Source: an optimization exercise on an open RTL-to-GDS flow (aim: small area, a short achievable clock period and few clock cycles). Production flows keep margins and buffers that such runs may drop. The RTL was checked by simulation tests, not by an equivalence proof against the original design. Not every run is shown, and edits may drop behaviour that the tests do not exercise. Power is estimated from default activity; no workload was simulated.

### design/flow/run.sh
#!/bin/bash
# synth_recipe.tcl (not shown) runs the flow's synth.tcl, then flattens the netlist and writes it again
# the make line also repeats each setting of config.mk as NAME=value (left out here)
make -C /OpenROAD-flow-scripts/flow DESIGN_CONFIG=/design/flow/config.mk WORK_HOME=/design/flow/orfs CLKGATE_MAP_FILE= SYNTH_SCRIPT=/design/flow/synth_recipe.tcl finish
### design/flow/config.mk
export PLATFORM = sky130hd
export DESIGN_NAME = core
export DESIGN_NICKNAME = core
export VERILOG_FILES = /design/flow/design.v
export SDC_FILE = /design/flow/constraint.sdc
export NUM_CORES = 4
export LEC_CHECK = 0
export CAP_MARGIN = 20
export CORE_MARGIN = 2
export CORE_UTILIZATION = 45
export PLACE_DENSITY = 0.6
export SLEW_MARGIN = 20
### design/flow/constraint.sdc
create_clock -name core_clock -period 10.0 [get_ports {clk}]
set_input_delay 2.0000 -clock core_clock [delete_from_list [all_inputs] [get_ports {clk}]]
set_output_delay 2.0000 -clock core_clock [all_outputs]
set_load 0.01 [all_outputs]
### design/flow/design.v
module ALU(clk, resetn, srcA, srcB, ALUControl, Zero, ALUResult);
input clk, resetn;
input [31:0] srcA, srcB;
input [9:0] ALUControl;
output reg Zero;
output reg [31:0] ALUResult;
localparam ADD               = 10'b0000000000;
localparam SUB               = 10'b0100000000;
localparam SLL               = 10'b0000000001;
localparam SLT               = 10'b0000000010;
localparam SLTU              = 10'b0000000011;
localparam XOR               = 10'b0000000100;
localparam SRL               = 10'b0000000101;
localparam SRA               = 10'b0100000101;
localparam OR                = 10'b0000000110;
localparam AND               = 10'b0000000111;
localparam BEQ               = 10'b0000001000;
localparam BNE               = 10'b0000001001;
localparam BLT               = 10'b0000001010;
localparam BGE               = 10'b0000001011;
localparam BLTU              = 10'b0000001100;
localparam BGEU              = 10'b0000001101;
localparam LUI               = 10'b0000001110;
always @ (*)
begin
	case(ALUControl)
		ADD : ALUResult = srcA + srcB;
		SUB : ALUResult = srcA - srcB;
		SLL : ALUResult = srcA << srcB[4:0];
		SLT : ALUResult = ($signed(srcA) < $signed(srcB))?32'b1:32'b0;
		SLTU: ALUResult = (srcA < srcB)?32'b1:32'b0;
		XOR : ALUResult = srcA ^ srcB;
		SRL : ALUResult = srcA >> srcB[4:0];
		SRA : ALUResult = $signed(srcA) >>> srcB[4:0];
		OR  : ALUResult = srcA | srcB;
		AND : ALUResult = srcA & srcB;
		BEQ :begin
			ALUResult = srcA - srcB;
		end
		BNE :begin
			ALUResult = srcA - srcB;
		end
		BLT :begin
			ALUResult = srcA - srcB;
		end
		BGE :begin
			ALUResult = srcA - srcB;
		end
		BLTU:begin
			ALUResult = srcA - srcB;
		end
		BGEU:begin
			ALUResult = srcA - srcB;
		end
		LUI:ALUResult = srcB;
		default : ALUResult = 32'h0;
	endcase
end
always @ (*)
begin
	case(ALUControl)
		BEQ : Zero = (srcA == srcB);
		BNE : Zero = (srcA != srcB);
		BLT : Zero = ($signed(srcA) < $signed(srcB));
		BGE : Zero = ($signed(srcA) >= $signed(srcB));
		BLTU: Zero = (srcA < srcB);
		BGEU: Zero = (srcA >= srcB);
		default : Zero = 1'b0;
	endcase
end
endmodule
module Controller(clk, resetn, opcode, func3, func7, Zero, IRWrite, MemWrite, AdrSrc, PCWrite, RegWrite, ResultSrc, ALUSrcB, ALUSrcA, ImmSrc, ALUControl);
input clk, resetn, Zero;
input [2:0] func3;  
input [6:0] opcode, func7;  
output reg IRWrite, MemWrite, AdrSrc, PCWrite, RegWrite;  
output reg [1:0] ResultSrc, ALUSrcB, ALUSrcA;  
output reg [2:0] ImmSrc;
output reg [9:0] ALUControl;
reg [4:0] state, next_state;
localparam Fetch             = 5'b00000;
localparam Decode            = 5'b00001;
localparam MemAdr            = 5'b00010;
localparam MemRead           = 5'b00110;
localparam MemWB             = 5'b00111;
localparam MemWrite_state    = 5'b01100;
localparam ExecuteR          = 5'b01010;
localparam ExecuteL          = 5'b01110;
localparam ALUWB             = 5'b01000;
localparam BEQ               = 5'b01001;
localparam JAL               = 5'b01011;
localparam AUIPC             = 5'b10000;
localparam LUI               = 5'b01101;
localparam JALR              = 5'b10001;
always @ (posedge clk)
begin
    if (~resetn)
        state <= Fetch;
    else
        state <= next_state;
end
always @ (*)
begin
	case(opcode)
		7'b0000011: ImmSrc = 3'b000;
		7'b0010011: begin
			if(func3 != 3'b101)
				ImmSrc = 3'b000;
			else
				ImmSrc = 3'b101;
		end
		7'b0100011: ImmSrc = 3'b001;
		7'b1100011: ImmSrc = 3'b010;
		7'b1101111: ImmSrc = 3'b011;
		7'b0110111: ImmSrc = 3'b100;
		7'b0010111: ImmSrc = 3'b100;
		default: ImmSrc = 3'b000;
	endcase
end
always @ (*)
begin
	next_state = Fetch;
	AdrSrc = 0;
	IRWrite = 0;
	ALUSrcA = 2'b00;
	ALUSrcB = 2'b00;
	ALUControl = 0;
	ResultSrc = 0;
	RegWrite = 0;
	MemWrite = 0;
	PCWrite = 0;
	if(resetn) begin
		case(state)
			Fetch:begin
				AdrSrc = 0;
				IRWrite = 1;
				ALUSrcA = 2'b00;
				ALUSrcB = 2'b10;
				ALUControl = 10'b0000000000;
				ResultSrc = 2'b10;
				PCWrite = 1;
				next_state = Decode;
			end
			Decode:begin
				ALUSrcA = 2'b01;
				ALUSrcB = 2'b01;
				case(opcode)
					7'b0000011: next_state = MemAdr;
					7'b0100011: next_state = MemAdr;
					7'b0110011: next_state = ExecuteR;
					7'b0010011: next_state = ExecuteL;
					7'b1101111: next_state = JAL;
					7'b1100111: next_state = JALR;
					7'b1100011: next_state = BEQ;
					7'b0010111: next_state = AUIPC;
					7'b0110111: next_state = LUI;
					default: next_state = Fetch;
				endcase
			end
			MemAdr:begin
				ALUSrcA = 2'b10;
				ALUSrcB = 2'b01;
				ALUControl = 10'b0000000000;
				case(opcode)
					7'b0000011: next_state = MemRead;
					7'b0100011: next_state = MemWrite_state;
					default: next_state = Fetch;
				endcase
			end
			MemRead:begin
				AdrSrc = 1;
				ALUSrcA = 2'b10;
				ALUSrcB = 2'b01;
				ALUControl = 10'b0000000000;
				ResultSrc = 2'b00;
				next_state = MemWB;
			end
			MemWB:begin
				AdrSrc = 1;
				ResultSrc = 2'b01;
				RegWrite = 1;
				next_state = Fetch;
			end
			MemWrite_state:begin
				AdrSrc = 1;
				ResultSrc = 2'b00;
				MemWrite = 1;
				next_state = Fetch;
			end
			ExecuteR:begin
				ALUSrcA = 2'b10;
				ALUSrcB = 2'b00;
				ALUControl = {func7,func3};
				next_state = ALUWB;
			end
			ExecuteL:begin
				ALUSrcA = 2'b10;
				ALUSrcB = 2'b01;
				ALUControl = {7'b0,func3};
				if ({func7,func3} == 10'b0100000101)
				   ALUControl = 10'b0100000101;
				next_state = ALUWB;
			end
			ALUWB:begin
				ResultSrc = 2'b00;
				RegWrite = 1;
				next_state = Fetch;
			end
			BEQ:begin
				ALUSrcA = 2'b10;
				ALUSrcB = 2'b00;
				case(func3)
					3'b000:ALUControl = 10'b0000001000;
					3'b001:ALUControl = 10'b0000001001;
					3'b100:ALUControl = 10'b0000001010;
					3'b101:ALUControl = 10'b0000001011;
					3'b110:ALUControl = 10'b0000001100;
					3'b111:ALUControl = 10'b0000001101;
					default:ALUControl = 10'b0000000000;
				endcase
				ResultSrc = 2'b00;
				PCWrite = Zero;
				next_state = Fetch;
			end
			JAL:begin
				ALUSrcA = 2'b01;
				ALUSrcB = 2'b10;
				ALUControl = 10'b0000000000;
				ResultSrc = 2'b00;
				PCWrite = 1;
				next_state = ALUWB;
			end
			JALR:begin
				ALUSrcA = 2'b10;
				ALUSrcB = 2'b01;
				ALUControl = 10'b0000000000;
				next_state = JAL;
			end
			AUIPC:begin
				ALUSrcA = 2'b01;
				ALUSrcB = 2'b01;
				ALUControl = 10'b0000000000;
				next_state = ALUWB;
			end
			LUI:begin
				ALUSrcA = 2'b10;
				ALUSrcB = 2'b01;
				ALUControl = 10'b0000001110;
				next_state = ALUWB;
			end
			default:begin
				next_state = Fetch;
			end
		endcase
	end
end
endmodule
module Extend(clk, resetn, immValue, immSrc, immExt);
input clk, resetn;
input [2:0] immSrc;
input [24:0] immValue;
output reg [31:0] immExt;
always @ (*)
begin
	case(immSrc)
		3'b000 : immExt = {{20{immValue[24]}},immValue[24:13]};  
		3'b001 : immExt = {{20{immValue[24]}},immValue[24:18],immValue[4:0]};  
		3'b010 : immExt = {{20{immValue[24]}},immValue[0],immValue[23:18],immValue[4:1],1'b0};  
		3'b011 : immExt = {{12{immValue[24]}},immValue[12:5],immValue[13],immValue[23:14],1'b0};  
		3'b100 : immExt = {immValue[24:5],12'b0};  
		3'b101 : immExt = {27'b0,immValue[17:13]};  
		default : immExt = 32'b0;  
	endcase
end
endmodule
module InstructionFetch(clk, resetn, IRWrite, PC, RD, OldPC, Instruction_rs1, Instruction_rs2, Instruction_rd, Instruction_extend, Instruction_op, Instruction_func3, Instruction_func7);
input clk, resetn, IRWrite;
input [31:0] PC, RD;
output reg [31:0] OldPC;
output [4:0] Instruction_rs1, Instruction_rs2, Instruction_rd;
output [24:0] Instruction_extend;
output [6:0] Instruction_op;
output [2:0] Instruction_func3;
output [6:0] Instruction_func7;
reg [31:0] InstructionRegister;
always @ (posedge clk)
begin
	if(IRWrite == 1'b1) begin
		InstructionRegister <= RD;
		OldPC <= PC;
	end
end
assign Instruction_op = InstructionRegister[6:0];
assign Instruction_rd = InstructionRegister[11:7];
assign Instruction_rs1 = InstructionRegister[19:15];
assign Instruction_rs2 = InstructionRegister[24:20];
assign Instruction_extend = InstructionRegister[31:7];
assign Instruction_func3 = InstructionRegister[14:12];
assign Instruction_func7 = InstructionRegister[31:25];
endmodule
module Multiplex(clk, resetn, ALUSrc, opt1, opt2, opt3, result);
input clk, resetn;
input [1:0] ALUSrc;
input [31:0] opt1, opt2, opt3;
output reg [31:0] result;
always @ (*)
begin
	case(ALUSrc)
	     2'b00 : result = opt1;
	     2'b01 : result = opt2;
	     2'b10 : result = opt3;
	     default : result = 32'h0;
	endcase
end
endmodule
module Multiplex_address(clk, resetn, PC, ALUResult, AdrSrc, address);
input clk, resetn;
input AdrSrc;
input [31:0] PC, ALUResult;
output reg [31:0] address;
always @ (*)
begin
	if(AdrSrc) begin
	   address = ALUResult;
	end
	else begin
	   address = PC;
	end
end
endmodule
module RegisterFile(clk,resetn,A1,A2,A3,WD3,WE3,RD1,RD2);
input clk,resetn,WE3;
input [4:0] A1;
input [4:0] A2;
input [4:0] A3;
input [31:0] WD3;
output [31:0] RD1;
output [31:0] RD2;
reg [31:0] Registers[31:1];
assign RD1 = (A1 == 5'd0) ? 32'h0 : Registers[A1];
assign RD2 = (A2 == 5'd0) ? 32'h0 : Registers[A2];
always @ (posedge clk)
begin
	if(WE3 == 1'b1 && A3 != 5'd0)
	begin
		Registers[A3] <= WD3;
	end
end
endmodule
module loadRegs_ALUOut(clk, resetn, ALUResult, ALUOut);
input clk, resetn;
input [31:0] ALUResult;
output reg [31:0] ALUOut;
always @ (posedge clk)
begin
	ALUOut <= ALUResult;
end
endmodule
module ProgramCounter(clk, resetn, PCWrite, PCNext, PC);
input clk, resetn, PCWrite;
input [31:0] PCNext;
output reg [31:0] PC;
always @ (posedge clk)
begin
	if(resetn == 1'b0) begin
		PC <= 32'h00000000;
	end else if(PCWrite == 1'b1) begin
		PC <= {PCNext[31:1], 1'b0};
	end
end
endmodule
module core(  
  input clk,  
  input resetn,  
  output [31:0] address,  
  output [31:0] data_out,  
  input [31:0] data_in,  
  output we  
);
wire [2:0] func3;  
wire [6:0] opcode, func7;  
wire IRWrite, MemWrite, AdrSrc, PCWrite, RegWrite;  
wire [1:0] ResultSrc, ALUSrcB, ALUSrcA;  
wire [2:0] ImmSrc;
wire [9:0] ALUControl; 
reg [31:0] PCNext;
wire [31:0] PC;
wire [31:0] ReadData;  
wire [4:0] Rs1, Rs2, Rd;  
wire [24:0] extend;  
wire [31:0] OldPC;
wire [31:0] RD1, RD2;  
wire [31:0] ImmExt;
wire Zero;
wire [31:0] ALUResult, ALUOut;
wire [31:0] multiplex_alu;
wire [31:0] multiplex_srcA;
wire [31:0] multiplex_srcB;
wire [31:0] multiplex_adr;
Controller cont(
	.clk(clk),
	.resetn(resetn), 
	.opcode(opcode), 
	.func3(func3), 
	.func7(func7), 
	.Zero(Zero), 
	.IRWrite(IRWrite), 
	.MemWrite(MemWrite), 
	.AdrSrc(AdrSrc), 
	.PCWrite(PCWrite), 
	.RegWrite(RegWrite), 
	.ResultSrc(ResultSrc), 
	.ALUSrcB(ALUSrcB), 
	.ALUSrcA(ALUSrcA), 
	.ImmSrc(ImmSrc), 
	.ALUControl(ALUControl)
);
ProgramCounter Prog_count(
	.clk(clk), 
	.resetn(resetn),
	.PCWrite(PCWrite), 
	.PCNext(multiplex_alu), 
	.PC(PC)
);
Multiplex_address Mult_adr(
	.clk(clk),
	.resetn(resetn),
	.PC(PC),
	.ALUResult(ALUOut), 
	.AdrSrc(AdrSrc), 
	.address(multiplex_adr)
);
InstructionFetch Inst_fetch(
	.clk(clk), 
	.resetn(resetn), 
	.IRWrite(IRWrite), 
	.PC(PC), 
	.RD(data_in), 
	.OldPC(OldPC), 
	.Instruction_rs1(Rs1), 
	.Instruction_rs2(Rs2), 
	.Instruction_rd(Rd), 
	.Instruction_extend(extend), 
	.Instruction_op(opcode), 
	.Instruction_func3(func3), 
	.Instruction_func7(func7)
);
RegisterFile Reg_file(
	.clk(clk),
	.resetn(resetn),
	.A1(Rs1),
	.A2(Rs2),
	.A3(Rd),
	.WD3(multiplex_alu),
	.WE3(RegWrite),
	.RD1(RD1),
	.RD2(RD2)
);
Extend Ext(
	.clk(clk),
	.resetn(resetn), 
	.immValue(extend), 
	.immSrc(ImmSrc), 
	.immExt(ImmExt)
);
Multiplex Multiplex_instance_SrcA (
	.clk(clk),
	.resetn(resetn),
	.ALUSrc(ALUSrcA),
	.opt1(PC),
	.opt2(OldPC),
	.opt3(RD1),
	.result(multiplex_srcA)
);
Multiplex Multiplex_instance_SrcB (
	.clk(clk),
	.resetn(resetn),
	.ALUSrc(ALUSrcB),
	.opt1(RD2),
	.opt2(ImmExt),
	.opt3(32'd4),
	.result(multiplex_srcB)
);
ALU Alu(
	.clk(clk),
 	.resetn(resetn), 
 	.srcA(multiplex_srcA), 
 	.srcB(multiplex_srcB), 
 	.ALUControl(ALUControl), 
 	.Zero(Zero), 
 	.ALUResult(ALUResult)
);
loadRegs_ALUOut loadReg(
	.clk(clk),
	.resetn(resetn),
	.ALUResult(ALUResult),
	.ALUOut(ALUOut)
);
Multiplex Multiplex_instance_ALU(
	.clk(clk),
	.resetn(resetn),
	.ALUSrc(ResultSrc),
	.opt1(ALUOut),
	.opt2(data_in),
	.opt3(ALUResult),
	.result(multiplex_alu)
);
assign data_out = RD2;
assign address = multiplex_adr;
assign we = MemWrite;
endmodule
==> run_1/class_map.png <==
Fill, decap, tap and diode cells in grey.
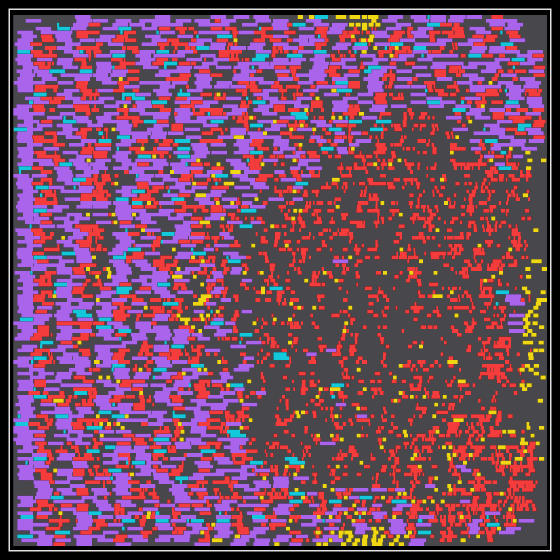
cyan -> clock drivers and dummy loads  # cells 222
red -> remaining logic cells  # cells 3081
yellow -> remaining buffers and delay cells  # cells 378
purple -> registers  # cells 1133
core area: 140000 um2
Seq area share: 46.5%
Final Instance Area: 71500 um2
post-layout utilization of the core: 51.3%
Rows: 137

==> run_1/sizing.png <==
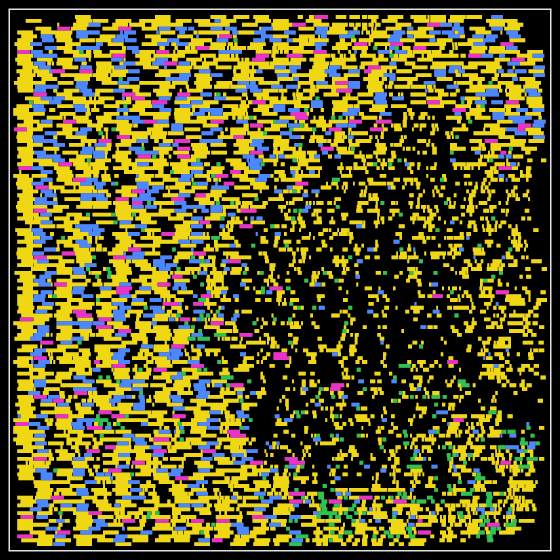
yellow -> x1 and smaller  # cells 3655
green -> x3 and x4  # cells 322
blue -> x2  # cells 675
magenta -> x6 and larger  # cells 162
P&R area growth vs syn: 13.1%
post-layout worst setup margin: 695 ps

==> run_1/layers.png <==
Scale bar: 100 um. Only two layers are drawn.
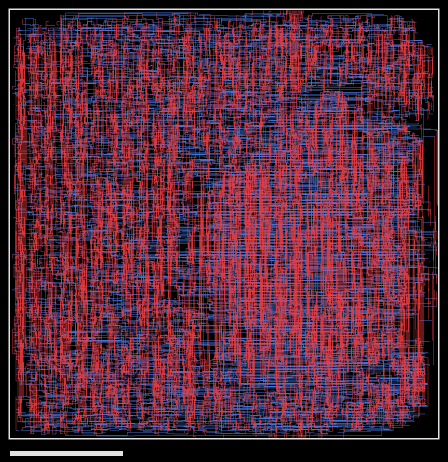
red -> M2  # wire length 130 mm
blue -> M1  # wire length 115 mm
wire length per cell: 45.0 um
DR vias: 48751

==> reports/metrics.yaml, run 1 <==
global_routing:
  grt_pass1_vias: 46237
  grt_max_degree: 99
  grt_overflow: 0
  grt_usage_pct: 41.7
  grt_pass1_wl_mm: 403
  antenna_found_initial: 21
yosys:
  synthMuxAreaShare_pct: 21.3
  synthSimpleGateAreaFrac_pct: 7.42
  yosys_register_bits: 1133
  synth_fp_nets: 4707
  synth_edf_count: 1055
  synth_top_area_share_pct: 50.1
  avgSynthCellArea_um2: 13.8
  ys_top_cells_by_count: "1055 x edfxtp_1, 450 x mux4_2, 267 x nand2_1"
  synth_fa_ha_area_share_pct: 2.02
  synth_compound_area_share_pct: 12.8
  synthCells: 4572
  yosys_warnings: 9
  synth.distinct_cells: 105
  async_flop_share_pct: 0
  synth_flop_cell: "edfxtp_1"
  synth_top_cells_by_area: "edfxtp_1 50%, mux4_2 16%, mux2i_1 3.7%"
  synth_xor_area_share_pct: 0.277
  yosys.area.top_type: "edfxtp_1"
  yosysSeqAreaShare_pct: 52.6
  syn-cell-area_um2: 63200
  synth_top_family_by_area: "multiplexers"
  synth_most_common_cell: "edfxtp_1"
min_path:
  min_from: "Prog_count.PC[13]"
  hp-class: "flop to flop"
  hold_end: "Inst_fetch.OldPC[13]"
  whs_path_depth: 0
worst_setup_path:
  worst-path-buf-inv: 5
  reg2reg_setup_slack_ps: 690
  path_cells: "buf_4, buf_4, mux4_2, a22oi_1, o2111ai_1, a311oi_2, inv_1, ha_1, nand2_1, nor4_1, a221oi_1, nand2_1, a31oi_1, a2bb2oi_1, a21oi_1, nor3_1, o21ai_0, a211oi_1, buf_4, o21ai_2, buf_4"
  rr_worst_depth: 21
  setup.worst_path.class: "flop to flop"
  cp_max_fo: 31
  start_kind: "flop"
  arrival_ps: 9790
  crit_path_end_kind: "flop"
  slowest_stage: "a311oi_2"
  path_depth: 21
  crit_path_max_incr_delay_ps: 960
  endpoint: "Reg_file.Registers[31][19]"
  timing.rr.end: "Reg_file.Registers[31][19]"
  worst_ep_required_time_ps: 10490
  cpMostUsedCell: "buf_4"
  critPathTopFamily: "compound AO/OA/AOI/OAI gates"
power_and_ir_drop:
  internal_power_uw: 9760
  ir_worst_vdd_uv: 162
  switchingPower_uw: 5230
  power_density_nw_per_um2: 210
  switching_share_pct: 34.9
  power.leakage_uw: 0.0240
  seq_power_share_pct: 39.4
  combinationalPowerShare_pct: 30.1
  clkPwrFrac_pct: 30.5
finish:
  clockBufferCount: 153
  fin_nets: 4849
  multi_input_gates: 2965
  nFillCells: 11911
  antenna_cells: 7
  nonClkBufAreaFrac_pct: 4.59
  stdcell_count: 6697
  layout-drive-gt1-share_pct: 24.1
  largest_class: "sequential cells"
  top_regs: "Reg_file.Registers (992), Inst_fetch.InstructionRegister (32), loadReg.ALUOut (32)"
  multi_input_area_share_pct: 39.4
  largest_register: "Reg_file.Registers"
  final_cell_mix: "1055 x edfxtp_1, 450 x mux4_2, 266 x nand2_1"
  seq_area_um2: 33300
  clock_area_share_pct: 5.58
  final_common_cell: "edfxtp_1"
  largest_reg_flops: 992
  multi_input_area_um2: 28200
  n_all_buffers: 378
  nonClockInverterCount: 116
  n_sequential_cell: 1133
clock_tree:
  clkLatencyLatePin_ps: 800
  clk_path_buf_depth: 3
  cts_buffers: 120
  cts_root_buffer: "clkbuf_16"
  h-tree-depth: 3
  cts_setup_buffers: 0
  post_cts_resize_count: 0
  ctsHoldBuffers: 0
  cts_tree: "built"
  clk_pin_slew_ps: 60
  cts.sinks: 1133
sta:
  timing.fmax_mhz: 107
  skew_ps: 86.9
  period_needed_ps: 9310
  finalHoldViolCount: 0
  min_period_over_period_pct: 93.1
  slew_violations: 0
  finalSetupViolations: 0
  rsz0062_at_grt: "false"
  relSlewSlack_pct: 13.5
  setup_tns_ps: 0
  tightestPinTransition_ps: 1300
place:
  port-buffer-count: 98
  dp_hpwl_mm: 211
  dp_cells: 6467
  place_area_um2: 67500
  gp_congestion: 1.15
drt:
  detail-route-antenna-nets: 0
  first_pass_iters: 6
  drt-total-wl_mm: 301
  drcViolationCount: 0
  drt_iter0_drc: 7493
  vias_per_cell: 7.28
run:
  maxCapViolations: 0
floorplan:
  dieHeight_um: 379
  top_level_ports: 99
  floorplan.initialDensity_pct: 45.3
  tapCellCount: 1876
  floorplan.die_area_um2: 144000
  die_w_um: 379
status:
  status: "no timing/DRC/antenna violations"
Testbench counts for the RTL of run 1, summed over its fixed seeds: cycles 255,244.
## run 1: per-layer routing
layer	vias up	routed length [um]	global-route usage, %	share of wire, %
li1	18981	-	-	-
met1	25379	115000	56.2	38
met2	3613	130000	61.1	43
met3	768	34200	9.67	11
met4	10	22300	25.7	7.4
met5	-	201	0	0.067
## run 1: logic make-up (layout without fill, tap and decap cells)
group / count (synthesis) / in the layout
DFF: 1133 / 1133
AOI/OAI and AO/OA: 1120 / 1120
xor gates and xnor gates: 20 / 20
and+or+nand+nor: 953 / 953
buffers and inverters: 474 / 716
adders and majority gates: 101 / 101
muxes: 771 / 771
other: 0 / 7
## run 1: stage by stage
step	hold WS (ps)	power, uW	worst slack (ps)	utilization, %
finish	450	15000	695	51.3
global route	483	15300	689	51.2
CTS	457	14800	1140	51.2
detailed placement	475	10300	517	48.4
global placement	466	10400	531	48.3
floorplan	433	8300	2030	-
## run 1: power groups by stage
stage                     sequential (uW)  clock [uW]  combinational (uW)
after floorplan                      5930           0                2370
after global placement               6000           0                4360
after detailed placement             6000           0                4310
after CTS                            5900        4590                4330
after global routing                 5920        4780                4600
final                                5910        4570                4510
--- run 2 (changed files replaced; the others as in run 1) ---
==> design/flow/design.v <==
module ALU(a, b, c, sub, sel_add, sel_slt, sel_xor, sel_or, sel_and, sel_sh, sel_c,
           uns, sh_right, sh_arith, sum, eq, lt, result);
input [31:0] a, b, c;
input sub, sel_add, sel_slt, sel_xor, sel_or, sel_and, sel_sh, sel_c;
input uns, sh_right, sh_arith;
output [31:0] sum;
output eq, lt;
output [31:0] result;
wire [32:0] s = {1'b0, a} + {1'b0, b ^ {32{sub}}} + {32'b0, sub};
assign sum = s[31:0];
wire ltu = ~s[32];
wire lts = (a[31] ^ b[31]) ? a[31] : s[31];
assign lt = uns ? ltu : lts;
assign eq = (a == b);
wire [31:0] ar;
genvar i;
generate for (i = 0; i < 32; i = i + 1) begin : rev
	assign ar[i] = a[31 - i];
end endgenerate
wire [31:0] sin = sh_right ? a : ar;
wire [32:0] sx = {sh_arith & a[31], sin};
wire [32:0] sr = $signed(sx) >>> b[4:0];
wire [31:0] srr;
generate for (i = 0; i < 32; i = i + 1) begin : rev2
	assign srr[i] = sr[31 - i];
end endgenerate
wire [31:0] shres = sh_right ? sr[31:0] : srr;
assign result = ({32{sel_add}} & sum)
              | {31'b0, sel_slt & lt}
              | ({32{sel_xor}} & (a ^ b))
              | ({32{sel_or}}  & (a | b))
              | ({32{sel_and}} & (a & b))
              | ({32{sel_sh}}  & shres)
              | ({32{sel_c}}   & c);
endmodule
module RegisterFile(clk, A1, A2, A3, WD3, WE3, RD1, RD2);
input clk, WE3;
input [4:0] A1, A2, A3;
input [31:0] WD3;
output [31:0] RD1, RD2;
reg [31:0] Registers[31:1];
assign RD1 = (A1 == 5'd0) ? 32'h0 : Registers[A1];
assign RD2 = (A2 == 5'd0) ? 32'h0 : Registers[A2];
always @ (posedge clk)
begin
	if (WE3 && A3 != 5'd0)
		Registers[A3] <= WD3;
end
endmodule
module core(
  input clk,
  input resetn,
  output [31:0] address,
  output [31:0] data_out,
  input [31:0] data_in,
  output we
);
reg [31:0] addr_q;    
reg [31:0] fpc_q;     
reg        st_q;      
reg        ld_q;      
reg [4:0]  mrd_q;     
reg [31:0] dout_q;    
wire mem = st_q | ld_q;
assign address  = addr_q;
assign data_out = dout_q;
assign we       = st_q;
reg        dv_q;
reg [31:0] ir_q;
reg [31:0] pcd_q;
reg        ev_q;
reg [31:0] a_q, b_q, c_q;
reg [4:0]  rd_q;      
reg        e_ld, e_st, e_br, e_jalr, e_pred;
reg [2:0]  e_f3;
reg        e_sub, e_add, e_slt, e_xor, e_or, e_and, e_sh, e_c;
reg        e_uns, e_shr, e_sha;
reg        m1_q, m2_q, mc_q;  
wire [6:0] op  = ir_q[6:0];
wire [2:0] f3  = ir_q[14:12];
wire [4:0] rs1 = ir_q[19:15];
wire [4:0] rs2 = ir_q[24:20];
wire [4:0] rd  = ir_q[11:7];
wire d_load  = (op[6:4] == 3'b000);
wire d_store = (op[6:4] == 3'b010);
wire d_opimm = (op[6:4] == 3'b001) & ~op[2];
wire d_op    = (op[6:4] == 3'b011) & ~op[2];
wire d_lui   = (op[6:4] == 3'b011) &  op[2];
wire d_auipc = (op[6:4] == 3'b001) &  op[2];
wire d_br    = op[6] & ~op[2];
wire d_jalr  = op[6] & op[2] & ~op[3];
wire d_jal   = op[6] & op[3];
wire [31:0] imm_i = {{20{ir_q[31]}}, ir_q[31:20]};
wire [31:0] imm_s = {{20{ir_q[31]}}, ir_q[31:25], ir_q[11:7]};
wire [31:0] imm_b = {{20{ir_q[31]}}, ir_q[7], ir_q[30:25], ir_q[11:8], 1'b0};
wire [31:0] imm_u = {ir_q[31:12], 12'b0};
wire [31:0] imm_j = {{12{ir_q[31]}}, ir_q[19:12], ir_q[20], ir_q[30:21], 1'b0};
wire [31:0] dimm = d_jal ? imm_j : d_br ? imm_b : imm_u;
wire [31:0] dsum = pcd_q + dimm;
wire [31:0] pc4  = pcd_q + 32'd4;
wire d_wr   = d_load | d_opimm | d_op | d_lui | d_auipc | d_jal | d_jalr;
wire d_pred = d_br & ir_q[31];
wire [31:0] r1, r2;
wire        rf_we;
wire [4:0]  rf_wa;
wire [31:0] rf_wd;
RegisterFile Reg_file(
	.clk(clk), .A1(rs1), .A2(rs2), .A3(rf_wa), .WD3(rf_wd), .WE3(rf_we),
	.RD1(r1), .RD2(r2)
);
wire [31:0] sum, res;
wire eq, lt;
ALU Alu(
	.a(a_q), .b(b_q), .c(c_q), .sub(e_sub),
	.sel_add(e_add), .sel_slt(e_slt), .sel_xor(e_xor), .sel_or(e_or), .sel_and(e_and),
	.sel_sh(e_sh), .sel_c(e_c), .uns(e_uns), .sh_right(e_shr), .sh_arith(e_sha),
	.sum(sum), .eq(eq), .lt(lt), .result(res)
);
wire taken   = (e_f3[2] ? lt : eq) ^ e_f3[0];
wire ex_go   = ev_q & ~mem;
wire ex_redir = ex_go & ((e_br & (taken ^ e_pred)) | e_jalr);
wire [31:0] ex_target = e_jalr ? {sum[31:1], 1'b0} : c_q;
wire ex_mem  = ex_go & (e_ld | e_st);
wire ex_wr   = ex_go & ~e_ld & (rd_q != 5'd0);
wire d_redir = dv_q & ~mem & ~ex_redir & (d_jal | d_pred);
assign rf_we = mem ? (ld_q & (mrd_q != 5'd0)) : ex_wr;
assign rf_wa = mem ? mrd_q : rd_q;
assign rf_wd = mem ? data_in : res;
wire fw1 = ex_wr & (rd_q == rs1);
wire fw2 = ex_wr & (rd_q == rs2);
wire [31:0] rs1v = fw1 ? res : r1;
wire [31:0] rs2v = fw2 ? res : r2;
wire lu1 = ex_mem & e_ld & (rd_q != 5'd0) & (rd_q == rs1);
wire lu2 = ex_mem & e_ld & (rd_q != 5'd0) & (rd_q == rs2);
wire [31:0] nf = mem ? fpc_q : ex_redir ? ex_target : d_redir ? dsum : addr_q + 32'd4;
always @ (posedge clk)
begin
	if (~resetn) begin
		addr_q <= 32'h0;
		st_q <= 1'b0;
		ld_q <= 1'b0;
		dv_q <= 1'b0;
		ev_q <= 1'b0;
	end else begin
		if (ex_mem) begin
			addr_q <= sum;
			fpc_q <= nf;
		end else
			addr_q <= nf;
		st_q <= ex_mem & e_st;
		ld_q <= ex_mem & e_ld;
		if (~mem)
			dv_q <= ~(ex_redir | d_redir);
		if (~mem)
			ev_q <= dv_q & ~ex_redir;
	end
end
always @ (posedge clk)
begin
	if (~mem) begin
		ir_q <= data_in;
		pcd_q <= addr_q;
	end
	if (ex_mem) begin
		mrd_q <= rd_q;
		dout_q <= c_q;
	end
end
always @ (posedge clk)
begin
	if (~mem) begin
		a_q <= rs1v;
		b_q <= (d_op | d_br) ? rs2v : (d_store ? imm_s : imm_i);
		c_q <= d_store ? rs2v : d_lui ? imm_u : (d_auipc | (d_br & ~ir_q[31])) ? dsum : pc4;
		m1_q <= lu1;
		m2_q <= lu2 & (d_op | d_br);
		mc_q <= lu2 & d_store;
		rd_q <= d_wr ? rd : 5'd0;
		e_ld <= d_load;
		e_st <= d_store;
		e_br <= d_br;
		e_jalr <= d_jalr;
		e_pred <= d_pred;
		e_f3 <= f3;
		e_sub <= d_br | ((d_op | d_opimm) & (f3 == 3'b010 || f3 == 3'b011)) | (d_op & f3 == 3'b000 & ir_q[30]);
		e_add <= ((d_op | d_opimm) & f3 == 3'b000);
		e_slt <= (d_op | d_opimm) & (f3 == 3'b010 || f3 == 3'b011);
		e_xor <= (d_op | d_opimm) & f3 == 3'b100;
		e_or  <= (d_op | d_opimm) & f3 == 3'b110;
		e_and <= (d_op | d_opimm) & f3 == 3'b111;
		e_sh  <= (d_op | d_opimm) & f3[1:0] == 2'b01;
		e_c   <= d_lui | d_auipc | d_jal | d_jalr;
		e_uns <= d_br ? f3[1] : f3[0];
		e_shr <= f3[2];
		e_sha <= ir_q[30] & f3[2];
	end else begin
		if (m1_q) a_q <= data_in;
		if (m2_q) b_q <= data_in;
		if (mc_q) c_q <= data_in;
	end
end
endmodule
==> reports/metrics.yaml, run 2 <==
yosys:
  synth_fa_ha_area_share_pct: 2.36
  syn-cell-area_um2: 69000
  synth_top_family_by_area: "multiplexers"
  yosys.area.top_type: "edfxtp_1"
  synth_fp_nets: 4783
  synth_compound_area_share_pct: 9.17
  synthCells: 4620
  synthSimpleGateAreaFrac_pct: 5.55
  synth.distinct_cells: 99
  avgSynthCellArea_um2: 14.9
  synth_top_area_share_pct: 54.1
  synth_most_common_cell: "edfxtp_1"
  yosys_warnings: 2
  synth_flop_cell: "edfxtp_1"
  yosysSeqAreaShare_pct: 55.4
worst_setup_path:
  rr_worst_depth: 11
  cpMostUsedCell: "o21ai_1"
  crit_path_end_kind: "flop"
  timing.rr.end: "Reg_file.Registers[9][28]"
  cp_max_fo: 38
  path_cells: "buf_4, mux2_4, fa_1, a211oi_1, o21ai_1, o21ai_1, a211o_1, nand2_1, a311oi_1, a221oi_1, o21ai_4"
  worst_ep_required_time_ps: 10480
  crit_path_max_incr_delay_ps: 1010
clock_tree:
  h-tree-depth: 4
  cts_tree: "built"
  post_cts_resize_count: 0
  clk_pin_slew_ps: 60
  clk_path_buf_depth: 3
  ctsHoldBuffers: 0
  cts.sinks: 1290
  cts_buffers: 144
  cts_root_buffer: "clkbuf_16"
drt:
  drcViolationCount: 0
  route.met3.wl_mm: 26.6
  first_pass_iters: 7
  wl_met1_mm: 95.5
place:
  dp_cells: 6545
  port-buffer-count: 98
  dp_hpwl_mm: 159
  dp_slack_ps: 4440
global_routing:
  grt_util_met3_pct: 6.32
  grt_max_degree: 118
  use_met2_pct: 47.6
  grt_overflow: 0
  busiest_layer: "met2"
sta:
  timing.fmax_mhz: 189
  relSlewSlack_pct: 17.3
  rsz0062_at_grt: "false"
  finalSetupViolations: 0
  tightestPinTransition_ps: 1230
finish:
  nonClkBufAreaFrac_pct: 2.68
  clock_area_share_pct: 6.16
  area_growth_syn_to_layout_pct: 12.3
  n_all_buffers: 234
  nFillCells: 12582
  seq_area_share_pct: 49.4
  seq_area_um2: 38300
  nonClockInverterCount: 119
  fin_nets: 4824
  final_common_cell: "edfxtp_1"
  multi_input_area_um2: 29300
  final_cell_mix: "1244 x edfxtp_1, 603 x mux4_2, 329 x nand2_1"
  largest_register: "Reg_file.Registers"
  multi_input_area_share_pct: 37.9
  largest_reg_flops: 992
  layout-drive-gt1-share_pct: 22.8
  final_area_um2: 77500
floorplan:
  top_level_ports: 99
  tapCellCount: 2030
  dieHeight_um: 396
  num_rows: 143
  floorplan.die_area_um2: 157000
power_and_ir_drop:
  ir_worst_vdd_uv: 187
min_path:
  hp-class: "flop to flop"
status:
  status: "no timing/DRC/antenna violations"
Testbench counts for the RTL of run 2, summed over its fixed seeds: cycles 96,309.
[run 2: cell types whose count changed after synthesis, moves of 55 or more]
cell and change:
a211oi_1 +62, a22oi_1 -96, buf_2 -69, clkbuf_1 +68, edfxtp_1 +189, mux2_2 -70, mux2i_1 -56, mux4_2 +153
nand2_1 +62, xnor2_1 +55, xor2_1 +77
[run 2: worst min path at each step]
| stage | startpoint | to | slack (ps) | cells after the start |
|---|---|---|---|---|
| finish | addr_q[1] | pcd_q[1] | 470 | 0 |
| global route | addr_q[1] | pcd_q[1] | 500 | 0 |
| CTS | addr_q[1] | pcd_q[1] | 470 | 0 |
| detailed placement | addr_q[1] | pcd_q[1] | 460 | 0 |
| global placement | addr_q[1] | pcd_q[1] | 460 | 0 |
| floorplan | rd_q[0] | mrd_q[0] | 420 | 0 |
[run 2: where the power goes]
part | internal, uW | leakage (uW) | switching [uW]
sequential | 6650 | 0.0121 | 577
clock | 3100 | 0.00232 | 2290
combinational | 1580 | 0.0119 | 3020
total | 11300 | 0.0263 | 5890
[run 2: critical path: cells and delay by family, from the launching register on]
family	cells	cell delay [ps]
fa+ha+maj	1	460
flops	1	320
compound gates	7	3180
simple gates	1	100
mux	1	370
buf+inv	1	510
==> run_2/m1.png <==
Supply wires on this layer in grey.
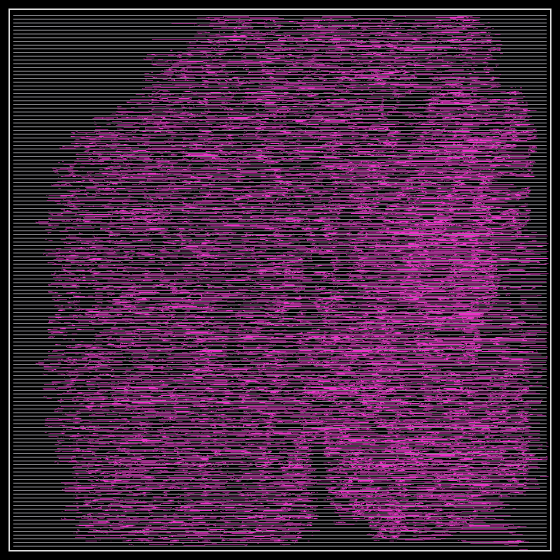
nets with wire on the layer = 4587
share of all routed wire = 38%
wire length on this layer = 95.5 mm
main direction = horizontal
met1 Use GR: 43.7%
routed wire length: 248 mm
DR vias: 46717

==> run_2/critical_path.png <==
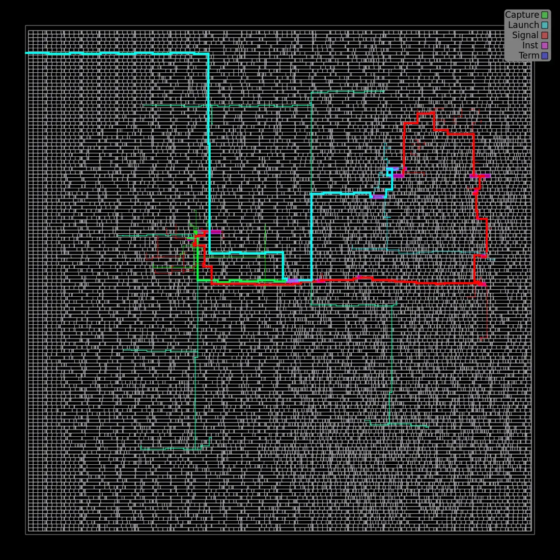
Finished Layout Cells: 6811
post-layout worst setup margin: 4710 ps
setup_tns: 0 ps
crit path time final: 5290 ps
post-layout utilization of the core: 51.0%

==> run 3: changes to the inputs <==
--- a/design/flow/design.v
+++ b/design/flow/design.v
@@ -37,10 +37,18 @@
 input clk, WE3;
 input [4:0] A1, A2, A3;
 input [31:0] WD3;
-output [31:0] RD1, RD2;
+output reg [31:0] RD1, RD2;
 reg [31:0] Registers[31:1];
-assign RD1 = (A1 == 5'd0) ? 32'h0 : Registers[A1];
-assign RD2 = (A2 == 5'd0) ? 32'h0 : Registers[A2];
+integer k;
+always @ (*)
+begin
+	RD1 = 32'h0;
+	RD2 = 32'h0;
+	for (k = 1; k < 32; k = k + 1) begin
+		RD1 = RD1 | ({32{A1 == k}} & Registers[k]);
+		RD2 = RD2 | ({32{A2 == k}} & Registers[k]);
+	end
+end
 always @ (posedge clk)
 begin
 	if (WE3 && A3 != 5'd0)
@@ -142,11 +150,7 @@
 		dv_q <= 1'b0;
 		ev_q <= 1'b0;
 	end else begin
-		if (ex_mem) begin
-			addr_q <= sum;
-			fpc_q <= nf;
-		end else
-			addr_q <= nf;
+		addr_q <= ex_mem ? sum : nf;
 		st_q <= ex_mem & e_st;
 		ld_q <= ex_mem & e_ld;
 		if (~mem)
@@ -161,10 +165,9 @@
 		ir_q <= data_in;
 		pcd_q <= addr_q;
 	end
-	if (ex_mem) begin
-		mrd_q <= rd_q;
-		dout_q <= c_q;
-	end
+	fpc_q <= nf;
+	mrd_q <= rd_q;
+	dout_q <= c_q;
 end
 always @ (posedge clk)
 begin
--- a/design/flow/config.mk
+++ b/design/flow/config.mk
@@ -9,4 +9,5 @@
 export CORE_MARGIN = 2
 export CORE_UTILIZATION = 45
 export PLACE_DENSITY = 0.6
+export SETUP_SLACK_MARGIN = 5
 export SLEW_MARGIN = 20
==> reports/metrics.yaml, run 3 <==
status:
  status: "no timing/DRC/antenna violations"
worst_setup_path:
  slowest_stage: "nor3_1"
  worst_ep_required_time_ps: 10470
  arrival_ps: 5560
  path_cells: "nand2b_1, nor2_4, buf_4, a22o_1, a221oi_1, nand3_1, nor3_1, nand2_1, o21ai_0, nor2_1, a21oi_1, a21oi_1"
  critPathTopFamily: "simple AND/OR/NAND/NOR gates"
  cpMostUsedCell: "a21oi_1"
  setup.worst_path.class: "flop to flop"
  crit_path_end_kind: "flop"
  start_kind: "flop"
  crit_path_max_incr_delay_ps: 850
  worst-path-buf-inv: 1
  cp_max_fo: 18
yosys:
  synth_edf_count: 1175
  avgSynthCellArea_um2: 12.4
  synth_top_cells_by_area: "edfxtp_1 56%, a22oi_1 4.5%, a221oi_1 4.1%"
  synth.distinct_cells: 95
  synth_top_family_by_area: "compound AO/OA/AOI/OAI gates"
  syn-cell-area_um2: 63100
  synth_flop_cell: "edfxtp_1"
  yosys_warnings: 2
  yosysSeqAreaShare_pct: 59.3
  synth_compound_area_share_pct: 21.1
  ys_top_cells_by_count: "1175 x edfxtp_1, 379 x a22oi_1, 339 x nor2_1"
  synthMuxAreaShare_pct: 3.41
  synth_xor_area_share_pct: 2.12
  synth_fp_nets: 5254
  yosys.area.top_type: "edfxtp_1"
  synth_top_area_share_pct: 55.9
  async_flop_share_pct: 0
  synth_fa_ha_area_share_pct: 2.58
power_and_ir_drop:
  seq_power_share_pct: 43.3
  switching_share_pct: 34.9
  power.leakage_uw: 0.0245
  switchingPower_uw: 5640
  internal_power_uw: 10500
  clkPwrFrac_pct: 31.5
  p_clk_uw: 5100
  seq_cell_power_uw: 7010
  combinationalPowerShare_pct: 25.1
  pg_comb_uw: 4060
  ir_worst_vdd_uv: 152
  power_density_nw_per_um2: 224
global_routing:
  use_met2_pct: 61.4
  busiest_layer: "met2"
  grtUsageMet1_pct: 52.7
  grt_pass1_vias: 51269
  grt_pass1_wl_mm: 427
  grt_usage_pct: 43.6
  antenna_found_initial: 27
  grt_overflow: 0
  grt_util_met3_pct: 18.2
  grt_max_degree: 86
finish:
  fin_nets: 5336
  antenna_cells: 23
  multi_input_area_um2: 25000
  nonClkBufAreaFrac_pct: 3.52
  largest_register: "Reg_file.Registers"
  seq_area_share_pct: 51.8
  clock_area_share_pct: 6.10
  seq_area_um2: 37400
  nFillCells: 11954
  final_common_cell: "edfxtp_1"
  multi_input_gates: 3348
  largest_class: "sequential cells"
  multi_input_area_share_pct: 34.7
  final_cell_mix: "1175 x edfxtp_1, 379 x a22oi_1, 292 x nand2_1"
  largest_reg_flops: 992
  n_sequential_cell: 1280
  layout-drive-gt1-share_pct: 13.2
  nonClockInverterCount: 104
drt:
  vias_per_cell: 7.85
  top_layer: "met5"
  avgRoutedWirePerCell_um: 44.5
  detail-route-antenna-nets: 0
  drcViolationCount: 0
  drt-total-wl_mm: 319
  drt_iter0_drc: 12335
  route.met3.wl_mm: 54.1
  vias: 56354
  wl_met2_mm: 128
  wl_met1_mm: 104
clock_tree:
  clk_path_buf_depth: 3
  cts_buffers: 138
  cts_root_buffer: "clkbuf_16"
  cts_tree: "built"
  h-tree-depth: 4
  cts.sinks: 1280
  clk_pin_slew_ps: 60
floorplan:
  top_level_ports: 99
  floorplan.initialDensity_pct: 45.3
  core_area_um2: 139000
  dieHeight_um: 378
  num_rows: 137
  tapCellCount: 1876
  floorplan.die_area_um2: 143000
sta:
  min_period_over_period_pct: 50.9
  relSlewSlack_pct: 9.52
  slew_violations: 0
  tightestPinTransition_ps: 1350
  finalSetupViolations: 0
  setup_tns_ps: 0
  rsz0062_at_grt: "false"
  timing.fmax_mhz: 196
  finalHoldViolCount: 0
  skew_ps: 51.9
place:
  place_area_um2: 67200
  dp_hpwl_mm: 192
  port-buffer-count: 98
  gp_congestion: 1.04
run:
  maxCapViolations: 0
min_path:
  hp-class: "flop to flop"
Testbench counts for the RTL of run 3, summed over its fixed seeds: cycles 96,309.
run 3: cell types whose count changed after synthesis, moves of 65 or more:
cell      before   now
mux4_2       603    44
a22oi_1       20   379
a221oi_1      22   292
a22o_1         9   272
nand4_1       20   155
mux2i_1      177    73
clkbuf_1     222   302
o21ai_0      145   223
a211oi_1     117    45
nor2_1       269   339
edfxtp_1    1244  1175
nand3_1       62   127
run 3: worst paths after layout:
kind,startpoint,end,cells past startpoint
min,fpc_q[23],fpc_q[23],2
min reg2reg,fpc_q[23],fpc_q[23],2
max,ir_q[20],c_q[9],12
max reg2reg,ir_q[20],c_q[9],12
run 3: metrics by stage:
stage / hold WS (ps) / power, uW / setup slack (ps) / utilization (%) / std cells
final: 453 / 16200 / 4910 / 51.8 / 7180
after global placement: 429 / 10800 / 4580 / 48.2 / 6884
after detailed placement: 436 / 10800 / 4590 / 48.2 / 6884
after CTS: 450 / 15800 / 5010 / 51.4 / 7135
after global routing: 466 / 16400 / 4990 / 51.7 / 7160
after floorplan: 346 / 8920 / 5630 / - / 5091
run 3: repair_timing:
action	in CTS	in global routing
gates resized for setup	14	24
endpoints found under the setup margin	105	258
pin swaps	0	3
setup buffers	2	20
hold buffers	0	0
cloned	1	0
==> run_3/critical_path.png <==
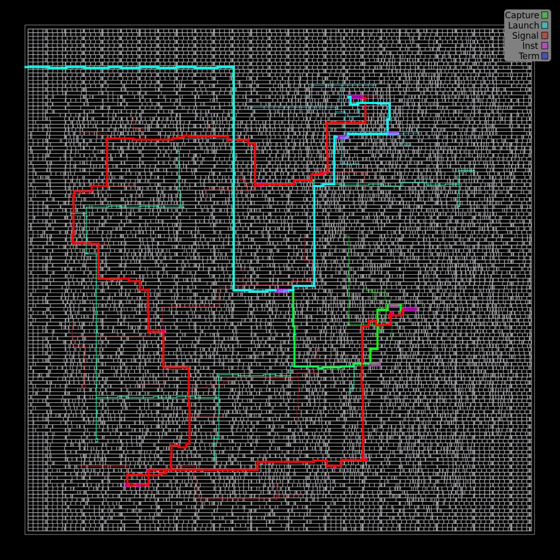
crit path time final: 5090 ps
Finished Layout Cells: 7180

==> run_3/sizing.png <==
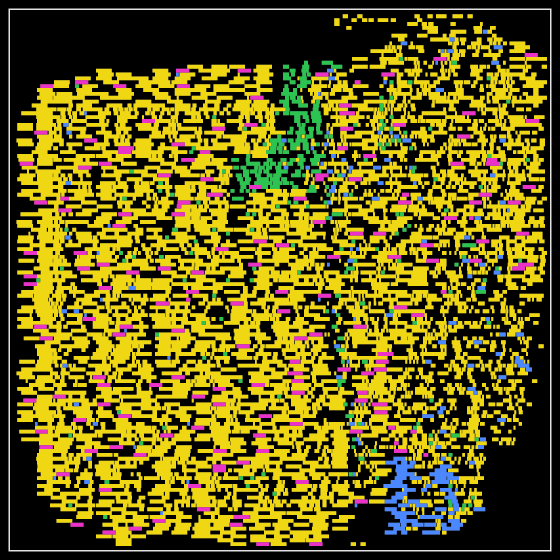
green -> x3 and x4  # cells 334
magenta -> x6 and larger  # cells 169
yellow -> x1 and smaller  # cells 4586
blue -> x2  # cells 192
Final Instance Area: 72200 um2
P&R area growth vs syn: 14.4%
Non-Clock Buffer Count: 301

==> run 4: a larger rewrite; changed files in full <==
removed: design/flow/run.sh
==> design/flow/design.v <==
module ALU(a, b, c, sub, sel_add, sel_slt, sel_xor, sel_or, sel_and, sel_sh, sel_c,
           uns, sh_right, sh_arith, sum, eq, lt, result);
input [31:0] a, b, c;
input sub, sel_add, sel_slt, sel_xor, sel_or, sel_and, sel_sh, sel_c;
input uns, sh_right, sh_arith;
output [31:0] sum;
output eq, lt;
output [31:0] result;
wire cout;
Adder32 add(.a(a), .b(b ^ {32{sub}}), .cin(sub), .sum(sum), .cout(cout));
wire [31:0] x = {a[31] ^ ~uns, a[30:0]};
wire [31:0] y = {b[31] ^ ~uns, b[30:0]};
wire [31:0] l [0:5];
wire [31:0] e [0:5];
assign l[0] = ~x & y;
assign e[0] = ~(x ^ y);
genvar i, k;
generate for (k = 0; k < 5; k = k + 1) begin : lv
	for (i = 0; i < (32 >> (k + 1)); i = i + 1) begin : nd
		assign l[k+1][i] = l[k][2*i+1] | (e[k][2*i+1] & l[k][2*i]);
		assign e[k+1][i] = e[k][2*i+1] & e[k][2*i];
	end
	for (i = (32 >> (k + 1)); i < 32; i = i + 1) begin : unused
		assign l[k+1][i] = 1'b0;
		assign e[k+1][i] = 1'b0;
	end
end endgenerate
assign lt = l[5][0];
assign eq = e[5][0];
wire [31:0] ar;
generate for (i = 0; i < 32; i = i + 1) begin : rev
	assign ar[i] = a[31 - i];
end endgenerate
wire [31:0] sin = sh_right ? a : ar;
wire [32:0] sx = {sh_arith & a[31], sin};
wire [32:0] sr = $signed(sx) >>> b[4:0];
wire [31:0] srr;
generate for (i = 0; i < 32; i = i + 1) begin : rev2
	assign srr[i] = sr[31 - i];
end endgenerate
wire [31:0] shres = sh_right ? sr[31:0] : srr;
assign result = ({32{sel_add}} & sum)
              | {31'b0, sel_slt & lt}
              | ({32{sel_xor}} & (a ^ b))
              | ({32{sel_or}}  & (a | b))
              | ({32{sel_and}} & (a & b))
              | ({32{sel_sh}}  & shres)
              | ({32{sel_c}}   & c);
endmodule
module Adder32(a, b, cin, sum, cout);
input [31:0] a, b;
input cin;
output [31:0] sum;
output cout;
wire [32:0] g [0:6];
wire [32:0] p [0:6];
assign g[0] = {a & b, cin};
assign p[0] = {a ^ b, 1'b0};
genvar l, i;
generate for (l = 0; l < 6; l = l + 1) begin : lvl
	for (i = 0; i < 33; i = i + 1) begin : pos
		if (i >= (1 << l)) begin : op
			assign g[l+1][i] = g[l][i] | (p[l][i] & g[l][i - (1 << l)]);
			assign p[l+1][i] = p[l][i] & p[l][i - (1 << l)];
		end else begin : pass
			assign g[l+1][i] = g[l][i];
			assign p[l+1][i] = p[l][i];
		end
	end
end endgenerate
assign sum = p[0][32:1] ^ g[6][31:0];
assign cout = g[6][32];
endmodule
module RegisterFile(clk, A1, A2, A3, WD3, WE3, RD1, RD2);
input clk, WE3;
input [4:0] A1, A2, A3;
input [31:0] WD3;
output reg [31:0] RD1, RD2;
reg [31:0] Registers[31:1];
integer k;
always @ (*)
begin
	RD1 = 32'h0;
	RD2 = 32'h0;
	for (k = 1; k < 32; k = k + 1) begin
		RD1 = RD1 | ({32{A1 == k}} & Registers[k]);
		RD2 = RD2 | ({32{A2 == k}} & Registers[k]);
	end
end
always @ (posedge clk)
begin
	if (WE3 && A3 != 5'd0)
		Registers[A3] <= WD3;
end
endmodule
module core(
  input clk,
  input resetn,
  output [31:0] address,
  output [31:0] data_out,
  input [31:0] data_in,
  output we
);
reg [31:0] addr_q;    
reg [31:0] fpc_q;     
reg        st_q;      
reg        ld_q;      
reg [4:0]  mrd_q;     
reg [31:0] dout_q;    
wire mem = st_q | ld_q;
assign address  = addr_q;
assign data_out = dout_q;
assign we       = st_q;
reg        dv_q;
reg [31:0] ir_q;
reg [31:0] tgt_q;     
reg [31:0] pcn_q;     
reg        ev_q;
reg [31:0] a_q, b_q, c_q;
reg [4:0]  rd_q;      
reg        e_ld, e_st, e_br, e_jalr, e_pred;
reg [2:0]  e_f3;
reg        e_sub, e_add, e_slt, e_xor, e_or, e_and, e_sh, e_c;
reg        e_uns, e_shr, e_sha;
reg        m1_q, m2_q, mc_q;  
wire [31:0] f_ib = {{20{data_in[31]}}, data_in[7], data_in[30:25], data_in[11:8], 1'b0};
wire [31:0] f_ij = {{12{data_in[31]}}, data_in[19:12], data_in[20], data_in[30:21], 1'b0};
wire [31:0] f_iu = {data_in[31:12], 12'b0};
wire [31:0] f_imm = data_in[2] ? (data_in[3] ? f_ij : f_iu) : f_ib;
wire [31:0] f_tgt;
wire        f_tgt_co;
Adder32 fadd(.a(addr_q), .b(f_imm), .cin(1'b0), .sum(f_tgt), .cout(f_tgt_co));
wire [31:0] f_pcn = addr_q + 32'd4;
wire f_jump = data_in[6] & data_in[5] & ~data_in[4] & (data_in[3] | (~data_in[2] & data_in[31]));
wire [6:0] op  = ir_q[6:0];
wire [2:0] f3  = ir_q[14:12];
wire [4:0] rs1 = ir_q[19:15];
wire [4:0] rs2 = ir_q[24:20];
wire [4:0] rd  = ir_q[11:7];
wire d_load  = (op[6:4] == 3'b000);
wire d_store = (op[6:4] == 3'b010);
wire d_opimm = (op[6:4] == 3'b001) & ~op[2];
wire d_op    = (op[6:4] == 3'b011) & ~op[2];
wire d_lui   = (op[6:4] == 3'b011) &  op[2];
wire d_auipc = (op[6:4] == 3'b001) &  op[2];
wire d_br    = op[6] & ~op[2];
wire d_jalr  = op[6] & op[2] & ~op[3];
wire d_jal   = op[6] & op[3];
wire [31:0] imm_i = {{20{ir_q[31]}}, ir_q[31:20]};
wire [31:0] imm_s = {{20{ir_q[31]}}, ir_q[31:25], ir_q[11:7]};
wire [31:0] imm_u = {ir_q[31:12], 12'b0};
wire d_wr   = d_load | d_opimm | d_op | d_lui | d_auipc | d_jal | d_jalr;
wire d_pred = d_br & ir_q[31];
wire [31:0] r1, r2;
wire        rf_we;
wire [4:0]  rf_wa;
wire [31:0] rf_wd;
RegisterFile Reg_file(
	.clk(clk), .A1(rs1), .A2(rs2), .A3(rf_wa), .WD3(rf_wd), .WE3(rf_we),
	.RD1(r1), .RD2(r2)
);
wire [31:0] sum, res;
wire eq, lt;
ALU Alu(
	.a(a_q), .b(b_q), .c(c_q), .sub(e_sub),
	.sel_add(e_add), .sel_slt(e_slt), .sel_xor(e_xor), .sel_or(e_or), .sel_and(e_and),
	.sel_sh(e_sh), .sel_c(e_c), .uns(e_uns), .sh_right(e_shr), .sh_arith(e_sha),
	.sum(sum), .eq(eq), .lt(lt), .result(res)
);
wire taken   = (e_f3[2] ? lt : eq) ^ e_f3[0];
wire ex_go   = ev_q & ~mem;
wire ex_redir = ex_go & ((e_br & (taken ^ e_pred)) | e_jalr);
wire [31:0] ex_target = e_jalr ? {sum[31:1], 1'b0} : c_q;
wire ex_mem  = ex_go & (e_ld | e_st);
wire ex_wr   = ex_go & ~e_ld & (rd_q != 5'd0);
wire f_redir = ~mem & ~ex_redir & f_jump;
assign rf_we = mem ? (ld_q & (mrd_q != 5'd0)) : ex_wr;
assign rf_wa = mem ? mrd_q : rd_q;
assign rf_wd = mem ? data_in : res;
wire fw1 = ex_wr & (rd_q == rs1);
wire fw2 = ex_wr & (rd_q == rs2);
wire [31:0] rs1v = fw1 ? res : r1;
wire [31:0] rs2v = fw2 ? res : r2;
wire lu1 = ex_mem & e_ld & (rd_q != 5'd0) & (rd_q == rs1);
wire lu2 = ex_mem & e_ld & (rd_q != 5'd0) & (rd_q == rs2);
wire [31:0] nf = mem ? fpc_q : ex_redir ? ex_target : f_redir ? f_tgt : f_pcn;
always @ (posedge clk)
begin
	if (~resetn) begin
		addr_q <= 32'h0;
		st_q <= 1'b0;
		ld_q <= 1'b0;
		dv_q <= 1'b0;
		ev_q <= 1'b0;
	end else begin
		addr_q <= ex_mem ? sum : nf;
		st_q <= ex_mem & e_st;
		ld_q <= ex_mem & e_ld;
		if (~mem)
			dv_q <= ~ex_redir;
		if (~mem)
			ev_q <= dv_q & ~ex_redir;
	end
end
always @ (posedge clk)
begin
	if (~mem) begin
		ir_q <= data_in;
		tgt_q <= f_tgt;
		pcn_q <= f_pcn;
	end
	fpc_q <= nf;
	mrd_q <= rd_q;
	dout_q <= c_q;
end
always @ (posedge clk)
begin
	if (~mem) begin
		a_q <= rs1v;
		b_q <= (d_op | d_br) ? rs2v : (d_store ? imm_s : imm_i);
		c_q <= d_store ? rs2v : d_lui ? imm_u : (d_auipc | (d_br & ~ir_q[31])) ? tgt_q : pcn_q;
		m1_q <= lu1;
		m2_q <= lu2 & (d_op | d_br);
		mc_q <= lu2 & d_store;
		rd_q <= d_wr ? rd : 5'd0;
		e_ld <= d_load;
		e_st <= d_store;
		e_br <= d_br;
		e_jalr <= d_jalr;
		e_pred <= d_pred;
		e_f3 <= f3;
		e_sub <= d_op & f3 == 3'b000 & ir_q[30];
		e_add <= (d_op | d_opimm) & f3 == 3'b000;
		e_slt <= (d_op | d_opimm) & (f3 == 3'b010 || f3 == 3'b011);
		e_xor <= (d_op | d_opimm) & f3 == 3'b100;
		e_or  <= (d_op | d_opimm) & f3 == 3'b110;
		e_and <= (d_op | d_opimm) & f3 == 3'b111;
		e_sh  <= (d_op | d_opimm) & f3[1:0] == 2'b01;
		e_c   <= d_lui | d_auipc | d_jal | d_jalr;
		e_uns <= d_br ? f3[1] : f3[0];
		e_shr <= f3[2];
		e_sha <= ir_q[30] & f3[2];
	end else begin
		if (m1_q) a_q <= data_in;
		if (m2_q) b_q <= data_in;
		if (mc_q) c_q <= data_in;
	end
end
endmodule
==> design/flow/flow/run.sh <==
#!/bin/bash
set -o pipefail
bash standard.sh SETUP_SLACK_MARGIN=7 TNS_END_PERCENT=0 finish > standard.log 2>&1
==> design/flow/standard.sh <==
#!/bin/bash
# synth_recipe.tcl (not shown) runs the flow's synth.tcl, then flattens the netlist and writes it again
# the make line also repeats each setting of config.mk as NAME=value (left out here)
make -C /OpenROAD-flow-scripts/flow DESIGN_CONFIG=/design/flow/config.mk WORK_HOME=/design/flow/orfs CLKGATE_MAP_FILE= SYNTH_SCRIPT=/design/flow/synth_recipe.tcl "${@:-finish}"
==> design/flow/config.mk <==
export PLATFORM = sky130hd
export DESIGN_NAME = core
export DESIGN_NICKNAME = core
export VERILOG_FILES = /design/flow/design.v
export SDC_FILE = /design/flow/constraint.sdc
export NUM_CORES = 4
export LEC_CHECK = 0
export CAP_MARGIN = 20
export CORE_MARGIN = 2
export CORE_UTILIZATION = 45
export CTS_BUF_LIST = sky130_fd_sc_hd__clkbuf_8
export CTS_CLUSTER_SIZE = 40
export PLACE_DENSITY = 0.6
export SLEW_MARGIN = 20
==> reports/metrics.yaml, run 4 <==
status:
  status: "no timing/DRC/antenna violations"
floorplan:
  floorplan.die_area_um2: 147000
  dieHeight_um: 383
  core_area_um2: 143000
  floorplan.initialDensity_pct: 45.2
  die_w_um: 383
  num_rows: 139
worst_setup_path:
  path_cells: "nand2b_2, nor2_4, buf_4, buf_4, a222oi_1, nand4_1, o31ai_1, o22ai_1"
  cp_max_fo: 22
  rr_startpoint: "ir_q[16]"
  slowest_stage: "o31ai_1"
  critPathTopFamily: "compound AO/OA/AOI/OAI gates"
  arrival_ps: 4870
  crit_path_max_incr_delay_ps: 990
  setup.worst_path.class: "flop to flop"
  worst_ep_required_time_ps: 10510
  startpoint: "ir_q[16]"
yosys:
  synth_edf_count: 1206
  async_flop_share_pct: 0
  synth.distinct_cells: 93
  yosysSeqAreaShare_pct: 59.1
  yosys_register_bits: 1311
  yosys.area.top_type: "edfxtp_1"
  synth_fp_nets: 5439
  synth_flop_cell: "edfxtp_1"
  ys_top_cells_by_count: "1206 x edfxtp_1, 524 x a22oi_1, 373 x nand2_1"
  synthCells: 5247
  synth_top_cells_by_area: "edfxtp_1 56%, a22oi_1 6.1%, dfxtp_1 3.2%"
  yosys_warnings: 4
sta:
  tightestPinTransition_ps: 1250
  period_needed_ps: 4360
  finalSetupViolations: 0
  timing.fmax_mhz: 229
  skew_ps: 72.1
  finalHoldViolCount: 0
  slew_violations: 0
  setup_tns_ps: 0
clock_tree:
  cts_tree: "built"
  cts.sinks: 1311
  clkLatencyLatePin_ps: 980
  cts_root_buffer: "clkbuf_8"
  h-tree-depth: 4
finish:
  layout-drive-gt1-share_pct: 18.3
  final_area_um2: 75500
  fin_nets: 5705
  area_growth_syn_to_layout_pct: 16.5
  largest_register: "Reg_file.Registers"
drt:
  first_pass_iters: 10
  drt_iter0_drc: 11868
  drt-total-wl_mm: 334
  detail-route-antenna-nets: 0
  vias_per_cell: 7.62
  route.met3.wl_mm: 56.6
  drcViolationCount: 0
  wl_met2_mm: 134
global_routing:
  grt_overflow: 0
  antenna_found_initial: 21
  grt_usage_pct: 44.2
  grt_util_met3_pct: 19.6
  grt_pass1_wl_mm: 445
  busiest_layer: "met2"
  grtUsageMet1_pct: 52.8
place:
  dp_slack_ps: 3170
  dp_cells: 7089
  gp_congestion: 1.04
min_path:
  min_from: "fpc_q[7]"
power_and_ir_drop:
  power_density_nw_per_um2: 214
run:
  maxCapViolations: 0
Testbench counts for the RTL of run 4, summed over its fixed seeds: cycles 91,144.
-- run 4: area by class of cell --
| class | count | area (um2) |
|---|---|---|
| Tap cell | 1903 | 2380 |
| Clock buffer | 217 | 2990 |
| Clock inverter | 171 | 1160 |
| Inverter | 121 | 482 |
| Multi-Input combinational cell | 3459 | 26500 |
| Antenna cell | 12 | 30.0 |
| Sequential cell | 1311 | 38400 |
| Fill cell | 12303 | 67800 |
| Timing Repair Buffer | 409 | 3610 |
-- run 4: report_power, final --
part	internal, uW	switching, uW	leakage [uW]
Clock	2360	2370	0.00236
Sequential	6700	396	0.0123
Combinational	1410	2940	0.0121
-- run 4: worst paths after layout --
kind | to | slack, ps | cells after the start
max | a_q[11] | 5640 | 8
min | fpc_q[7] | 440 | 2
max reg2reg | a_q[11] | 5640 | 8
min reg2reg | fpc_q[7] | 440 | 2
-- run 4: cell families after synthesis --
family	share of synthesized area [%]
AOI/OAI and AO/OA	20.3
DFF	59.1
and+or+nand+nor	9.23
buffers and inverters	2.85
muxes	3.71
adders and majority gates	3.06
xor gates and xnor gates	1.72
-- run 4: timing repair --
item	CTS	global route
buffers inserted	88	16
pin swaps	52	26
gates resized for setup	284	63
setup endpoints to repair	2273	2301
gates cloned	5	4
==> run_4/sizing.png <==
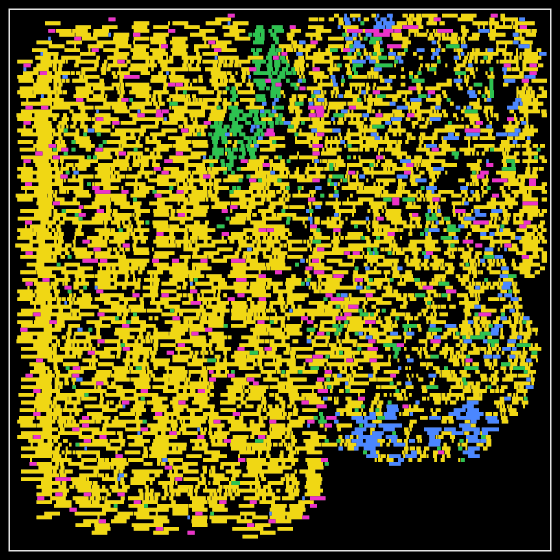
green -> x3 and x4  # cells 444
magenta -> x6 and larger  # cells 278
yellow -> x1 and smaller  # cells 4646
blue -> x2  # cells 320

==> run_4/critical_path.png <==
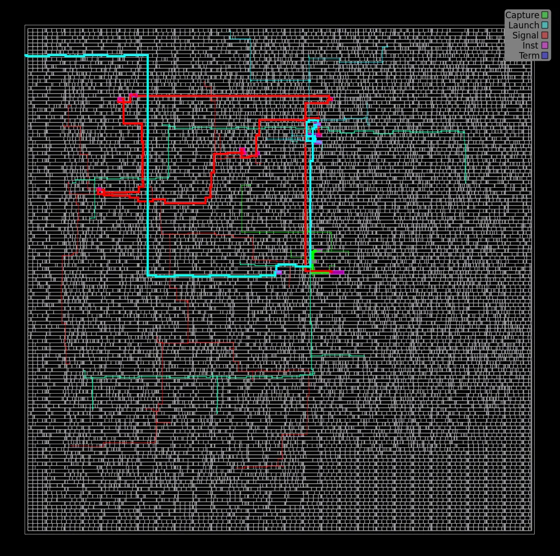
post-layout worst setup margin: 5640 ps
Finished Layout Cells: 7603

## Run 5: files that changed since run 4, shown whole
==> design/flow/design.v <==
module ALU(a, b, c, sub, sel_add, sel_slt, sel_xor, sel_or, sel_and, sel_sh, sel_c,
           uns, sh_right, sh_arith, sum, eq, lt, result);
input [31:0] a, b, c;
input sub, sel_add, sel_slt, sel_xor, sel_or, sel_and, sel_sh, sel_c;
input uns, sh_right, sh_arith;
output [31:0] sum;
output eq, lt;
output [31:0] result;
wire cout;
Adder32 add(.a(a), .b(b ^ {32{sub}}), .cin(sub), .sum(sum), .cout(cout));
Compare32 cmp(.a(a), .b(b), .uns(uns), .lt(lt), .eq(eq));
genvar i;
wire [31:0] ar;
generate for (i = 0; i < 32; i = i + 1) begin : rev
	assign ar[i] = a[31 - i];
end endgenerate
wire [31:0] sin = sh_right ? a : ar;
wire [32:0] sx = {sh_arith & a[31], sin};
wire [32:0] sr = $signed(sx) >>> b[4:0];
wire [31:0] srr;
generate for (i = 0; i < 32; i = i + 1) begin : rev2
	assign srr[i] = sr[31 - i];
end endgenerate
wire [31:0] shres = sh_right ? sr[31:0] : srr;
assign result = ({32{sel_add}} & sum)
              | {31'b0, sel_slt & lt}
              | ({32{sel_xor}} & (a ^ b))
              | ({32{sel_or}}  & (a | b))
              | ({32{sel_and}} & (a & b))
              | ({32{sel_sh}}  & shres)
              | ({32{sel_c}}   & c);
endmodule
module Compare32(a, b, uns, lt, eq);
input [31:0] a, b;
input uns;
output lt, eq;
wire [31:0] x = {a[31] ^ ~uns, a[30:0]};
wire [31:0] y = {b[31] ^ ~uns, b[30:0]};
wire [31:0] l [0:5];
wire [31:0] e [0:5];
assign l[0] = ~x & y;
assign e[0] = ~(x ^ y);
genvar i, k;
generate for (k = 0; k < 5; k = k + 1) begin : lv
	for (i = 0; i < (32 >> (k + 1)); i = i + 1) begin : nd
		assign l[k+1][i] = l[k][2*i+1] | (e[k][2*i+1] & l[k][2*i]);
		assign e[k+1][i] = e[k][2*i+1] & e[k][2*i];
	end
	for (i = (32 >> (k + 1)); i < 32; i = i + 1) begin : unused
		assign l[k+1][i] = 1'b0;
		assign e[k+1][i] = 1'b0;
	end
end endgenerate
assign lt = l[5][0];
assign eq = e[5][0];
endmodule
module Adder32(a, b, cin, sum, cout);
input [31:0] a, b;
input cin;
output [31:0] sum;
output cout;
wire [32:0] g [0:6];
wire [32:0] p [0:6];
assign g[0] = {a & b, cin};
assign p[0] = {a ^ b, 1'b0};
genvar l, i;
generate for (l = 0; l < 6; l = l + 1) begin : lvl
	for (i = 0; i < 33; i = i + 1) begin : pos
		if (i >= (1 << l)) begin : op
			assign g[l+1][i] = g[l][i] | (p[l][i] & g[l][i - (1 << l)]);
			assign p[l+1][i] = p[l][i] & p[l][i - (1 << l)];
		end else begin : pass
			assign g[l+1][i] = g[l][i];
			assign p[l+1][i] = p[l][i];
		end
	end
end endgenerate
assign sum = p[0][32:1] ^ g[6][31:0];
assign cout = g[6][32];
endmodule
module RegisterFile(clk, A1, A2, A3, WD3, WE3, RD1, RD2);
input clk, WE3;
input [4:0] A1, A2, A3;
input [31:0] WD3;
output reg [31:0] RD1, RD2;
reg [31:0] Registers[31:1];
integer k;
always @ (*)
begin
	RD1 = 32'h0;
	RD2 = 32'h0;
	for (k = 1; k < 32; k = k + 1) begin
		RD1 = RD1 | ({32{A1 == k}} & Registers[k]);
		RD2 = RD2 | ({32{A2 == k}} & Registers[k]);
	end
end
always @ (posedge clk)
begin
	if (WE3 && A3 != 5'd0)
		Registers[A3] <= WD3;
end
endmodule
module core(
  input clk,
  input resetn,
  output [31:0] address,
  output [31:0] data_out,
  input [31:0] data_in,
  output we
);
reg [31:0] addr_q;    
reg [31:0] fpc_q;     
reg        st_q;      
reg        ld_q;      
reg [4:0]  mrd_q;     
reg [31:0] dout_q;    
wire mem = st_q | ld_q;
assign address  = addr_q;
assign data_out = dout_q;
assign we       = st_q;
reg        dv_q;
reg        fr_q;      
reg        fx_q;      
reg [31:0] ir_q;
reg [31:0] pcd_q;
reg        ev_q;
reg [31:0] a_q, b_q, c_q;
reg [4:0]  rd_q;      
reg        e_ld, e_st, e_br, e_jalr, e_pred;
reg [2:0]  e_f3;
reg        e_sub, e_add, e_slt, e_xor, e_or, e_and, e_sh, e_c;
reg        e_uns, e_shr, e_sha;
reg        m1_q, m2_q, mc_q;  
wire [6:0] op  = ir_q[6:0];
wire [2:0] f3  = ir_q[14:12];
wire [4:0] rs1 = ir_q[19:15];
wire [4:0] rs2 = ir_q[24:20];
wire [4:0] rd  = ir_q[11:7];
wire d_load  = (op[6:4] == 3'b000);
wire d_store = (op[6:4] == 3'b010);
wire d_opimm = (op[6:4] == 3'b001) & ~op[2];
wire d_op    = (op[6:4] == 3'b011) & ~op[2];
wire d_lui   = (op[6:4] == 3'b011) &  op[2];
wire d_auipc = (op[6:4] == 3'b001) &  op[2];
wire d_br    = op[6] & ~op[2];
wire d_jalr  = op[6] & op[2] & ~op[3];
wire d_jal   = op[6] & op[3];
wire [31:0] imm_i = {{20{ir_q[31]}}, ir_q[31:20]};
wire [31:0] imm_s = {{20{ir_q[31]}}, ir_q[31:25], ir_q[11:7]};
wire [31:0] imm_b = {{20{ir_q[31]}}, ir_q[7], ir_q[30:25], ir_q[11:8], 1'b0};
wire [31:0] imm_u = {ir_q[31:12], 12'b0};
wire [31:0] imm_j = {{12{ir_q[31]}}, ir_q[19:12], ir_q[20], ir_q[30:21], 1'b0};
wire [31:0] dimm = d_jal ? imm_j : d_br ? imm_b : imm_u;
wire [31:0] dsum;
wire dsum_co;
Adder32 dadd(.a(pcd_q), .b(dimm), .cin(1'b0), .sum(dsum), .cout(dsum_co));
wire [31:0] pc4  = pcd_q + 32'd4;
wire d_wr   = d_load | d_opimm | d_op | d_lui | d_auipc | d_jal | d_jalr;
wire [31:0] r1, r2;
wire        rf_we;
wire [4:0]  rf_wa;
wire [31:0] rf_wd;
RegisterFile Reg_file(
	.clk(clk), .A1(rs1), .A2(rs2), .A3(rf_wa), .WD3(rf_wd), .WE3(rf_we),
	.RD1(r1), .RD2(r2)
);
wire [31:0] sum, res;
wire eq, lt;
ALU Alu(
	.a(a_q), .b(b_q), .c(c_q), .sub(e_sub),
	.sel_add(e_add), .sel_slt(e_slt), .sel_xor(e_xor), .sel_or(e_or), .sel_and(e_and),
	.sel_sh(e_sh), .sel_c(e_c), .uns(e_uns), .sh_right(e_shr), .sh_arith(e_sha),
	.sum(sum), .eq(eq), .lt(lt), .result(res)
);
wire taken   = (e_f3[2] ? lt : eq) ^ e_f3[0];
wire ex_go   = ev_q & ~mem;
wire ex_redir = ex_go & ((e_br & (taken ^ e_pred)) | e_jalr);
wire [31:0] ex_target = e_jalr ? {sum[31:1], 1'b0} : c_q;
wire ex_mem  = ex_go & (e_ld | e_st);
wire ex_wr   = ex_go & ~e_ld & (rd_q != 5'd0);
wire d_pred = ir_q[31];
wire d_redir = dv_q & ~mem & ~ex_redir & (fr_q ? fx_q : (d_jal | (d_br & d_pred)));
wire [31:0] f_ib = {{20{data_in[31]}}, data_in[7], data_in[30:25], data_in[11:8], 1'b0};
wire [31:0] f_ij = {{12{data_in[31]}}, data_in[19:12], data_in[20], data_in[30:21], 1'b0};
wire [10:0] f_off = data_in[3] ? f_ij[10:0] : f_ib[10:0];
wire f_small = data_in[3] ? (f_ij[31:11] == {21{data_in[31]}}) : (data_in[7] == data_in[31]);
wire f_jump = data_in[6] & data_in[5] & ~data_in[4] & (data_in[3] | (~data_in[2] & data_in[31]));
wire [11:0] f_low = {1'b0, addr_q[10:0]} + {1'b0, f_off};
wire f_cross = (f_low[11] ^ data_in[31]) | ~f_small;
wire [31:0] f_tgt = {addr_q[31:11], f_low[10:0]};
wire f_redir = ~mem & ~ex_redir & ~d_redir & f_jump;
assign rf_we = mem ? (ld_q & (mrd_q != 5'd0)) : ex_wr;
assign rf_wa = mem ? mrd_q : rd_q;
assign rf_wd = mem ? data_in : res;
wire fw1 = ex_wr & (rd_q == rs1);
wire fw2 = ex_wr & (rd_q == rs2);
wire [31:0] rs1v = fw1 ? res : r1;
wire [31:0] rs2v = fw2 ? res : r2;
wire lu1 = ex_mem & e_ld & (rd_q != 5'd0) & (rd_q == rs1);
wire lu2 = ex_mem & e_ld & (rd_q != 5'd0) & (rd_q == rs2);
wire d_redir0 = dv_q & (fr_q ? fx_q : (d_jal | (d_br & d_pred)));
wire [31:0] nf = ex_redir ? ex_target : mem ? fpc_q : d_redir0 ? dsum : f_jump ? f_tgt : addr_q + 32'd4;
always @ (posedge clk)
begin
	if (~resetn) begin
		addr_q <= 32'h0;
		st_q <= 1'b0;
		ld_q <= 1'b0;
		dv_q <= 1'b0;
		ev_q <= 1'b0;
	end else begin
		addr_q <= ex_mem ? sum : nf;
		st_q <= ex_mem & e_st;
		ld_q <= ex_mem & e_ld;
		if (~mem)
			dv_q <= ~(ex_redir | d_redir);
		if (~mem)
			fr_q <= f_redir;
		if (~mem)
			fx_q <= f_cross;
		if (~mem)
			ev_q <= dv_q & ~ex_redir;
	end
end
always @ (posedge clk)
begin
	if (~mem) begin
		ir_q <= data_in;
		pcd_q <= addr_q;
	end
	fpc_q <= nf;
	mrd_q <= rd_q;
	dout_q <= c_q;
end
always @ (posedge clk)
begin
	if (~mem) begin
		a_q <= rs1v;
		b_q <= (d_op | d_br) ? rs2v : (d_store ? imm_s : imm_i);
		c_q <= d_store ? rs2v : d_lui ? imm_u : (d_auipc | (d_br & ~d_pred)) ? dsum : pc4;
		m1_q <= lu1;
		m2_q <= lu2 & (d_op | d_br);
		mc_q <= lu2 & d_store;
		rd_q <= d_wr ? rd : 5'd0;
		e_ld <= d_load;
		e_st <= d_store;
		e_br <= d_br;
		e_jalr <= d_jalr;
		e_pred <= d_pred;
		e_f3 <= f3;
		e_sub <= d_op & f3 == 3'b000 & ir_q[30];
		e_add <= ((d_op | d_opimm) & f3 == 3'b000);
		e_slt <= (d_op | d_opimm) & (f3 == 3'b010 || f3 == 3'b011);
		e_xor <= (d_op | d_opimm) & f3 == 3'b100;
		e_or  <= (d_op | d_opimm) & f3 == 3'b110;
		e_and <= (d_op | d_opimm) & f3 == 3'b111;
		e_sh  <= (d_op | d_opimm) & f3[1:0] == 2'b01;
		e_c   <= d_lui | d_auipc | d_jal | d_jalr;
		e_uns <= d_br ? f3[1] : f3[0];
		e_shr <= f3[2];
		e_sha <= ir_q[30] & f3[2];
	end else begin
		if (m1_q) a_q <= data_in;
		if (m2_q) b_q <= data_in;
		if (mc_q) c_q <= data_in;
	end
end
endmodule
==> design/flow/flow/run.sh <==
#!/bin/bash
set -o pipefail
bash standard.sh SETUP_SLACK_MARGIN=7 "BUFFER_PORTS_ARGS=-buffer_cell sky130_fd_sc_hd__buf_4" finish > standard.log 2>&1
==> design/flow/config.mk <==
export PLATFORM = sky130hd
export DESIGN_NAME = core
export DESIGN_NICKNAME = core
export VERILOG_FILES = /design/flow/design.v
export SDC_FILE = /design/flow/constraint.sdc
export NUM_CORES = 4
export LEC_CHECK = 0
export CAP_MARGIN = 20
export CORE_MARGIN = 2
export CORE_UTILIZATION = 45
export CTS_BUF_LIST = sky130_fd_sc_hd__clkbuf_16
export CTS_CLUSTER_DIAMETER = 150
export CTS_CLUSTER_SIZE = 20
export PLACE_DENSITY = 0.6
export SLEW_MARGIN = 20
export TNS_END_PERCENT = 0
==> reports/metrics.yaml, run 5 <==
status:
  status: "no timing/DRC/antenna violations"
yosys:
  synth_most_common_cell: "edfxtp_1"
  ys_top_cells_by_count: "1177 x edfxtp_1, 569 x a22oi_1, 452 x nand2_1"
  yosys_warnings: 4
  synth_compound_area_share_pct: 20.8
  synthCells: 5412
  async_flop_share_pct: 0
  yosys.area.top_type: "edfxtp_1"
  synth_xor_area_share_pct: 2.20
  synth.distinct_cells: 96
  synth_top_area_share_pct: 54.5
  synthMuxAreaShare_pct: 3.14
finish:
  multi_input_area_share_pct: 37.7
  antenna_cells: 19
  largest_reg_flops: 992
  fin_nets: 5715
  seq_area_share_pct: 51.2
  final_cell_mix: "1177 x edfxtp_1, 569 x a22oi_1, 442 x nand2_1"
  layout-drive-gt1-share_pct: 16.0
  multi_input_area_um2: 27600
  n_all_buffers: 380
  nFillCells: 12434
  clockBufferCount: 76
  final_common_cell: "edfxtp_1"
  clock_area_share_pct: 2.85
  final_area_um2: 73200
sta:
  relSlewSlack_pct: 13.4
  min_period_over_period_pct: 43.2
  hold_ws_ps: 484
  rsz0062_at_grt: "true"
floorplan:
  tapCellCount: 1903
  floorplan.die_area_um2: 147000
  core_area_um2: 143000
drt:
  drcViolationCount: 0
  avgRoutedWirePerCell_um: 45.4
  first_pass_iters: 10
  route.met3.wl_mm: 56.2
power_and_ir_drop:
  switchingPower_uw: 5360
  combinationalPowerShare_pct: 30.0
  clkPwrFrac_pct: 22.4
  internal_power_uw: 9290
  seq_cell_power_uw: 6980
  switching_share_pct: 36.6
  maxPowerGroup: "registers"
place:
  place_area_um2: 68800
  port-buffer-count: 98
  dp_hpwl_mm: 200
  gp_congestion: 1.03
worst_setup_path:
  setup.worst_path.class: "flop to flop"
  arrival_ps: 4830
clock_tree:
  cts_tree: "built"
  clk_path_buf_depth: 3
  ctsHoldBuffers: 0
  h-tree-depth: 3
  clk_pin_slew_ps: 110
  clkLatencyLatePin_ps: 750
min_path:
  hp-class: "flop to flop"
global_routing:
  grt_max_degree: 75
  antenna_found_initial: 24
  grt_pass1_vias: 53594
  grt_overflow: 0
Testbench counts for the RTL of run 5, summed over its fixed seeds: cycles 91,144.
-- run 5: cell count changes in the layout (fill, tap and decap cells not counted), moves of 44 or more --
| cell | previous run | this run |
|---|---|---|
| a22oi_1 | 524 | 569 |
| clkbuf_8 | 217 | 0 |
| clkdlybuf4s50_1 | 69 | 0 |
| a21oi_1 | 129 | 175 |
| nand2_1 | 369 | 442 |
| inv_1 | 175 | 115 |
| o21ai_1 | 19 | 70 |
| clkinv_1 | 47 | 3 |
| clkbuf_16 | 2 | 77 |
| buf_4 | 279 | 353 |
-- run 5: worst max-delay path, cell delays in order (launching register included) --
cell,delay [ps]
edfxtp_1,500
buf_4,210
or3b_2,600
nor2_4,560
buf_4,530
a22oi_1,160
nand2_1,130
nor3_1,70
nand3_1,380
o21ai_1,350
nor2_1,170
nor3_1,70
nor2_2,310
-- run 5: worst paths after layout --
check	startpoint	to	slack, ps	depth (start not counted)
worst max-delay path	ir_q[22]	b_q[2]	5680	12
worst min-delay path	ev_q	ev_q	480	2
worst max register to register	ir_q[22]	b_q[2]	5680	12
worst min register to register	ev_q	ev_q	480	2
==> run_5/critical_path.png <==
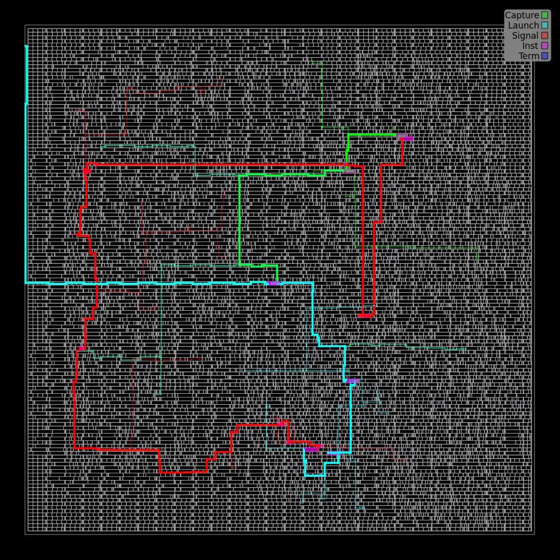
post-layout utilization of the core: 51.0%
post-layout worst setup margin: 5680 ps

==> run_5/layers.png <==
Scale bar: 100 um. Only two layers are drawn.
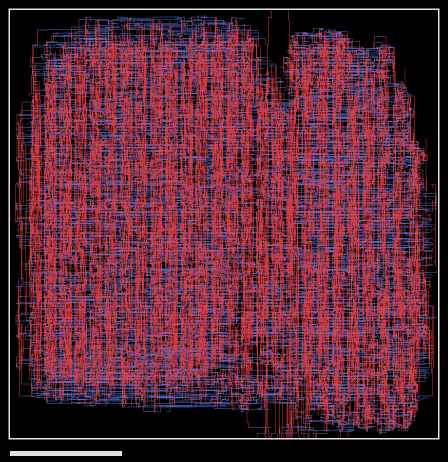
red -> M2  # wire length 138 mm
blue -> M1  # wire length 111 mm
DR vias: 58307
routed wire length: 338 mm
Tot GR Track Use: 44.6%

==> run 6: changes to the inputs <==
--- a/design/flow/design.v
+++ b/design/flow/design.v
@@ -66,9 +66,9 @@
 genvar l, i;
 generate for (l = 0; l < 6; l = l + 1) begin : lvl
 	for (i = 0; i < 33; i = i + 1) begin : pos
-		if (i >= (1 << l)) begin : op
-			assign g[l+1][i] = g[l][i] | (p[l][i] & g[l][i - (1 << l)]);
-			assign p[l+1][i] = p[l][i] & p[l][i - (1 << l)];
+		if ((i >> l) & 1) begin : op
+			assign g[l+1][i] = g[l][i] | (p[l][i] & g[l][((i >> l) << l) - 1]);
+			assign p[l+1][i] = p[l][i] & p[l][((i >> l) << l) - 1];
 		end else begin : pass
 			assign g[l+1][i] = g[l][i];
 			assign p[l+1][i] = p[l][i];
==> reports/metrics.yaml, run 6 <==
power_and_ir_drop:
  switching_share_pct: 35.9
  seq_power_share_pct: 48.1
  switchingPower_uw: 5180
  ir_worst_vdd_uv: 144
  maxPowerGroup: "registers"
  seq_cell_power_uw: 6950
  power_uw: 14400
  internal_power_uw: 9250
  power_density_nw_per_um2: 199
  p_clk_uw: 3270
  combinationalPowerShare_pct: 29.2
  power.leakage_uw: 0.0251
  clkPwrFrac_pct: 22.6
  pg_comb_uw: 4220
drt:
  avgRoutedWirePerCell_um: 45.8
  drcViolationCount: 0
  route.met3.wl_mm: 57.0
  drt_iter0_drc: 12525
  wl_met2_mm: 136
  vias_per_cell: 7.85
  detail-route-antenna-nets: 0
  vias: 57369
  wl_met1_mm: 109
  first_pass_iters: 10
  top_layer: "met5"
yosys:
  syn-cell-area_um2: 64200
  yosys.area.top_type: "edfxtp_1"
  yosys_warnings: 4
  synth_top_area_share_pct: 55.1
  yosysSeqAreaShare_pct: 58.4
  synth_fp_nets: 5471
  synth_top_cells_by_area: "edfxtp_1 55%, a22oi_1 7.1%, dfxtp_1 3.3%"
  async_flop_share_pct: 0
  synth_flop_cell: "edfxtp_1"
  yosys_register_bits: 1282
  synth.distinct_cells: 92
  synth_most_common_cell: "edfxtp_1"
  synth_edf_count: 1177
  avgSynthCellArea_um2: 12.2
  synthCells: 5262
  ys_top_cells_by_count: "1177 x edfxtp_1, 608 x a22oi_1, 411 x nand2_1"
sta:
  slew_violations: 0
  min_period_over_period_pct: 43.3
  relSlewSlack_pct: 12.0
  finalHoldViolCount: 0
  tightestPinTransition_ps: 1320
  setup_tns_ps: 0
  skew_ps: 62.1
  period_needed_ps: 4330
  rsz0062_at_grt: "true"
  timing.fmax_mhz: 231
  finalSetupViolations: 0
finish:
  n_all_buffers: 392
  nFillCells: 12271
  multi_input_area_share_pct: 36.9
  stdcell_count: 7305
  clockBufferCount: 74
  multi_input_area_um2: 26700
  antenna_cells: 18
  final_common_cell: "edfxtp_1"
  nonClkBufAreaFrac_pct: 4.40
  largest_class: "sequential cells"
  area_growth_syn_to_layout_pct: 12.8
  multi_input_gates: 3501
  clock_area_share_pct: 2.92
  fin_nets: 5588
  layout-drive-gt1-share_pct: 16.1
  nonClockInverterCount: 128
  largest_register: "Reg_file.Registers"
  largest_reg_flops: 992
  seq_area_um2: 37400
  n_sequential_cell: 1282
  seq_area_share_pct: 51.7
  final_cell_mix: "1177 x edfxtp_1, 608 x a22oi_1, 404 x nand2_1"
global_routing:
  grt_max_degree: 79
  antenna_found_initial: 20
  grt_pass1_vias: 52645
  busiest_layer: "met2"
  grt_pass1_wl_mm: 446
  grt_util_met3_pct: 18.5
  grt_usage_pct: 44.6
  use_met2_pct: 63.3
  grt_overflow: 0
worst_setup_path:
  cpMostUsedCell: "buf_4"
  setup.worst_path.class: "flop to flop"
  reg2reg_setup_slack_ps: 5670
  worst_ep_required_time_ps: 10590
  start_kind: "flop"
  startpoint: "ir_q[22]"
  endpoint: "c_q[10]"
  cp_max_fo: 21
  rr_startpoint: "ir_q[22]"
  slowest_stage: "buf_4"
  path_cells: "buf_4, or3b_2, nor2_4, buf_4, a22oi_1, nand4_1, nor3_1, and3_1, a21oi_1, a221oi_1, nor2_1"
  worst-path-buf-inv: 2
  arrival_ps: 4920
  path_depth: 11
  critPathTopFamily: "simple AND/OR/NAND/NOR gates"
  rr_worst_depth: 11
  timing.rr.end: "c_q[10]"
  crit_path_max_incr_delay_ps: 700
  crit_path_end_kind: "flop"
clock_tree:
  clk_path_buf_depth: 3
  post_cts_resize_count: 189
  h-tree-depth: 3
  cts.sinks: 1282
  cts_buffers: 74
  ctsHoldBuffers: 0
  cts_setup_buffers: 79
  clk_pin_slew_ps: 100
  cts_tree: "built"
  clkLatencyLatePin_ps: 770
  cts_root_buffer: "clkbuf_16"
min_path:
  hp-class: "flop to flop"
  whs_path_depth: 2
floorplan:
  floorplan.die_area_um2: 146000
  dieHeight_um: 382
  die_w_um: 382
  tapCellCount: 1890
  floorplan.initialDensity_pct: 45.3
  core_area_um2: 142000
  num_rows: 138
  top_level_ports: 99
status:
  status: "no timing/DRC/antenna violations"
place:
  dp_hpwl_mm: 199
  port-buffer-count: 98
  gp_congestion: 1.06
  dp_cells: 7086
run:
  maxCapViolations: 0
Testbench counts for the RTL of run 6, summed over its fixed seeds: cycles 91,144.
-- run 6: changes by cell type after synthesis, moves of 12 or more --
cell / change
mux4_1: +12
a22oi_1: +39
clkbuf_1: -20
a22o_1: -21
nand2_1: -41
o21ai_1: -55
inv_1: +14
a21o_1: -14
nand3_1: -12
a211oi_1: -30
o21ai_0: +35
a21oi_1: -21
-- run 6: worst min path at each step --
stage	endpoint	from
floorplan	dout_q[15]	c_q[15]
global placement	fpc_q[29]	fpc_q[29]
detailed placement	fpc_q[25]	fpc_q[25]
CTS	fpc_q[11]	fpc_q[11]
global route	pcd_q[31]	addr_q[31]
finish	fpc_q[11]	fpc_q[11]
-- run 6: cell families after synthesis --
logic type,share of synthesized area (%)
buf+inv,2.95
compound gates,20.1
xor+xnor,2.01
fa+ha+maj,3.52
simple gates,9.49
mux,3.63
flops,58.4
-- run 6: per-stage QoR --
step	area (um2)	setup WS (ps)	util, %	hold slack [ps]
after CTS	71900	5940	50.8	498
after detailed placement	68200	4460	48.2	479
final	72400	5670	51.1	503
after global routing	72300	5770	51.1	526
after floorplan	64200	5690	-	365
after global placement	68200	4490	48.1	472
==> run_6/sizing.png <==
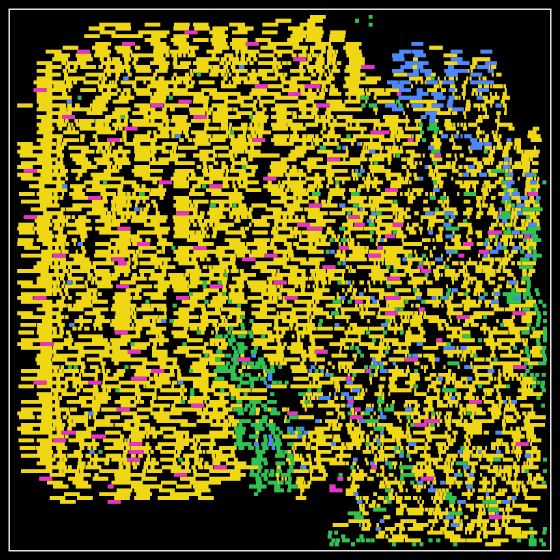
magenta -> x6 and larger  # cells 113
blue -> x2  # cells 237
yellow -> x1 and smaller  # cells 4528
green -> x3 and x4  # cells 519

==> run_6/m1.png <==
Supply wires on this layer in grey.
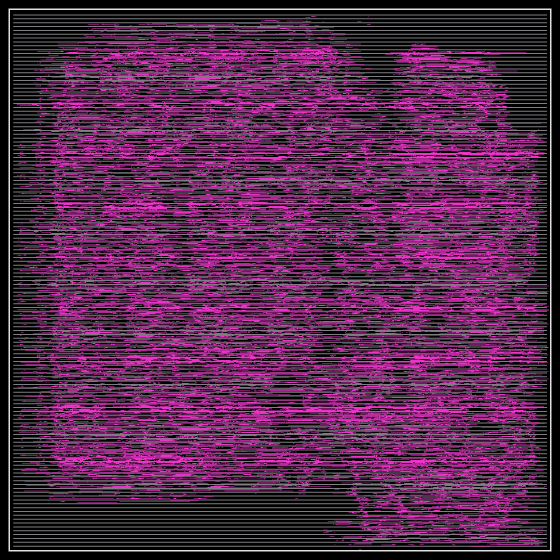
nets with wire on the layer = 5278
share of all routed wire = 33%
met1 Use GR: 54.4%
routed wire length: 335 mm

==> run 7: changes to the inputs <==
--- a/design/flow/design.v
+++ b/design/flow/design.v
@@ -150,10 +150,11 @@
 wire [31:0] imm_b = {{20{ir_q[31]}}, ir_q[7], ir_q[30:25], ir_q[11:8], 1'b0};
 wire [31:0] imm_u = {ir_q[31:12], 12'b0};
 wire [31:0] imm_j = {{12{ir_q[31]}}, ir_q[19:12], ir_q[20], ir_q[30:21], 1'b0};
-wire [31:0] dimm = d_jal ? imm_j : d_br ? imm_b : imm_u;
+wire d_jalr_fast = d_jalr & ev_q & e_c & (rd_q != 5'd0) & (rd_q == rs1);
+wire [31:0] dimm = d_jalr ? imm_i : d_jal ? imm_j : d_br ? imm_b : imm_u;
 wire [31:0] dsum;
 wire dsum_co;
-Adder32 dadd(.a(pcd_q), .b(dimm), .cin(1'b0), .sum(dsum), .cout(dsum_co));
+Adder32 dadd(.a(d_jalr_fast ? c_q : pcd_q), .b(dimm), .cin(1'b0), .sum(dsum), .cout(dsum_co));
 wire [31:0] pc4  = pcd_q + 32'd4;
 wire d_wr   = d_load | d_opimm | d_op | d_lui | d_auipc | d_jal | d_jalr;
 wire [31:0] r1, r2;
@@ -179,7 +180,7 @@
 wire ex_mem  = ex_go & (e_ld | e_st);
 wire ex_wr   = ex_go & ~e_ld & (rd_q != 5'd0);
 wire d_pred = ir_q[31];
-wire d_redir = dv_q & ~mem & ~ex_redir & (fr_q ? fx_q : (d_jal | (d_br & d_pred)));
+wire d_redir = dv_q & ~mem & ~ex_redir & (fr_q ? fx_q : (d_jal | (d_br & d_pred) | d_jalr_fast));
 wire [31:0] f_ib = {{20{data_in[31]}}, data_in[7], data_in[30:25], data_in[11:8], 1'b0};
 wire [31:0] f_ij = {{12{data_in[31]}}, data_in[19:12], data_in[20], data_in[30:21], 1'b0};
 wire [10:0] f_off = data_in[3] ? f_ij[10:0] : f_ib[10:0];
@@ -198,8 +199,8 @@
 wire [31:0] rs2v = fw2 ? res : r2;
 wire lu1 = ex_mem & e_ld & (rd_q != 5'd0) & (rd_q == rs1);
 wire lu2 = ex_mem & e_ld & (rd_q != 5'd0) & (rd_q == rs2);
-wire d_redir0 = dv_q & (fr_q ? fx_q : (d_jal | (d_br & d_pred)));
-wire [31:0] nf = ex_redir ? ex_target : mem ? fpc_q : d_redir0 ? dsum : f_jump ? f_tgt : addr_q + 32'd4;
+wire d_redir0 = dv_q & (fr_q ? fx_q : (d_jal | (d_br & d_pred) | d_jalr_fast));
+wire [31:0] nf = ex_redir ? ex_target : mem ? fpc_q : d_redir0 ? {dsum[31:1], 1'b0} : f_jump ? f_tgt : addr_q + 32'd4;
 always @ (posedge clk)
 begin
 	if (~resetn) begin
@@ -245,7 +246,7 @@
 		e_ld <= d_load;
 		e_st <= d_store;
 		e_br <= d_br;
-		e_jalr <= d_jalr;
+		e_jalr <= d_jalr & ~d_jalr_fast;
 		e_pred <= d_pred;
 		e_f3 <= f3;
 		e_sub <= d_op & f3 == 3'b000 & ir_q[30];
==> reports/metrics.yaml, run 7 <==
worst_setup_path:
  slowest_stage: "edfxtp_1"
  path_cells: "nand3b_1, nor2_4, buf_4, a22oi_1, nand3_1, nor3_1, nand3_1, o21ai_1, o21a_1, nor2_1"
  start_kind: "flop"
  worst_ep_required_time_ps: 10560
  arrival_ps: 5280
  crit_path_end_kind: "flop"
  cp_max_fo: 20
  reg2reg_setup_slack_ps: 5280
  rr_worst_depth: 10
  crit_path_max_incr_delay_ps: 950
  cpMostUsedCell: "nand3_1"
  endpoint: "b_q[18]"
  rr_startpoint: "ir_q[24]"
  startpoint: "ir_q[24]"
  timing.rr.end: "b_q[18]"
yosys:
  async_flop_share_pct: 0
  synth_compound_area_share_pct: 20.3
  synth_most_common_cell: "edfxtp_1"
  synth_fp_nets: 5543
  avgSynthCellArea_um2: 12.2
  synth_xor_area_share_pct: 2.01
  synth_edf_count: 1177
  synth_fa_ha_area_share_pct: 3.51
  synthCells: 5332
  synthMuxAreaShare_pct: 3.98
  yosysSeqAreaShare_pct: 57.6
  synth_top_area_share_pct: 54.4
  synth_flop_cell: "edfxtp_1"
  synth.distinct_cells: 97
  synthSimpleGateAreaFrac_pct: 9.56
  yosys_register_bits: 1282
  yosys.area.top_type: "edfxtp_1"
  ys_top_cells_by_count: "1177 x edfxtp_1, 556 x a22oi_1, 355 x nand2_1"
  synth_top_family_by_area: "compound AO/OA/AOI/OAI gates"
  syn-cell-area_um2: 65000
  synth_top_cells_by_area: "edfxtp_1 54%, a22oi_1 6.4%, dfxtp_1 3.2%"
  yosys_warnings: 4
power_and_ir_drop:
  maxPowerGroup: "registers"
  power_density_nw_per_um2: 197
  switchingPower_uw: 5180
  seq_power_share_pct: 48.5
  p_clk_uw: 3250
  power.leakage_uw: 0.0252
  ir_worst_vdd_uv: 202
  clkPwrFrac_pct: 22.7
  seq_cell_power_uw: 6970
  pg_comb_uw: 4140
  power_uw: 14400
  internal_power_uw: 9180
  switching_share_pct: 36.1
  combinationalPowerShare_pct: 28.8
drt:
  detail-route-antenna-nets: 0
  wl_met1_mm: 111
  avgRoutedWirePerCell_um: 46.3
  top_layer: "met5"
  vias_per_cell: 7.91
  drcViolationCount: 0
  drt_iter0_drc: 12463
  drt-total-wl_mm: 342
  route.met3.wl_mm: 57.8
  first_pass_iters: 10
  wl_met2_mm: 135
  vias: 58428
finish:
  nonClkBufAreaFrac_pct: 4.15
  largest_register: "Reg_file.Registers"
  multi_input_area_share_pct: 37.6
  fin_util_pct: 50.8
  multi_input_area_um2: 27400
  final_common_cell: "edfxtp_1"
  multi_input_gates: 3563
  clockBufferCount: 75
  seq_area_share_pct: 51.3
  area_growth_syn_to_layout_pct: 12.2
  antenna_cells: 25
  nFillCells: 12381
  largest_class: "sequential cells"
  stdcell_count: 7383
  n_sequential_cell: 1282
  nonClockInverterCount: 131
  n_all_buffers: 383
  final_cell_mix: "1177 x edfxtp_1, 556 x a22oi_1, 367 x buf_4"
  largest_reg_flops: 992
  final_area_um2: 72900
  seq_area_um2: 37400
  clock_area_share_pct: 2.84
  layout-drive-gt1-share_pct: 15.9
  fin_nets: 5646
floorplan:
  num_rows: 139
  floorplan.initialDensity_pct: 45.3
  dieHeight_um: 384
  die_w_um: 384
  floorplan.die_area_um2: 147000
  core_area_um2: 143000
  tapCellCount: 1903
  top_level_ports: 99
global_routing:
  grt_pass1_wl_mm: 452
  grt_usage_pct: 44.9
  busiest_layer: "met2"
  grtUsageMet1_pct: 54.3
  antenna_found_initial: 28
  grt_pass1_vias: 53045
  use_met2_pct: 62.3
  grt_util_met3_pct: 19.5
  grt_overflow: 0
  grt_max_degree: 56
clock_tree:
  cts_root_buffer: "clkbuf_16"
  clkLatencyLatePin_ps: 760
  cts.sinks: 1282
  clk_path_buf_depth: 3
  clk_pin_slew_ps: 110
  cts_tree: "built"
  cts_buffers: 74
  h-tree-depth: 3
sta:
  skew_ps: 35.6
  finalSetupViolations: 0
  min_period_over_period_pct: 47.2
  setup_ws_ps: 5280
  period_needed_ps: 4720
  setup_tns_ps: 0
  slew_violations: 0
  rsz0062_at_grt: "true"
  timing.fmax_mhz: 212
  finalHoldViolCount: 0
  tightestPinTransition_ps: 1300
min_path:
  whs_path_depth: 2
  hold_end: "fpc_q[0]"
  min_from: "fpc_q[0]"
  hp-class: "flop to flop"
place:
  place_area_um2: 69300
  port-buffer-count: 98
  gp_congestion: 1.02
  dp_slack_ps: 4120
  dp_hpwl_mm: 208
  dp_cells: 7179
status:
  status: "no timing/DRC/antenna violations"
run:
  maxCapViolations: 0
Testbench counts for the RTL of run 7, summed over its fixed seeds: cycles 89,602.
run 7: cell count changes after synthesis, moves of 15 or more:
cell	delta
mux2_2	+31
a22o_1	+19
nand4_1	+15
nand2_1	-56
o21ai_0	+26
o21ai_1	-15
a21o_1	-20
a211oi_1	+22
nor2_1	+25
a22oi_1	-52
and3_1	-31
and2_1	+22
run 7: worst max-delay path: cells and delay by family (launching register included):
kind	cells	cell delay, ps
compound gates	3	800
buf+inv	1	650
flops	1	950
simple gates	6	2060
run 7: timing repair:
item | 4_1_cts | 5_1_grt
endpoints found under the setup margin | 2213 | 2225
gates cloned | 6 | 1
gates resized for setup | 97 | 45
setup buffers | 49 | 24
pin swaps | 29 | 32
hold buffers | 0 | 0
hold endpoints to repair | 0 | 0
run 7: kinds of logic (layout without fill, tap and decap cells):
| kind of cell | count (synthesis) | after routing |
|---|---|---|
| xor gates and xnor gates | 149 | 149 |
| other | 0 | 25 |
| AOI/OAI and AO/OA | 1756 | 1759 |
| muxes | 178 | 178 |
| and+or+nand+nor | 1299 | 1300 |
| DFF | 1282 | 1282 |
| adders and majority gates | 177 | 177 |
| buffers and inverters | 491 | 610 |
==> run_7/class_map.png <==
Fill, decap, tap and diode cells in grey.
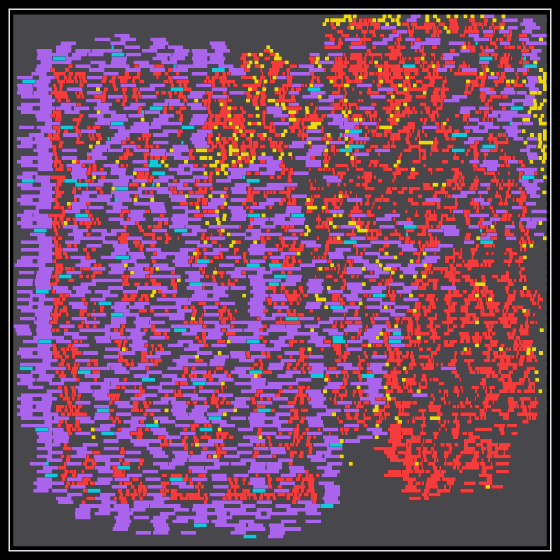
purple -> registers  # cells 1282
cyan -> clock drivers and dummy loads  # cells 96
yellow -> remaining buffers and delay cells  # cells 383
red -> remaining logic cells  # cells 3694

==> run_7/sizing.png <==
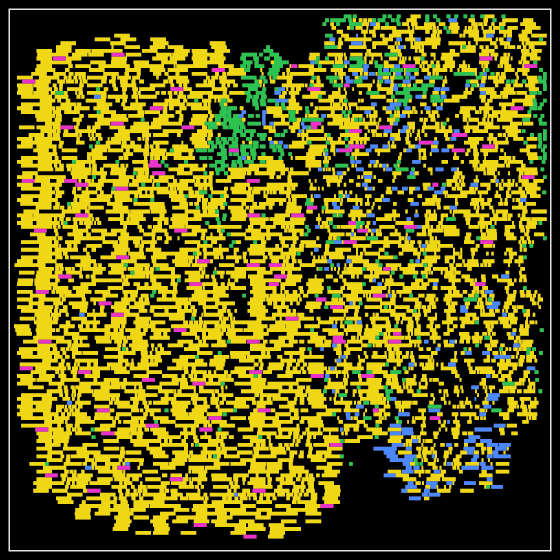
blue -> x2  # cells 245
green -> x3 and x4  # cells 524
magenta -> x6 and larger  # cells 97
yellow -> x1 and smaller  # cells 4589

==> run 8: changes to the inputs <==
--- a/design/flow/design.v
+++ b/design/flow/design.v
@@ -78,9 +78,11 @@
 assign sum = p[0][32:1] ^ g[6][31:0];
 assign cout = g[6][32];
 endmodule
-module RegisterFile(clk, A1, A2, A3, WD3, WE3, RD1, RD2);
+module RegisterFile(clk, S1H, S1L, S2H, S2L, A3, WD3, WE3, RD1, RD2);
 input clk, WE3;
-input [4:0] A1, A2, A3;
+input [3:0] S1H, S2H;
+input [7:0] S1L, S2L;
+input [4:0] A3;
 input [31:0] WD3;
 output reg [31:0] RD1, RD2;
 reg [31:0] Registers[31:1];
@@ -90,8 +92,8 @@
 	RD1 = 32'h0;
 	RD2 = 32'h0;
 	for (k = 1; k < 32; k = k + 1) begin
-		RD1 = RD1 | ({32{A1 == k}} & Registers[k]);
-		RD2 = RD2 | ({32{A2 == k}} & Registers[k]);
+		RD1 = RD1 | ({32{S1H[k >> 3] & S1L[k & 7]}} & Registers[k]);
+		RD2 = RD2 | ({32{S2H[k >> 3] & S2L[k & 7]}} & Registers[k]);
 	end
 end
 always @ (posedge clk)
@@ -119,6 +121,8 @@
 assign data_out = dout_q;
 assign we       = st_q;
 reg        dv_q;
+reg [3:0]  s1h_q, s2h_q;  
+reg [7:0]  s1l_q, s2l_q;  
 reg        fr_q;      
 reg        fx_q;      
 reg [31:0] ir_q;
@@ -150,11 +154,10 @@
 wire [31:0] imm_b = {{20{ir_q[31]}}, ir_q[7], ir_q[30:25], ir_q[11:8], 1'b0};
 wire [31:0] imm_u = {ir_q[31:12], 12'b0};
 wire [31:0] imm_j = {{12{ir_q[31]}}, ir_q[19:12], ir_q[20], ir_q[30:21], 1'b0};
-wire d_jalr_fast = d_jalr & ev_q & e_c & (rd_q != 5'd0) & (rd_q == rs1);
-wire [31:0] dimm = d_jalr ? imm_i : d_jal ? imm_j : d_br ? imm_b : imm_u;
+wire [31:0] dimm = d_jal ? imm_j : d_br ? imm_b : imm_u;
 wire [31:0] dsum;
 wire dsum_co;
-Adder32 dadd(.a(d_jalr_fast ? c_q : pcd_q), .b(dimm), .cin(1'b0), .sum(dsum), .cout(dsum_co));
+Adder32 dadd(.a(pcd_q), .b(dimm), .cin(1'b0), .sum(dsum), .cout(dsum_co));
 wire [31:0] pc4  = pcd_q + 32'd4;
 wire d_wr   = d_load | d_opimm | d_op | d_lui | d_auipc | d_jal | d_jalr;
 wire [31:0] r1, r2;
@@ -162,8 +165,8 @@
 wire [4:0]  rf_wa;
 wire [31:0] rf_wd;
 RegisterFile Reg_file(
-	.clk(clk), .A1(rs1), .A2(rs2), .A3(rf_wa), .WD3(rf_wd), .WE3(rf_we),
-	.RD1(r1), .RD2(r2)
+	.clk(clk), .S1H(s1h_q), .S1L(s1l_q), .S2H(s2h_q), .S2L(s2l_q),
+	.A3(rf_wa), .WD3(rf_wd), .WE3(rf_we), .RD1(r1), .RD2(r2)
 );
 wire [31:0] sum, res;
 wire eq, lt;
@@ -180,7 +183,7 @@
 wire ex_mem  = ex_go & (e_ld | e_st);
 wire ex_wr   = ex_go & ~e_ld & (rd_q != 5'd0);
 wire d_pred = ir_q[31];
-wire d_redir = dv_q & ~mem & ~ex_redir & (fr_q ? fx_q : (d_jal | (d_br & d_pred) | d_jalr_fast));
+wire d_redir = dv_q & ~mem & ~ex_redir & (fr_q ? fx_q : (d_jal | (d_br & d_pred)));
 wire [31:0] f_ib = {{20{data_in[31]}}, data_in[7], data_in[30:25], data_in[11:8], 1'b0};
 wire [31:0] f_ij = {{12{data_in[31]}}, data_in[19:12], data_in[20], data_in[30:21], 1'b0};
 wire [10:0] f_off = data_in[3] ? f_ij[10:0] : f_ib[10:0];
@@ -199,8 +202,8 @@
 wire [31:0] rs2v = fw2 ? res : r2;
 wire lu1 = ex_mem & e_ld & (rd_q != 5'd0) & (rd_q == rs1);
 wire lu2 = ex_mem & e_ld & (rd_q != 5'd0) & (rd_q == rs2);
-wire d_redir0 = dv_q & (fr_q ? fx_q : (d_jal | (d_br & d_pred) | d_jalr_fast));
-wire [31:0] nf = ex_redir ? ex_target : mem ? fpc_q : d_redir0 ? {dsum[31:1], 1'b0} : f_jump ? f_tgt : addr_q + 32'd4;
+wire d_redir0 = dv_q & (fr_q ? fx_q : (d_jal | (d_br & d_pred)));
+wire [31:0] nf = ex_redir ? ex_target : mem ? fpc_q : d_redir0 ? dsum : f_jump ? f_tgt : addr_q + 32'd4;
 always @ (posedge clk)
 begin
 	if (~resetn) begin
@@ -228,6 +231,10 @@
 	if (~mem) begin
 		ir_q <= data_in;
 		pcd_q <= addr_q;
+		s1h_q <= 4'b1 << data_in[19:18];
+		s1l_q <= 8'b1 << data_in[17:15];
+		s2h_q <= 4'b1 << data_in[24:23];
+		s2l_q <= 8'b1 << data_in[22:20];
 	end
 	fpc_q <= nf;
 	mrd_q <= rd_q;
@@ -246,7 +253,7 @@
 		e_ld <= d_load;
 		e_st <= d_store;
 		e_br <= d_br;
-		e_jalr <= d_jalr & ~d_jalr_fast;
+		e_jalr <= d_jalr;
 		e_pred <= d_pred;
 		e_f3 <= f3;
 		e_sub <= d_op & f3 == 3'b000 & ir_q[30];
==> reports/metrics.yaml, run 8 <==
status:
  status: "no timing/DRC/antenna violations"
drt:
  wl_met2_mm: 130
  drt-total-wl_mm: 328
  avgRoutedWirePerCell_um: 46.2
  first_pass_iters: 13
  drcViolationCount: 0
  detail-route-antenna-nets: 0
  vias_per_cell: 7.97
  drt_iter0_drc: 12598
  wl_met1_mm: 106
  route.met3.wl_mm: 56.5
  vias: 56493
place:
  dp_hpwl_mm: 194
  gp_congestion: 1.06
  port-buffer-count: 98
  dp_slack_ps: 4750
run:
  maxCapViolations: 0
yosys:
  yosys_register_bits: 1306
  synth_xor_area_share_pct: 2.02
  syn-cell-area_um2: 64700
  synth_compound_area_share_pct: 20.7
  synth_fa_ha_area_share_pct: 3.49
  synth_top_cells_by_area: "edfxtp_1 56%, a221oi_1 5.6%, a22o_1 5.4%"
  synth.distinct_cells: 93
  yosysSeqAreaShare_pct: 59.0
  synth_top_family_by_area: "compound AO/OA/AOI/OAI gates"
  synth_most_common_cell: "edfxtp_1"
  synth_fp_nets: 5330
  yosys.area.top_type: "edfxtp_1"
  synth_edf_count: 1201
  async_flop_share_pct: 0
finish:
  multi_input_area_um2: 26000
  area_growth_syn_to_layout_pct: 11.6
  clockBufferCount: 77
  final_cell_mix: "1201 x edfxtp_1, 408 x a221oi_1, 400 x a22o_1"
  largest_reg_flops: 992
  clock_area_share_pct: 2.96
  n_sequential_cell: 1306
  multi_input_gates: 3294
  antenna_cells: 12
  largest_register: "Reg_file.Registers"
  multi_input_area_share_pct: 36.1
  largest_class: "sequential cells"
  nonClockInverterCount: 128
  fin_nets: 5367
  final_common_cell: "edfxtp_1"
  layout-drive-gt1-share_pct: 15.8
  nFillCells: 12271
  n_all_buffers: 352
  nonClkBufAreaFrac_pct: 4.08
  seq_area_um2: 38200
global_routing:
  grt_util_met3_pct: 19.4
  grt_overflow: 0
  antenna_found_initial: 21
  use_met2_pct: 60.6
  grtUsageMet1_pct: 51.7
  grt_max_degree: 137
  grt_pass1_vias: 51903
power_and_ir_drop:
  switching_share_pct: 36.1
  ir_worst_vdd_uv: 164
  seq_power_share_pct: 47.8
  clkPwrFrac_pct: 22.6
  switchingPower_uw: 5360
  internal_power_uw: 9480
  power.leakage_uw: 0.0249
worst_setup_path:
  rr_startpoint: "s2h_q[1]"
  rr_worst_depth: 9
  cp_max_fo: 14
  crit_path_end_kind: "flop"
  start_kind: "flop"
  reg2reg_setup_slack_ps: 5780
  timing.rr.end: "c_q[15]"
  worst_ep_required_time_ps: 10500
  setup.worst_path.class: "flop to flop"
  startpoint: "s2h_q[1]"
  arrival_ps: 4720
  endpoint: "c_q[15]"
floorplan:
  tapCellCount: 1903
  die_w_um: 383
  top_level_ports: 99
  core_area_um2: 143000
  floorplan.initialDensity_pct: 45.2
  floorplan.die_area_um2: 147000
  num_rows: 139
clock_tree:
  clk_path_buf_depth: 3
  h-tree-depth: 3
  clk_pin_slew_ps: 110
  cts_setup_buffers: 38
  post_cts_resize_count: 140
  cts_buffers: 76
  cts.sinks: 1306
  clkLatencyLatePin_ps: 800
  cts_tree: "built"
sta:
  tightestPinTransition_ps: 1360
  hold_ws_ps: 510
  setup_tns_ps: 0
  rsz0062_at_grt: "true"
  skew_ps: 81.6
  finalSetupViolations: 0
  finalHoldViolCount: 0
  timing.fmax_mhz: 237
  relSlewSlack_pct: 8.73
  slew_violations: 0
min_path:
  hold_end: "fpc_q[27]"
  whs_path_depth: 2
  min_from: "fpc_q[27]"
Testbench counts for the RTL of run 8, summed over its fixed seeds: cycles 91,144.
[run 8: cell count changes in the layout (fill, tap and decap cells not counted), moves of 62 or more]
cell	change
buf_4	-67
a22oi_1	-414
a221oi_1	+221
and2_2	+62
a22o_1	+213
nand2_1	-62
[run 8: worst max-delay path: stages, from the launching register on]
cell and delay, ps:
edfxtp_1 500, and2_2 410, buf_4 320, buf_4 320
a222oi_1 380, nand3_1 140, nor4_1 960, nand2_1 380
a21oi_4 390, nor3_2 80
[run 8: metrics by stage]
stage / power, uW / cell area [um2] / utilization [%]
global route: 15100 / 72200 / 50.4
detailed placement: 10900 / 68200 / 47.6
floorplan: 9080 / 64800 / -
global placement: 10900 / 68200 / 47.6
CTS: 14300 / 71400 / 49.9
finish: 14800 / 72200 / 50.4
[run 8: power by group through the flow]
stage | clock network [uW] | logic (uW) | registers (uW)
2_1_floorplan | 0 | 2110 | 6970
3_3_place_gp | 0 | 3660 | 7220
3_5_place_dp | 0 | 3690 | 7210
4_1_cts | 3310 | 3920 | 7070
5_1_grt | 3490 | 4480 | 7090
6_report | 3360 | 4390 | 7090
==> run_8/critical_path.png <==
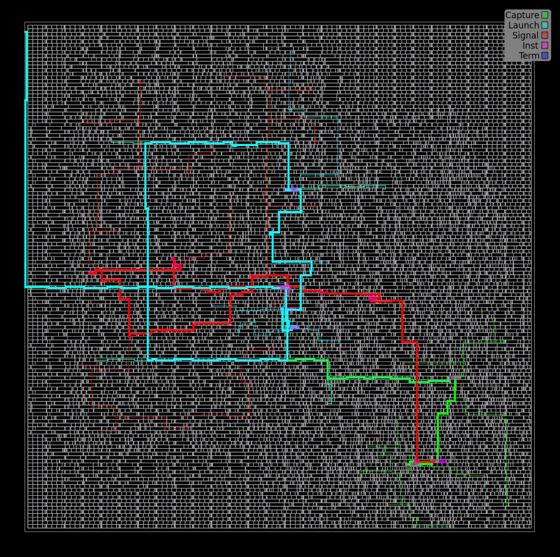
Finished Layout Cells: 7090
crit path time final: 4220 ps
post-layout utilization of the core: 50.4%
post-layout worst setup margin: 5780 ps

==> run_8/layers.png <==
Scale bar: 100 um. Only two layers are drawn.
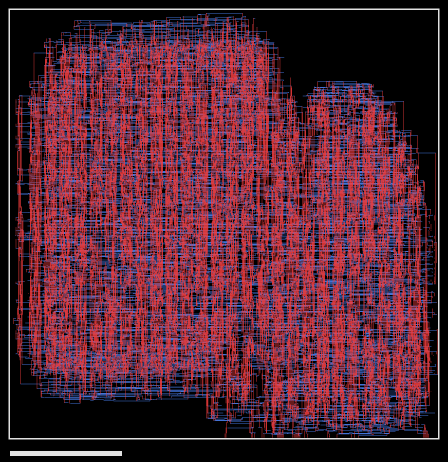
blue -> M1  # wire length 106 mm
red -> M2  # wire length 130 mm

==> run 9: changes to the inputs <==
--- a/design/flow/design.v
+++ b/design/flow/design.v
@@ -7,7 +7,7 @@
 output eq, lt;
 output [31:0] result;
 wire cout;
-Adder32 add(.a(a), .b(b ^ {32{sub}}), .cin(sub), .sum(sum), .cout(cout));
+Adder32 add(.a(a), .b(b), .cin(sub), .sum(sum), .cout(cout));
 Compare32 cmp(.a(a), .b(b), .uns(uns), .lt(lt), .eq(eq));
 genvar i;
 wire [31:0] ar;
@@ -159,6 +159,7 @@
 wire dsum_co;
 Adder32 dadd(.a(pcd_q), .b(dimm), .cin(1'b0), .sum(dsum), .cout(dsum_co));
 wire [31:0] pc4  = pcd_q + 32'd4;
+wire d_sub  = d_op & (f3 == 3'b000) & ir_q[30];
 wire d_wr   = d_load | d_opimm | d_op | d_lui | d_auipc | d_jal | d_jalr;
 wire [31:0] r1, r2;
 wire        rf_we;
@@ -244,7 +245,7 @@
 begin
 	if (~mem) begin
 		a_q <= rs1v;
-		b_q <= (d_op | d_br) ? rs2v : (d_store ? imm_s : imm_i);
+		b_q <= d_sub ? ~rs2v : (d_op | d_br) ? rs2v : (d_store ? imm_s : imm_i);
 		c_q <= d_store ? rs2v : d_lui ? imm_u : (d_auipc | (d_br & ~d_pred)) ? dsum : pc4;
 		m1_q <= lu1;
 		m2_q <= lu2 & (d_op | d_br);
@@ -256,7 +257,7 @@
 		e_jalr <= d_jalr;
 		e_pred <= d_pred;
 		e_f3 <= f3;
-		e_sub <= d_op & f3 == 3'b000 & ir_q[30];
+		e_sub <= d_sub;
 		e_add <= ((d_op | d_opimm) & f3 == 3'b000);
 		e_slt <= (d_op | d_opimm) & (f3 == 3'b010 || f3 == 3'b011);
 		e_xor <= (d_op | d_opimm) & f3 == 3'b100;
@@ -269,7 +270,7 @@
 		e_sha <= ir_q[30] & f3[2];
 	end else begin
 		if (m1_q) a_q <= data_in;
-		if (m2_q) b_q <= data_in;
+		if (m2_q) b_q <= e_sub ? ~data_in : data_in;
 		if (mc_q) c_q <= data_in;
 	end
 end
==> reports/metrics.yaml, run 9 <==
status:
  status: "no timing/DRC/antenna violations"
worst_setup_path:
  slowest_stage: "nor3_1"
  crit_path_end_kind: "flop"
  cp_max_fo: 19
  endpoint: "c_q[14]"
  start_kind: "flop"
  worst-path-buf-inv: 1
  critPathTopFamily: "simple AND/OR/NAND/NOR gates"
  rr_startpoint: "s2h_q[3]"
  reg2reg_setup_slack_ps: 5780
  path_cells: "and2_2, buf_4, a22o_1, a221oi_1, nand4_1, nor3_1, nand2_1, o21ai_1, a22o_1, nor2_1"
clock_tree:
  cts_buffers: 76
  clkLatencyLatePin_ps: 750
  ctsHoldBuffers: 0
  cts_tree: "built"
  cts_root_buffer: "clkbuf_16"
  clk_pin_slew_ps: 100
  h-tree-depth: 3
  clk_path_buf_depth: 3
yosys:
  synth_flop_cell: "edfxtp_1"
  synth_edf_count: 1201
  syn-cell-area_um2: 65700
  yosys_warnings: 4
  yosys.area.top_type: "edfxtp_1"
  ys_top_cells_by_count: "1201 x edfxtp_1, 372 x a221oi_1, 362 x clkbuf_1"
  yosys_register_bits: 1306
  synth_xor_area_share_pct: 2.03
  synth_top_cells_by_area: "edfxtp_1 55%, a221oi_1 5.0%, a22o_1 4.8%"
  synth_top_area_share_pct: 54.9
  synthMuxAreaShare_pct: 4.28
  synth_fp_nets: 5447
  avgSynthCellArea_um2: 12.5
  synth_most_common_cell: "edfxtp_1"
floorplan:
  floorplan.initialDensity_pct: 45.2
  dieHeight_um: 386
  core_area_um2: 145000
  die_w_um: 386
finish:
  final_common_cell: "edfxtp_1"
  area_growth_syn_to_layout_pct: 12.0
  final_cell_mix: "1201 x edfxtp_1, 369 x a221oi_1, 360 x a22o_1"
place:
  port-buffer-count: 98
  gp_congestion: 1.07
drt:
  vias_per_cell: 7.90
  first_pass_iters: 9
  drt_iter0_drc: 12559
  route.met3.wl_mm: 56.6
  detail-route-antenna-nets: 0
  top_layer: "met5"
min_path:
  hp-class: "flop to flop"
  hold_end: "fpc_q[6]"
global_routing:
  grt_pass1_vias: 52889
  grt_max_degree: 73
  grt_pass1_wl_mm: 446
  busiest_layer: "met2"
power_and_ir_drop:
  internal_power_uw: 9710
  power_density_nw_per_um2: 208
  seq_power_share_pct: 46.4
sta:
  setup_tns_ps: 0
  timing.fmax_mhz: 237
  relSlewSlack_pct: 15.1
  skew_ps: 64.0
  period_needed_ps: 4220
  finalSetupViolations: 0
  tightestPinTransition_ps: 1260
Testbench counts for the RTL of run 9, summed over its fixed seeds: cycles 91,144.
-- run 9: power groups by stage --
stage / Combinational (uW) / Sequential [uW] / Clock [uW]
floorplan: 2350 / 7020 / 0
global placement: 3990 / 7280 / 0
detailed placement: 4010 / 7280 / 0
CTS: 4570 / 7070 / 3320
global route: 4940 / 7100 / 3490
finish: 4840 / 7100 / 3350
-- run 9: final cells by class --
type	instances	area, um2
diodes	15	37.5
well taps	1917	2400
repair buffers	381	3340
clock inverters	25	249
multi-input cells	3416	27000
fillers	12474	71600
flip-flops and latches	1306	38200
clock buffers	77	1930
inverters	121	490
-- run 9: timing repair --
action | 4_1_cts | 5_1_grt
gates resized for setup | 257 | 20
pin swaps | 63 | 7
cloned | 16 | 1
setup buffers | 95 | 1
setup endpoints to repair | 2221 | 2245
-- run 9: per-stage QoR --
step	total power (uW)	setup slack [ps]	area, um2	utilization (%)	hold WS, ps
floorplan	9370	5660	65700	-	346
global placement	11300	4380	68900	47.4	477
detailed placement	11300	4280	68900	47.5	494
CTS	15000	6090	73400	50.6	507
global route	15500	5780	73500	50.6	516
finish	15300	5780	73600	50.7	512
==> run_9/m1.png <==
Supply wires on this layer in grey.
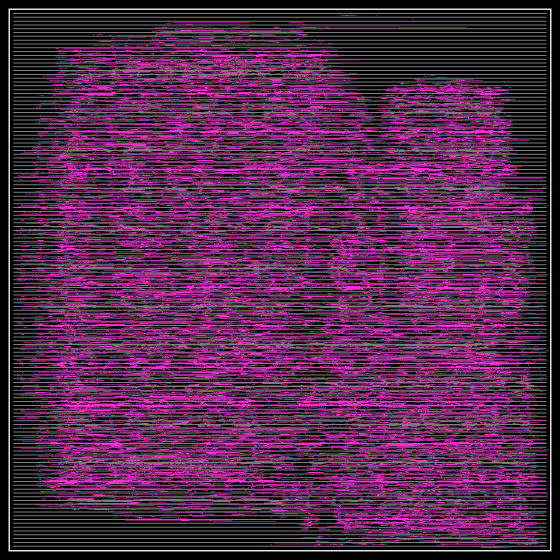
main direction = horizontal
nets with wire on the layer = 5188
longest straight run = 127 um
met1 Use GR: 54.0%
routed wire length: 335 mm
DR vias: 57360

==> run_9/layers.png <==
Scale bar: 100 um. Only two layers are drawn.
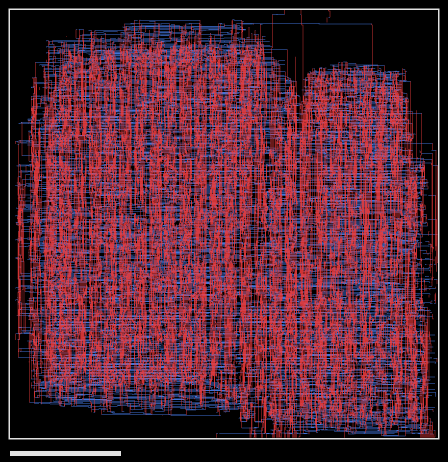
blue -> M1  # wire length 111 mm
red -> M2  # wire length 134 mm
wire length per cell: 46.2 um
Tot GR Track Use: 43.8%

==> run 10: changes to the inputs <==
--- a/design/flow/design.v
+++ b/design/flow/design.v
@@ -66,9 +66,9 @@
 genvar l, i;
 generate for (l = 0; l < 6; l = l + 1) begin : lvl
 	for (i = 0; i < 33; i = i + 1) begin : pos
-		if ((i >> l) & 1) begin : op
-			assign g[l+1][i] = g[l][i] | (p[l][i] & g[l][((i >> l) << l) - 1]);
-			assign p[l+1][i] = p[l][i] & p[l][((i >> l) << l) - 1];
+		if (i >= (1 << l)) begin : op
+			assign g[l+1][i] = g[l][i] | (p[l][i] & g[l][i - (1 << l)]);
+			assign p[l+1][i] = p[l][i] & p[l][i - (1 << l)];
 		end else begin : pass
 			assign g[l+1][i] = g[l][i];
 			assign p[l+1][i] = p[l][i];
==> reports/metrics.yaml, run 10 <==
worst_setup_path:
  arrival_ps: 4800
  path_depth: 10
  endpoint: "b_q[15]"
  crit_path_max_incr_delay_ps: 880
  rr_startpoint: "s2h_q[1]"
  worst_ep_required_time_ps: 10490
  cp_max_fo: 24
  startpoint: "s2h_q[1]"
  slowest_stage: "nor3_1"
  path_cells: "and2_2, buf_4, a22o_1, a221oi_1, nand4_1, nor3_1, nand2_1, o21ai_4, nor2_1, a221oi_2"
  rr_worst_depth: 10
  start_kind: "flop"
  critPathTopFamily: "simple AND/OR/NAND/NOR gates"
  reg2reg_setup_slack_ps: 5690
clock_tree:
  cts_tree: "built"
  cts_buffers: 76
  h-tree-depth: 3
  clkLatencyLatePin_ps: 760
  ctsHoldBuffers: 0
  cts_root_buffer: "clkbuf_16"
  cts.sinks: 1306
  clk_path_buf_depth: 3
yosys:
  synthCells: 5392
  yosys_warnings: 4
  synthMuxAreaShare_pct: 4.61
  yosys.area.top_type: "edfxtp_1"
  synth_most_common_cell: "edfxtp_1"
  synth.distinct_cells: 93
  synth_top_area_share_pct: 54.3
  synth_fp_nets: 5566
  ys_top_cells_by_count: "1201 x edfxtp_1, 374 x clkbuf_1, 369 x a221oi_1"
  synth_top_cells_by_area: "edfxtp_1 54%, a221oi_1 4.9%, a22o_1 4.6%"
  avgSynthCellArea_um2: 12.3
  yosys_register_bits: 1306
  synth_flop_cell: "edfxtp_1"
  synth_edf_count: 1201
  synth_top_family_by_area: "compound AO/OA/AOI/OAI gates"
  syn-cell-area_um2: 66400
  synth_compound_area_share_pct: 21.4
  synth_fa_ha_area_share_pct: 2.67
  synth_xor_area_share_pct: 2.06
place:
  gp_congestion: 1.04
  dp_slack_ps: 4290
  dp_cells: 7149
  port-buffer-count: 98
  dp_hpwl_mm: 208
floorplan:
  num_rows: 141
  floorplan.initialDensity_pct: 45.2
  floorplan.die_area_um2: 151000
  die_w_um: 388
  dieHeight_um: 388
  top_level_ports: 99
global_routing:
  grt_max_degree: 136
  grt_overflow: 0
  busiest_layer: "met2"
  antenna_found_initial: 34
  grtUsageMet1_pct: 54.1
  grt_pass1_wl_mm: 467
  grt_pass1_vias: 54769
  use_met2_pct: 63.5
  grt_util_met3_pct: 20.2
drt:
  route.met3.wl_mm: 59.4
  drt_iter0_drc: 12557
  detail-route-antenna-nets: 0
  top_layer: "met5"
  vias_per_cell: 8.05
  wl_met1_mm: 115
  drcViolationCount: 0
  first_pass_iters: 13
sta:
  period_needed_ps: 4310
  relSlewSlack_pct: 5.19
  finalHoldViolCount: 0
  rsz0062_at_grt: "true"
  skew_ps: 47.5
  hold_ws_ps: 489
  finalSetupViolations: 0
  slew_violations: 0
  setup_ws_ps: 5690
  timing.fmax_mhz: 232
  setup_tns_ps: 0
  min_period_over_period_pct: 43.1
  tightestPinTransition_ps: 1410
finish:
  layout-drive-gt1-share_pct: 16.9
  area_growth_syn_to_layout_pct: 12.9
  largest_register: "Reg_file.Registers"
  stdcell_count: 7399
  largest_reg_flops: 992
  final_cell_mix: "1201 x edfxtp_1, 360 x a221oi_1, 348 x a22o_1"
  fin_nets: 5605
  fin_util_pct: 51.0
  nFillCells: 12737
power_and_ir_drop:
  power.leakage_uw: 0.0259
  power_uw: 15900
  ir_worst_vdd_uv: 198
min_path:
  min_from: "addr_q[31]"
  whs_path_depth: 0
  hp-class: "flop to flop"
  hold_end: "pcd_q[31]"
status:
  status: "no timing/DRC/antenna violations"
run:
  maxCapViolations: 0
Testbench counts for the RTL of run 10, summed over its fixed seeds: cycles 91,144.
-- run 10: changes by cell type after synthesis, sizes merged, moves of 14 or more --
| cell | delta |
|---|---|
| nor3 | -17 |
| mux2 | -15 |
| a21oi | +18 |
| inv | +14 |
| nor2 | -28 |
| o21ai | +31 |
| xor2 | +16 |
| a22oi | +38 |
| mux2i | +28 |
| and3 | +14 |
-- run 10: what timing repair did --
action / 4_1_cts / 5_1_grt
hold endpoints to repair: 0 / 0
buffers inserted: 103 / 11
pin swaps: 62 / 17
gates cloned: 17 / 1
resized for setup: 305 / 51
endpoints found under the setup margin: 2213 / 2213
-- run 10: area by class of cell --
class	count	area [um2]	area share, %
clock buffers	77	1930	2.57
repair buffers	396	3770	5.02
multi-input cells	3514	27900	37.2
clock inverters	19	234	0.312
diodes	20	50.0	0.0667
flip-flops and latches	1306	38200	50.9
inverters	136	562	0.749
well taps	1930	2410	3.22
repair inverters	1	5.00	0.00667
-- run 10: power breakdown --
group / internal (uW) / switching (uW)
sequential: 6690 / 459
clock: 1410 / 1930
combinational: 1790 / 3650
total: 9900 / 6040
==> run_10/sizing.png <==
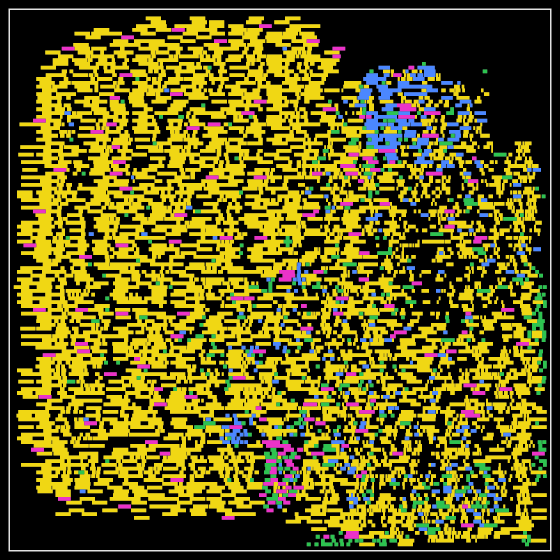
magenta -> x6 and larger  # cells 168
blue -> x2  # cells 321
green -> x3 and x4  # cells 430
yellow -> x1 and smaller  # cells 4530

==> run_10/layers.png <==
Scale bar: 100 um. Only two layers are drawn.
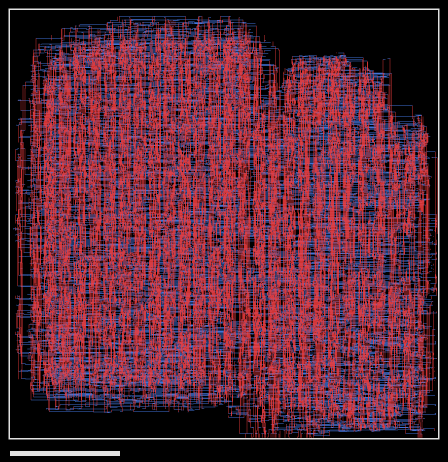
red -> M2  # wire length 140 mm
blue -> M1  # wire length 115 mm
Tot GR Track Use: 44.9%
routed wire length: 350 mm
DR vias: 59596
wire length per cell: 47.3 um

## static timing again, ports no longer ideal
In the flow no input, the clock included, has a driving cell. The finished layouts below were timed again as built, in two steps.
Step 1, drivers: a clkbuf_16 drives clk and a buf_2 each remaining input, both assumed.
Step 2 adds t to the input delays and takes it off the output delays; t is the mean of the earliest and latest rising clock arrival at the registers after step 1. Input paths then give back, and output paths get back, about the clock's delay inside the block.
Three values: ideal, step 1, step 2; two values: the first two.
| run | t (ns) | slack for setup (ns) | worst data-port slew with drivers (ns) |
|---|---|---|---|
| run 1 | 0.825 | 0.695 / 0.695 / 0.040 | 0.08 |
| run 2 | 0.873 | 4.712 / 4.712 / 4.712 | 0.09 |
| run 3 | 0.863 | 4.908 / 4.908 / 4.908 | 0.04 |
| run 4 | 1.027 | 5.642 / 5.642 / 4.811 | 0.17 |
| run 5 | 0.808 | 5.682 / 5.682 / 5.176 | 0.15 |
| run 6 | 0.822 | 5.668 / 5.668 / 5.107 | 0.12 |
| run 7 | 0.811 | 5.281 / 5.281 / 4.866 | 0.13 |
| run 8 | 0.843 | 5.784 / 5.784 / 5.147 | 0.16 |
| run 9 | 0.799 | 5.778 / 5.778 / 5.264 | 0.16 |
| run 10 | 0.818 | 5.686 / 5.686 / 5.124 | 0.14 |
After both steps setup and hold are still met in every run listed. The setup slack of run 4, which loses most, moves by 0.000 ns with the drivers and by -0.831 ns with both steps.
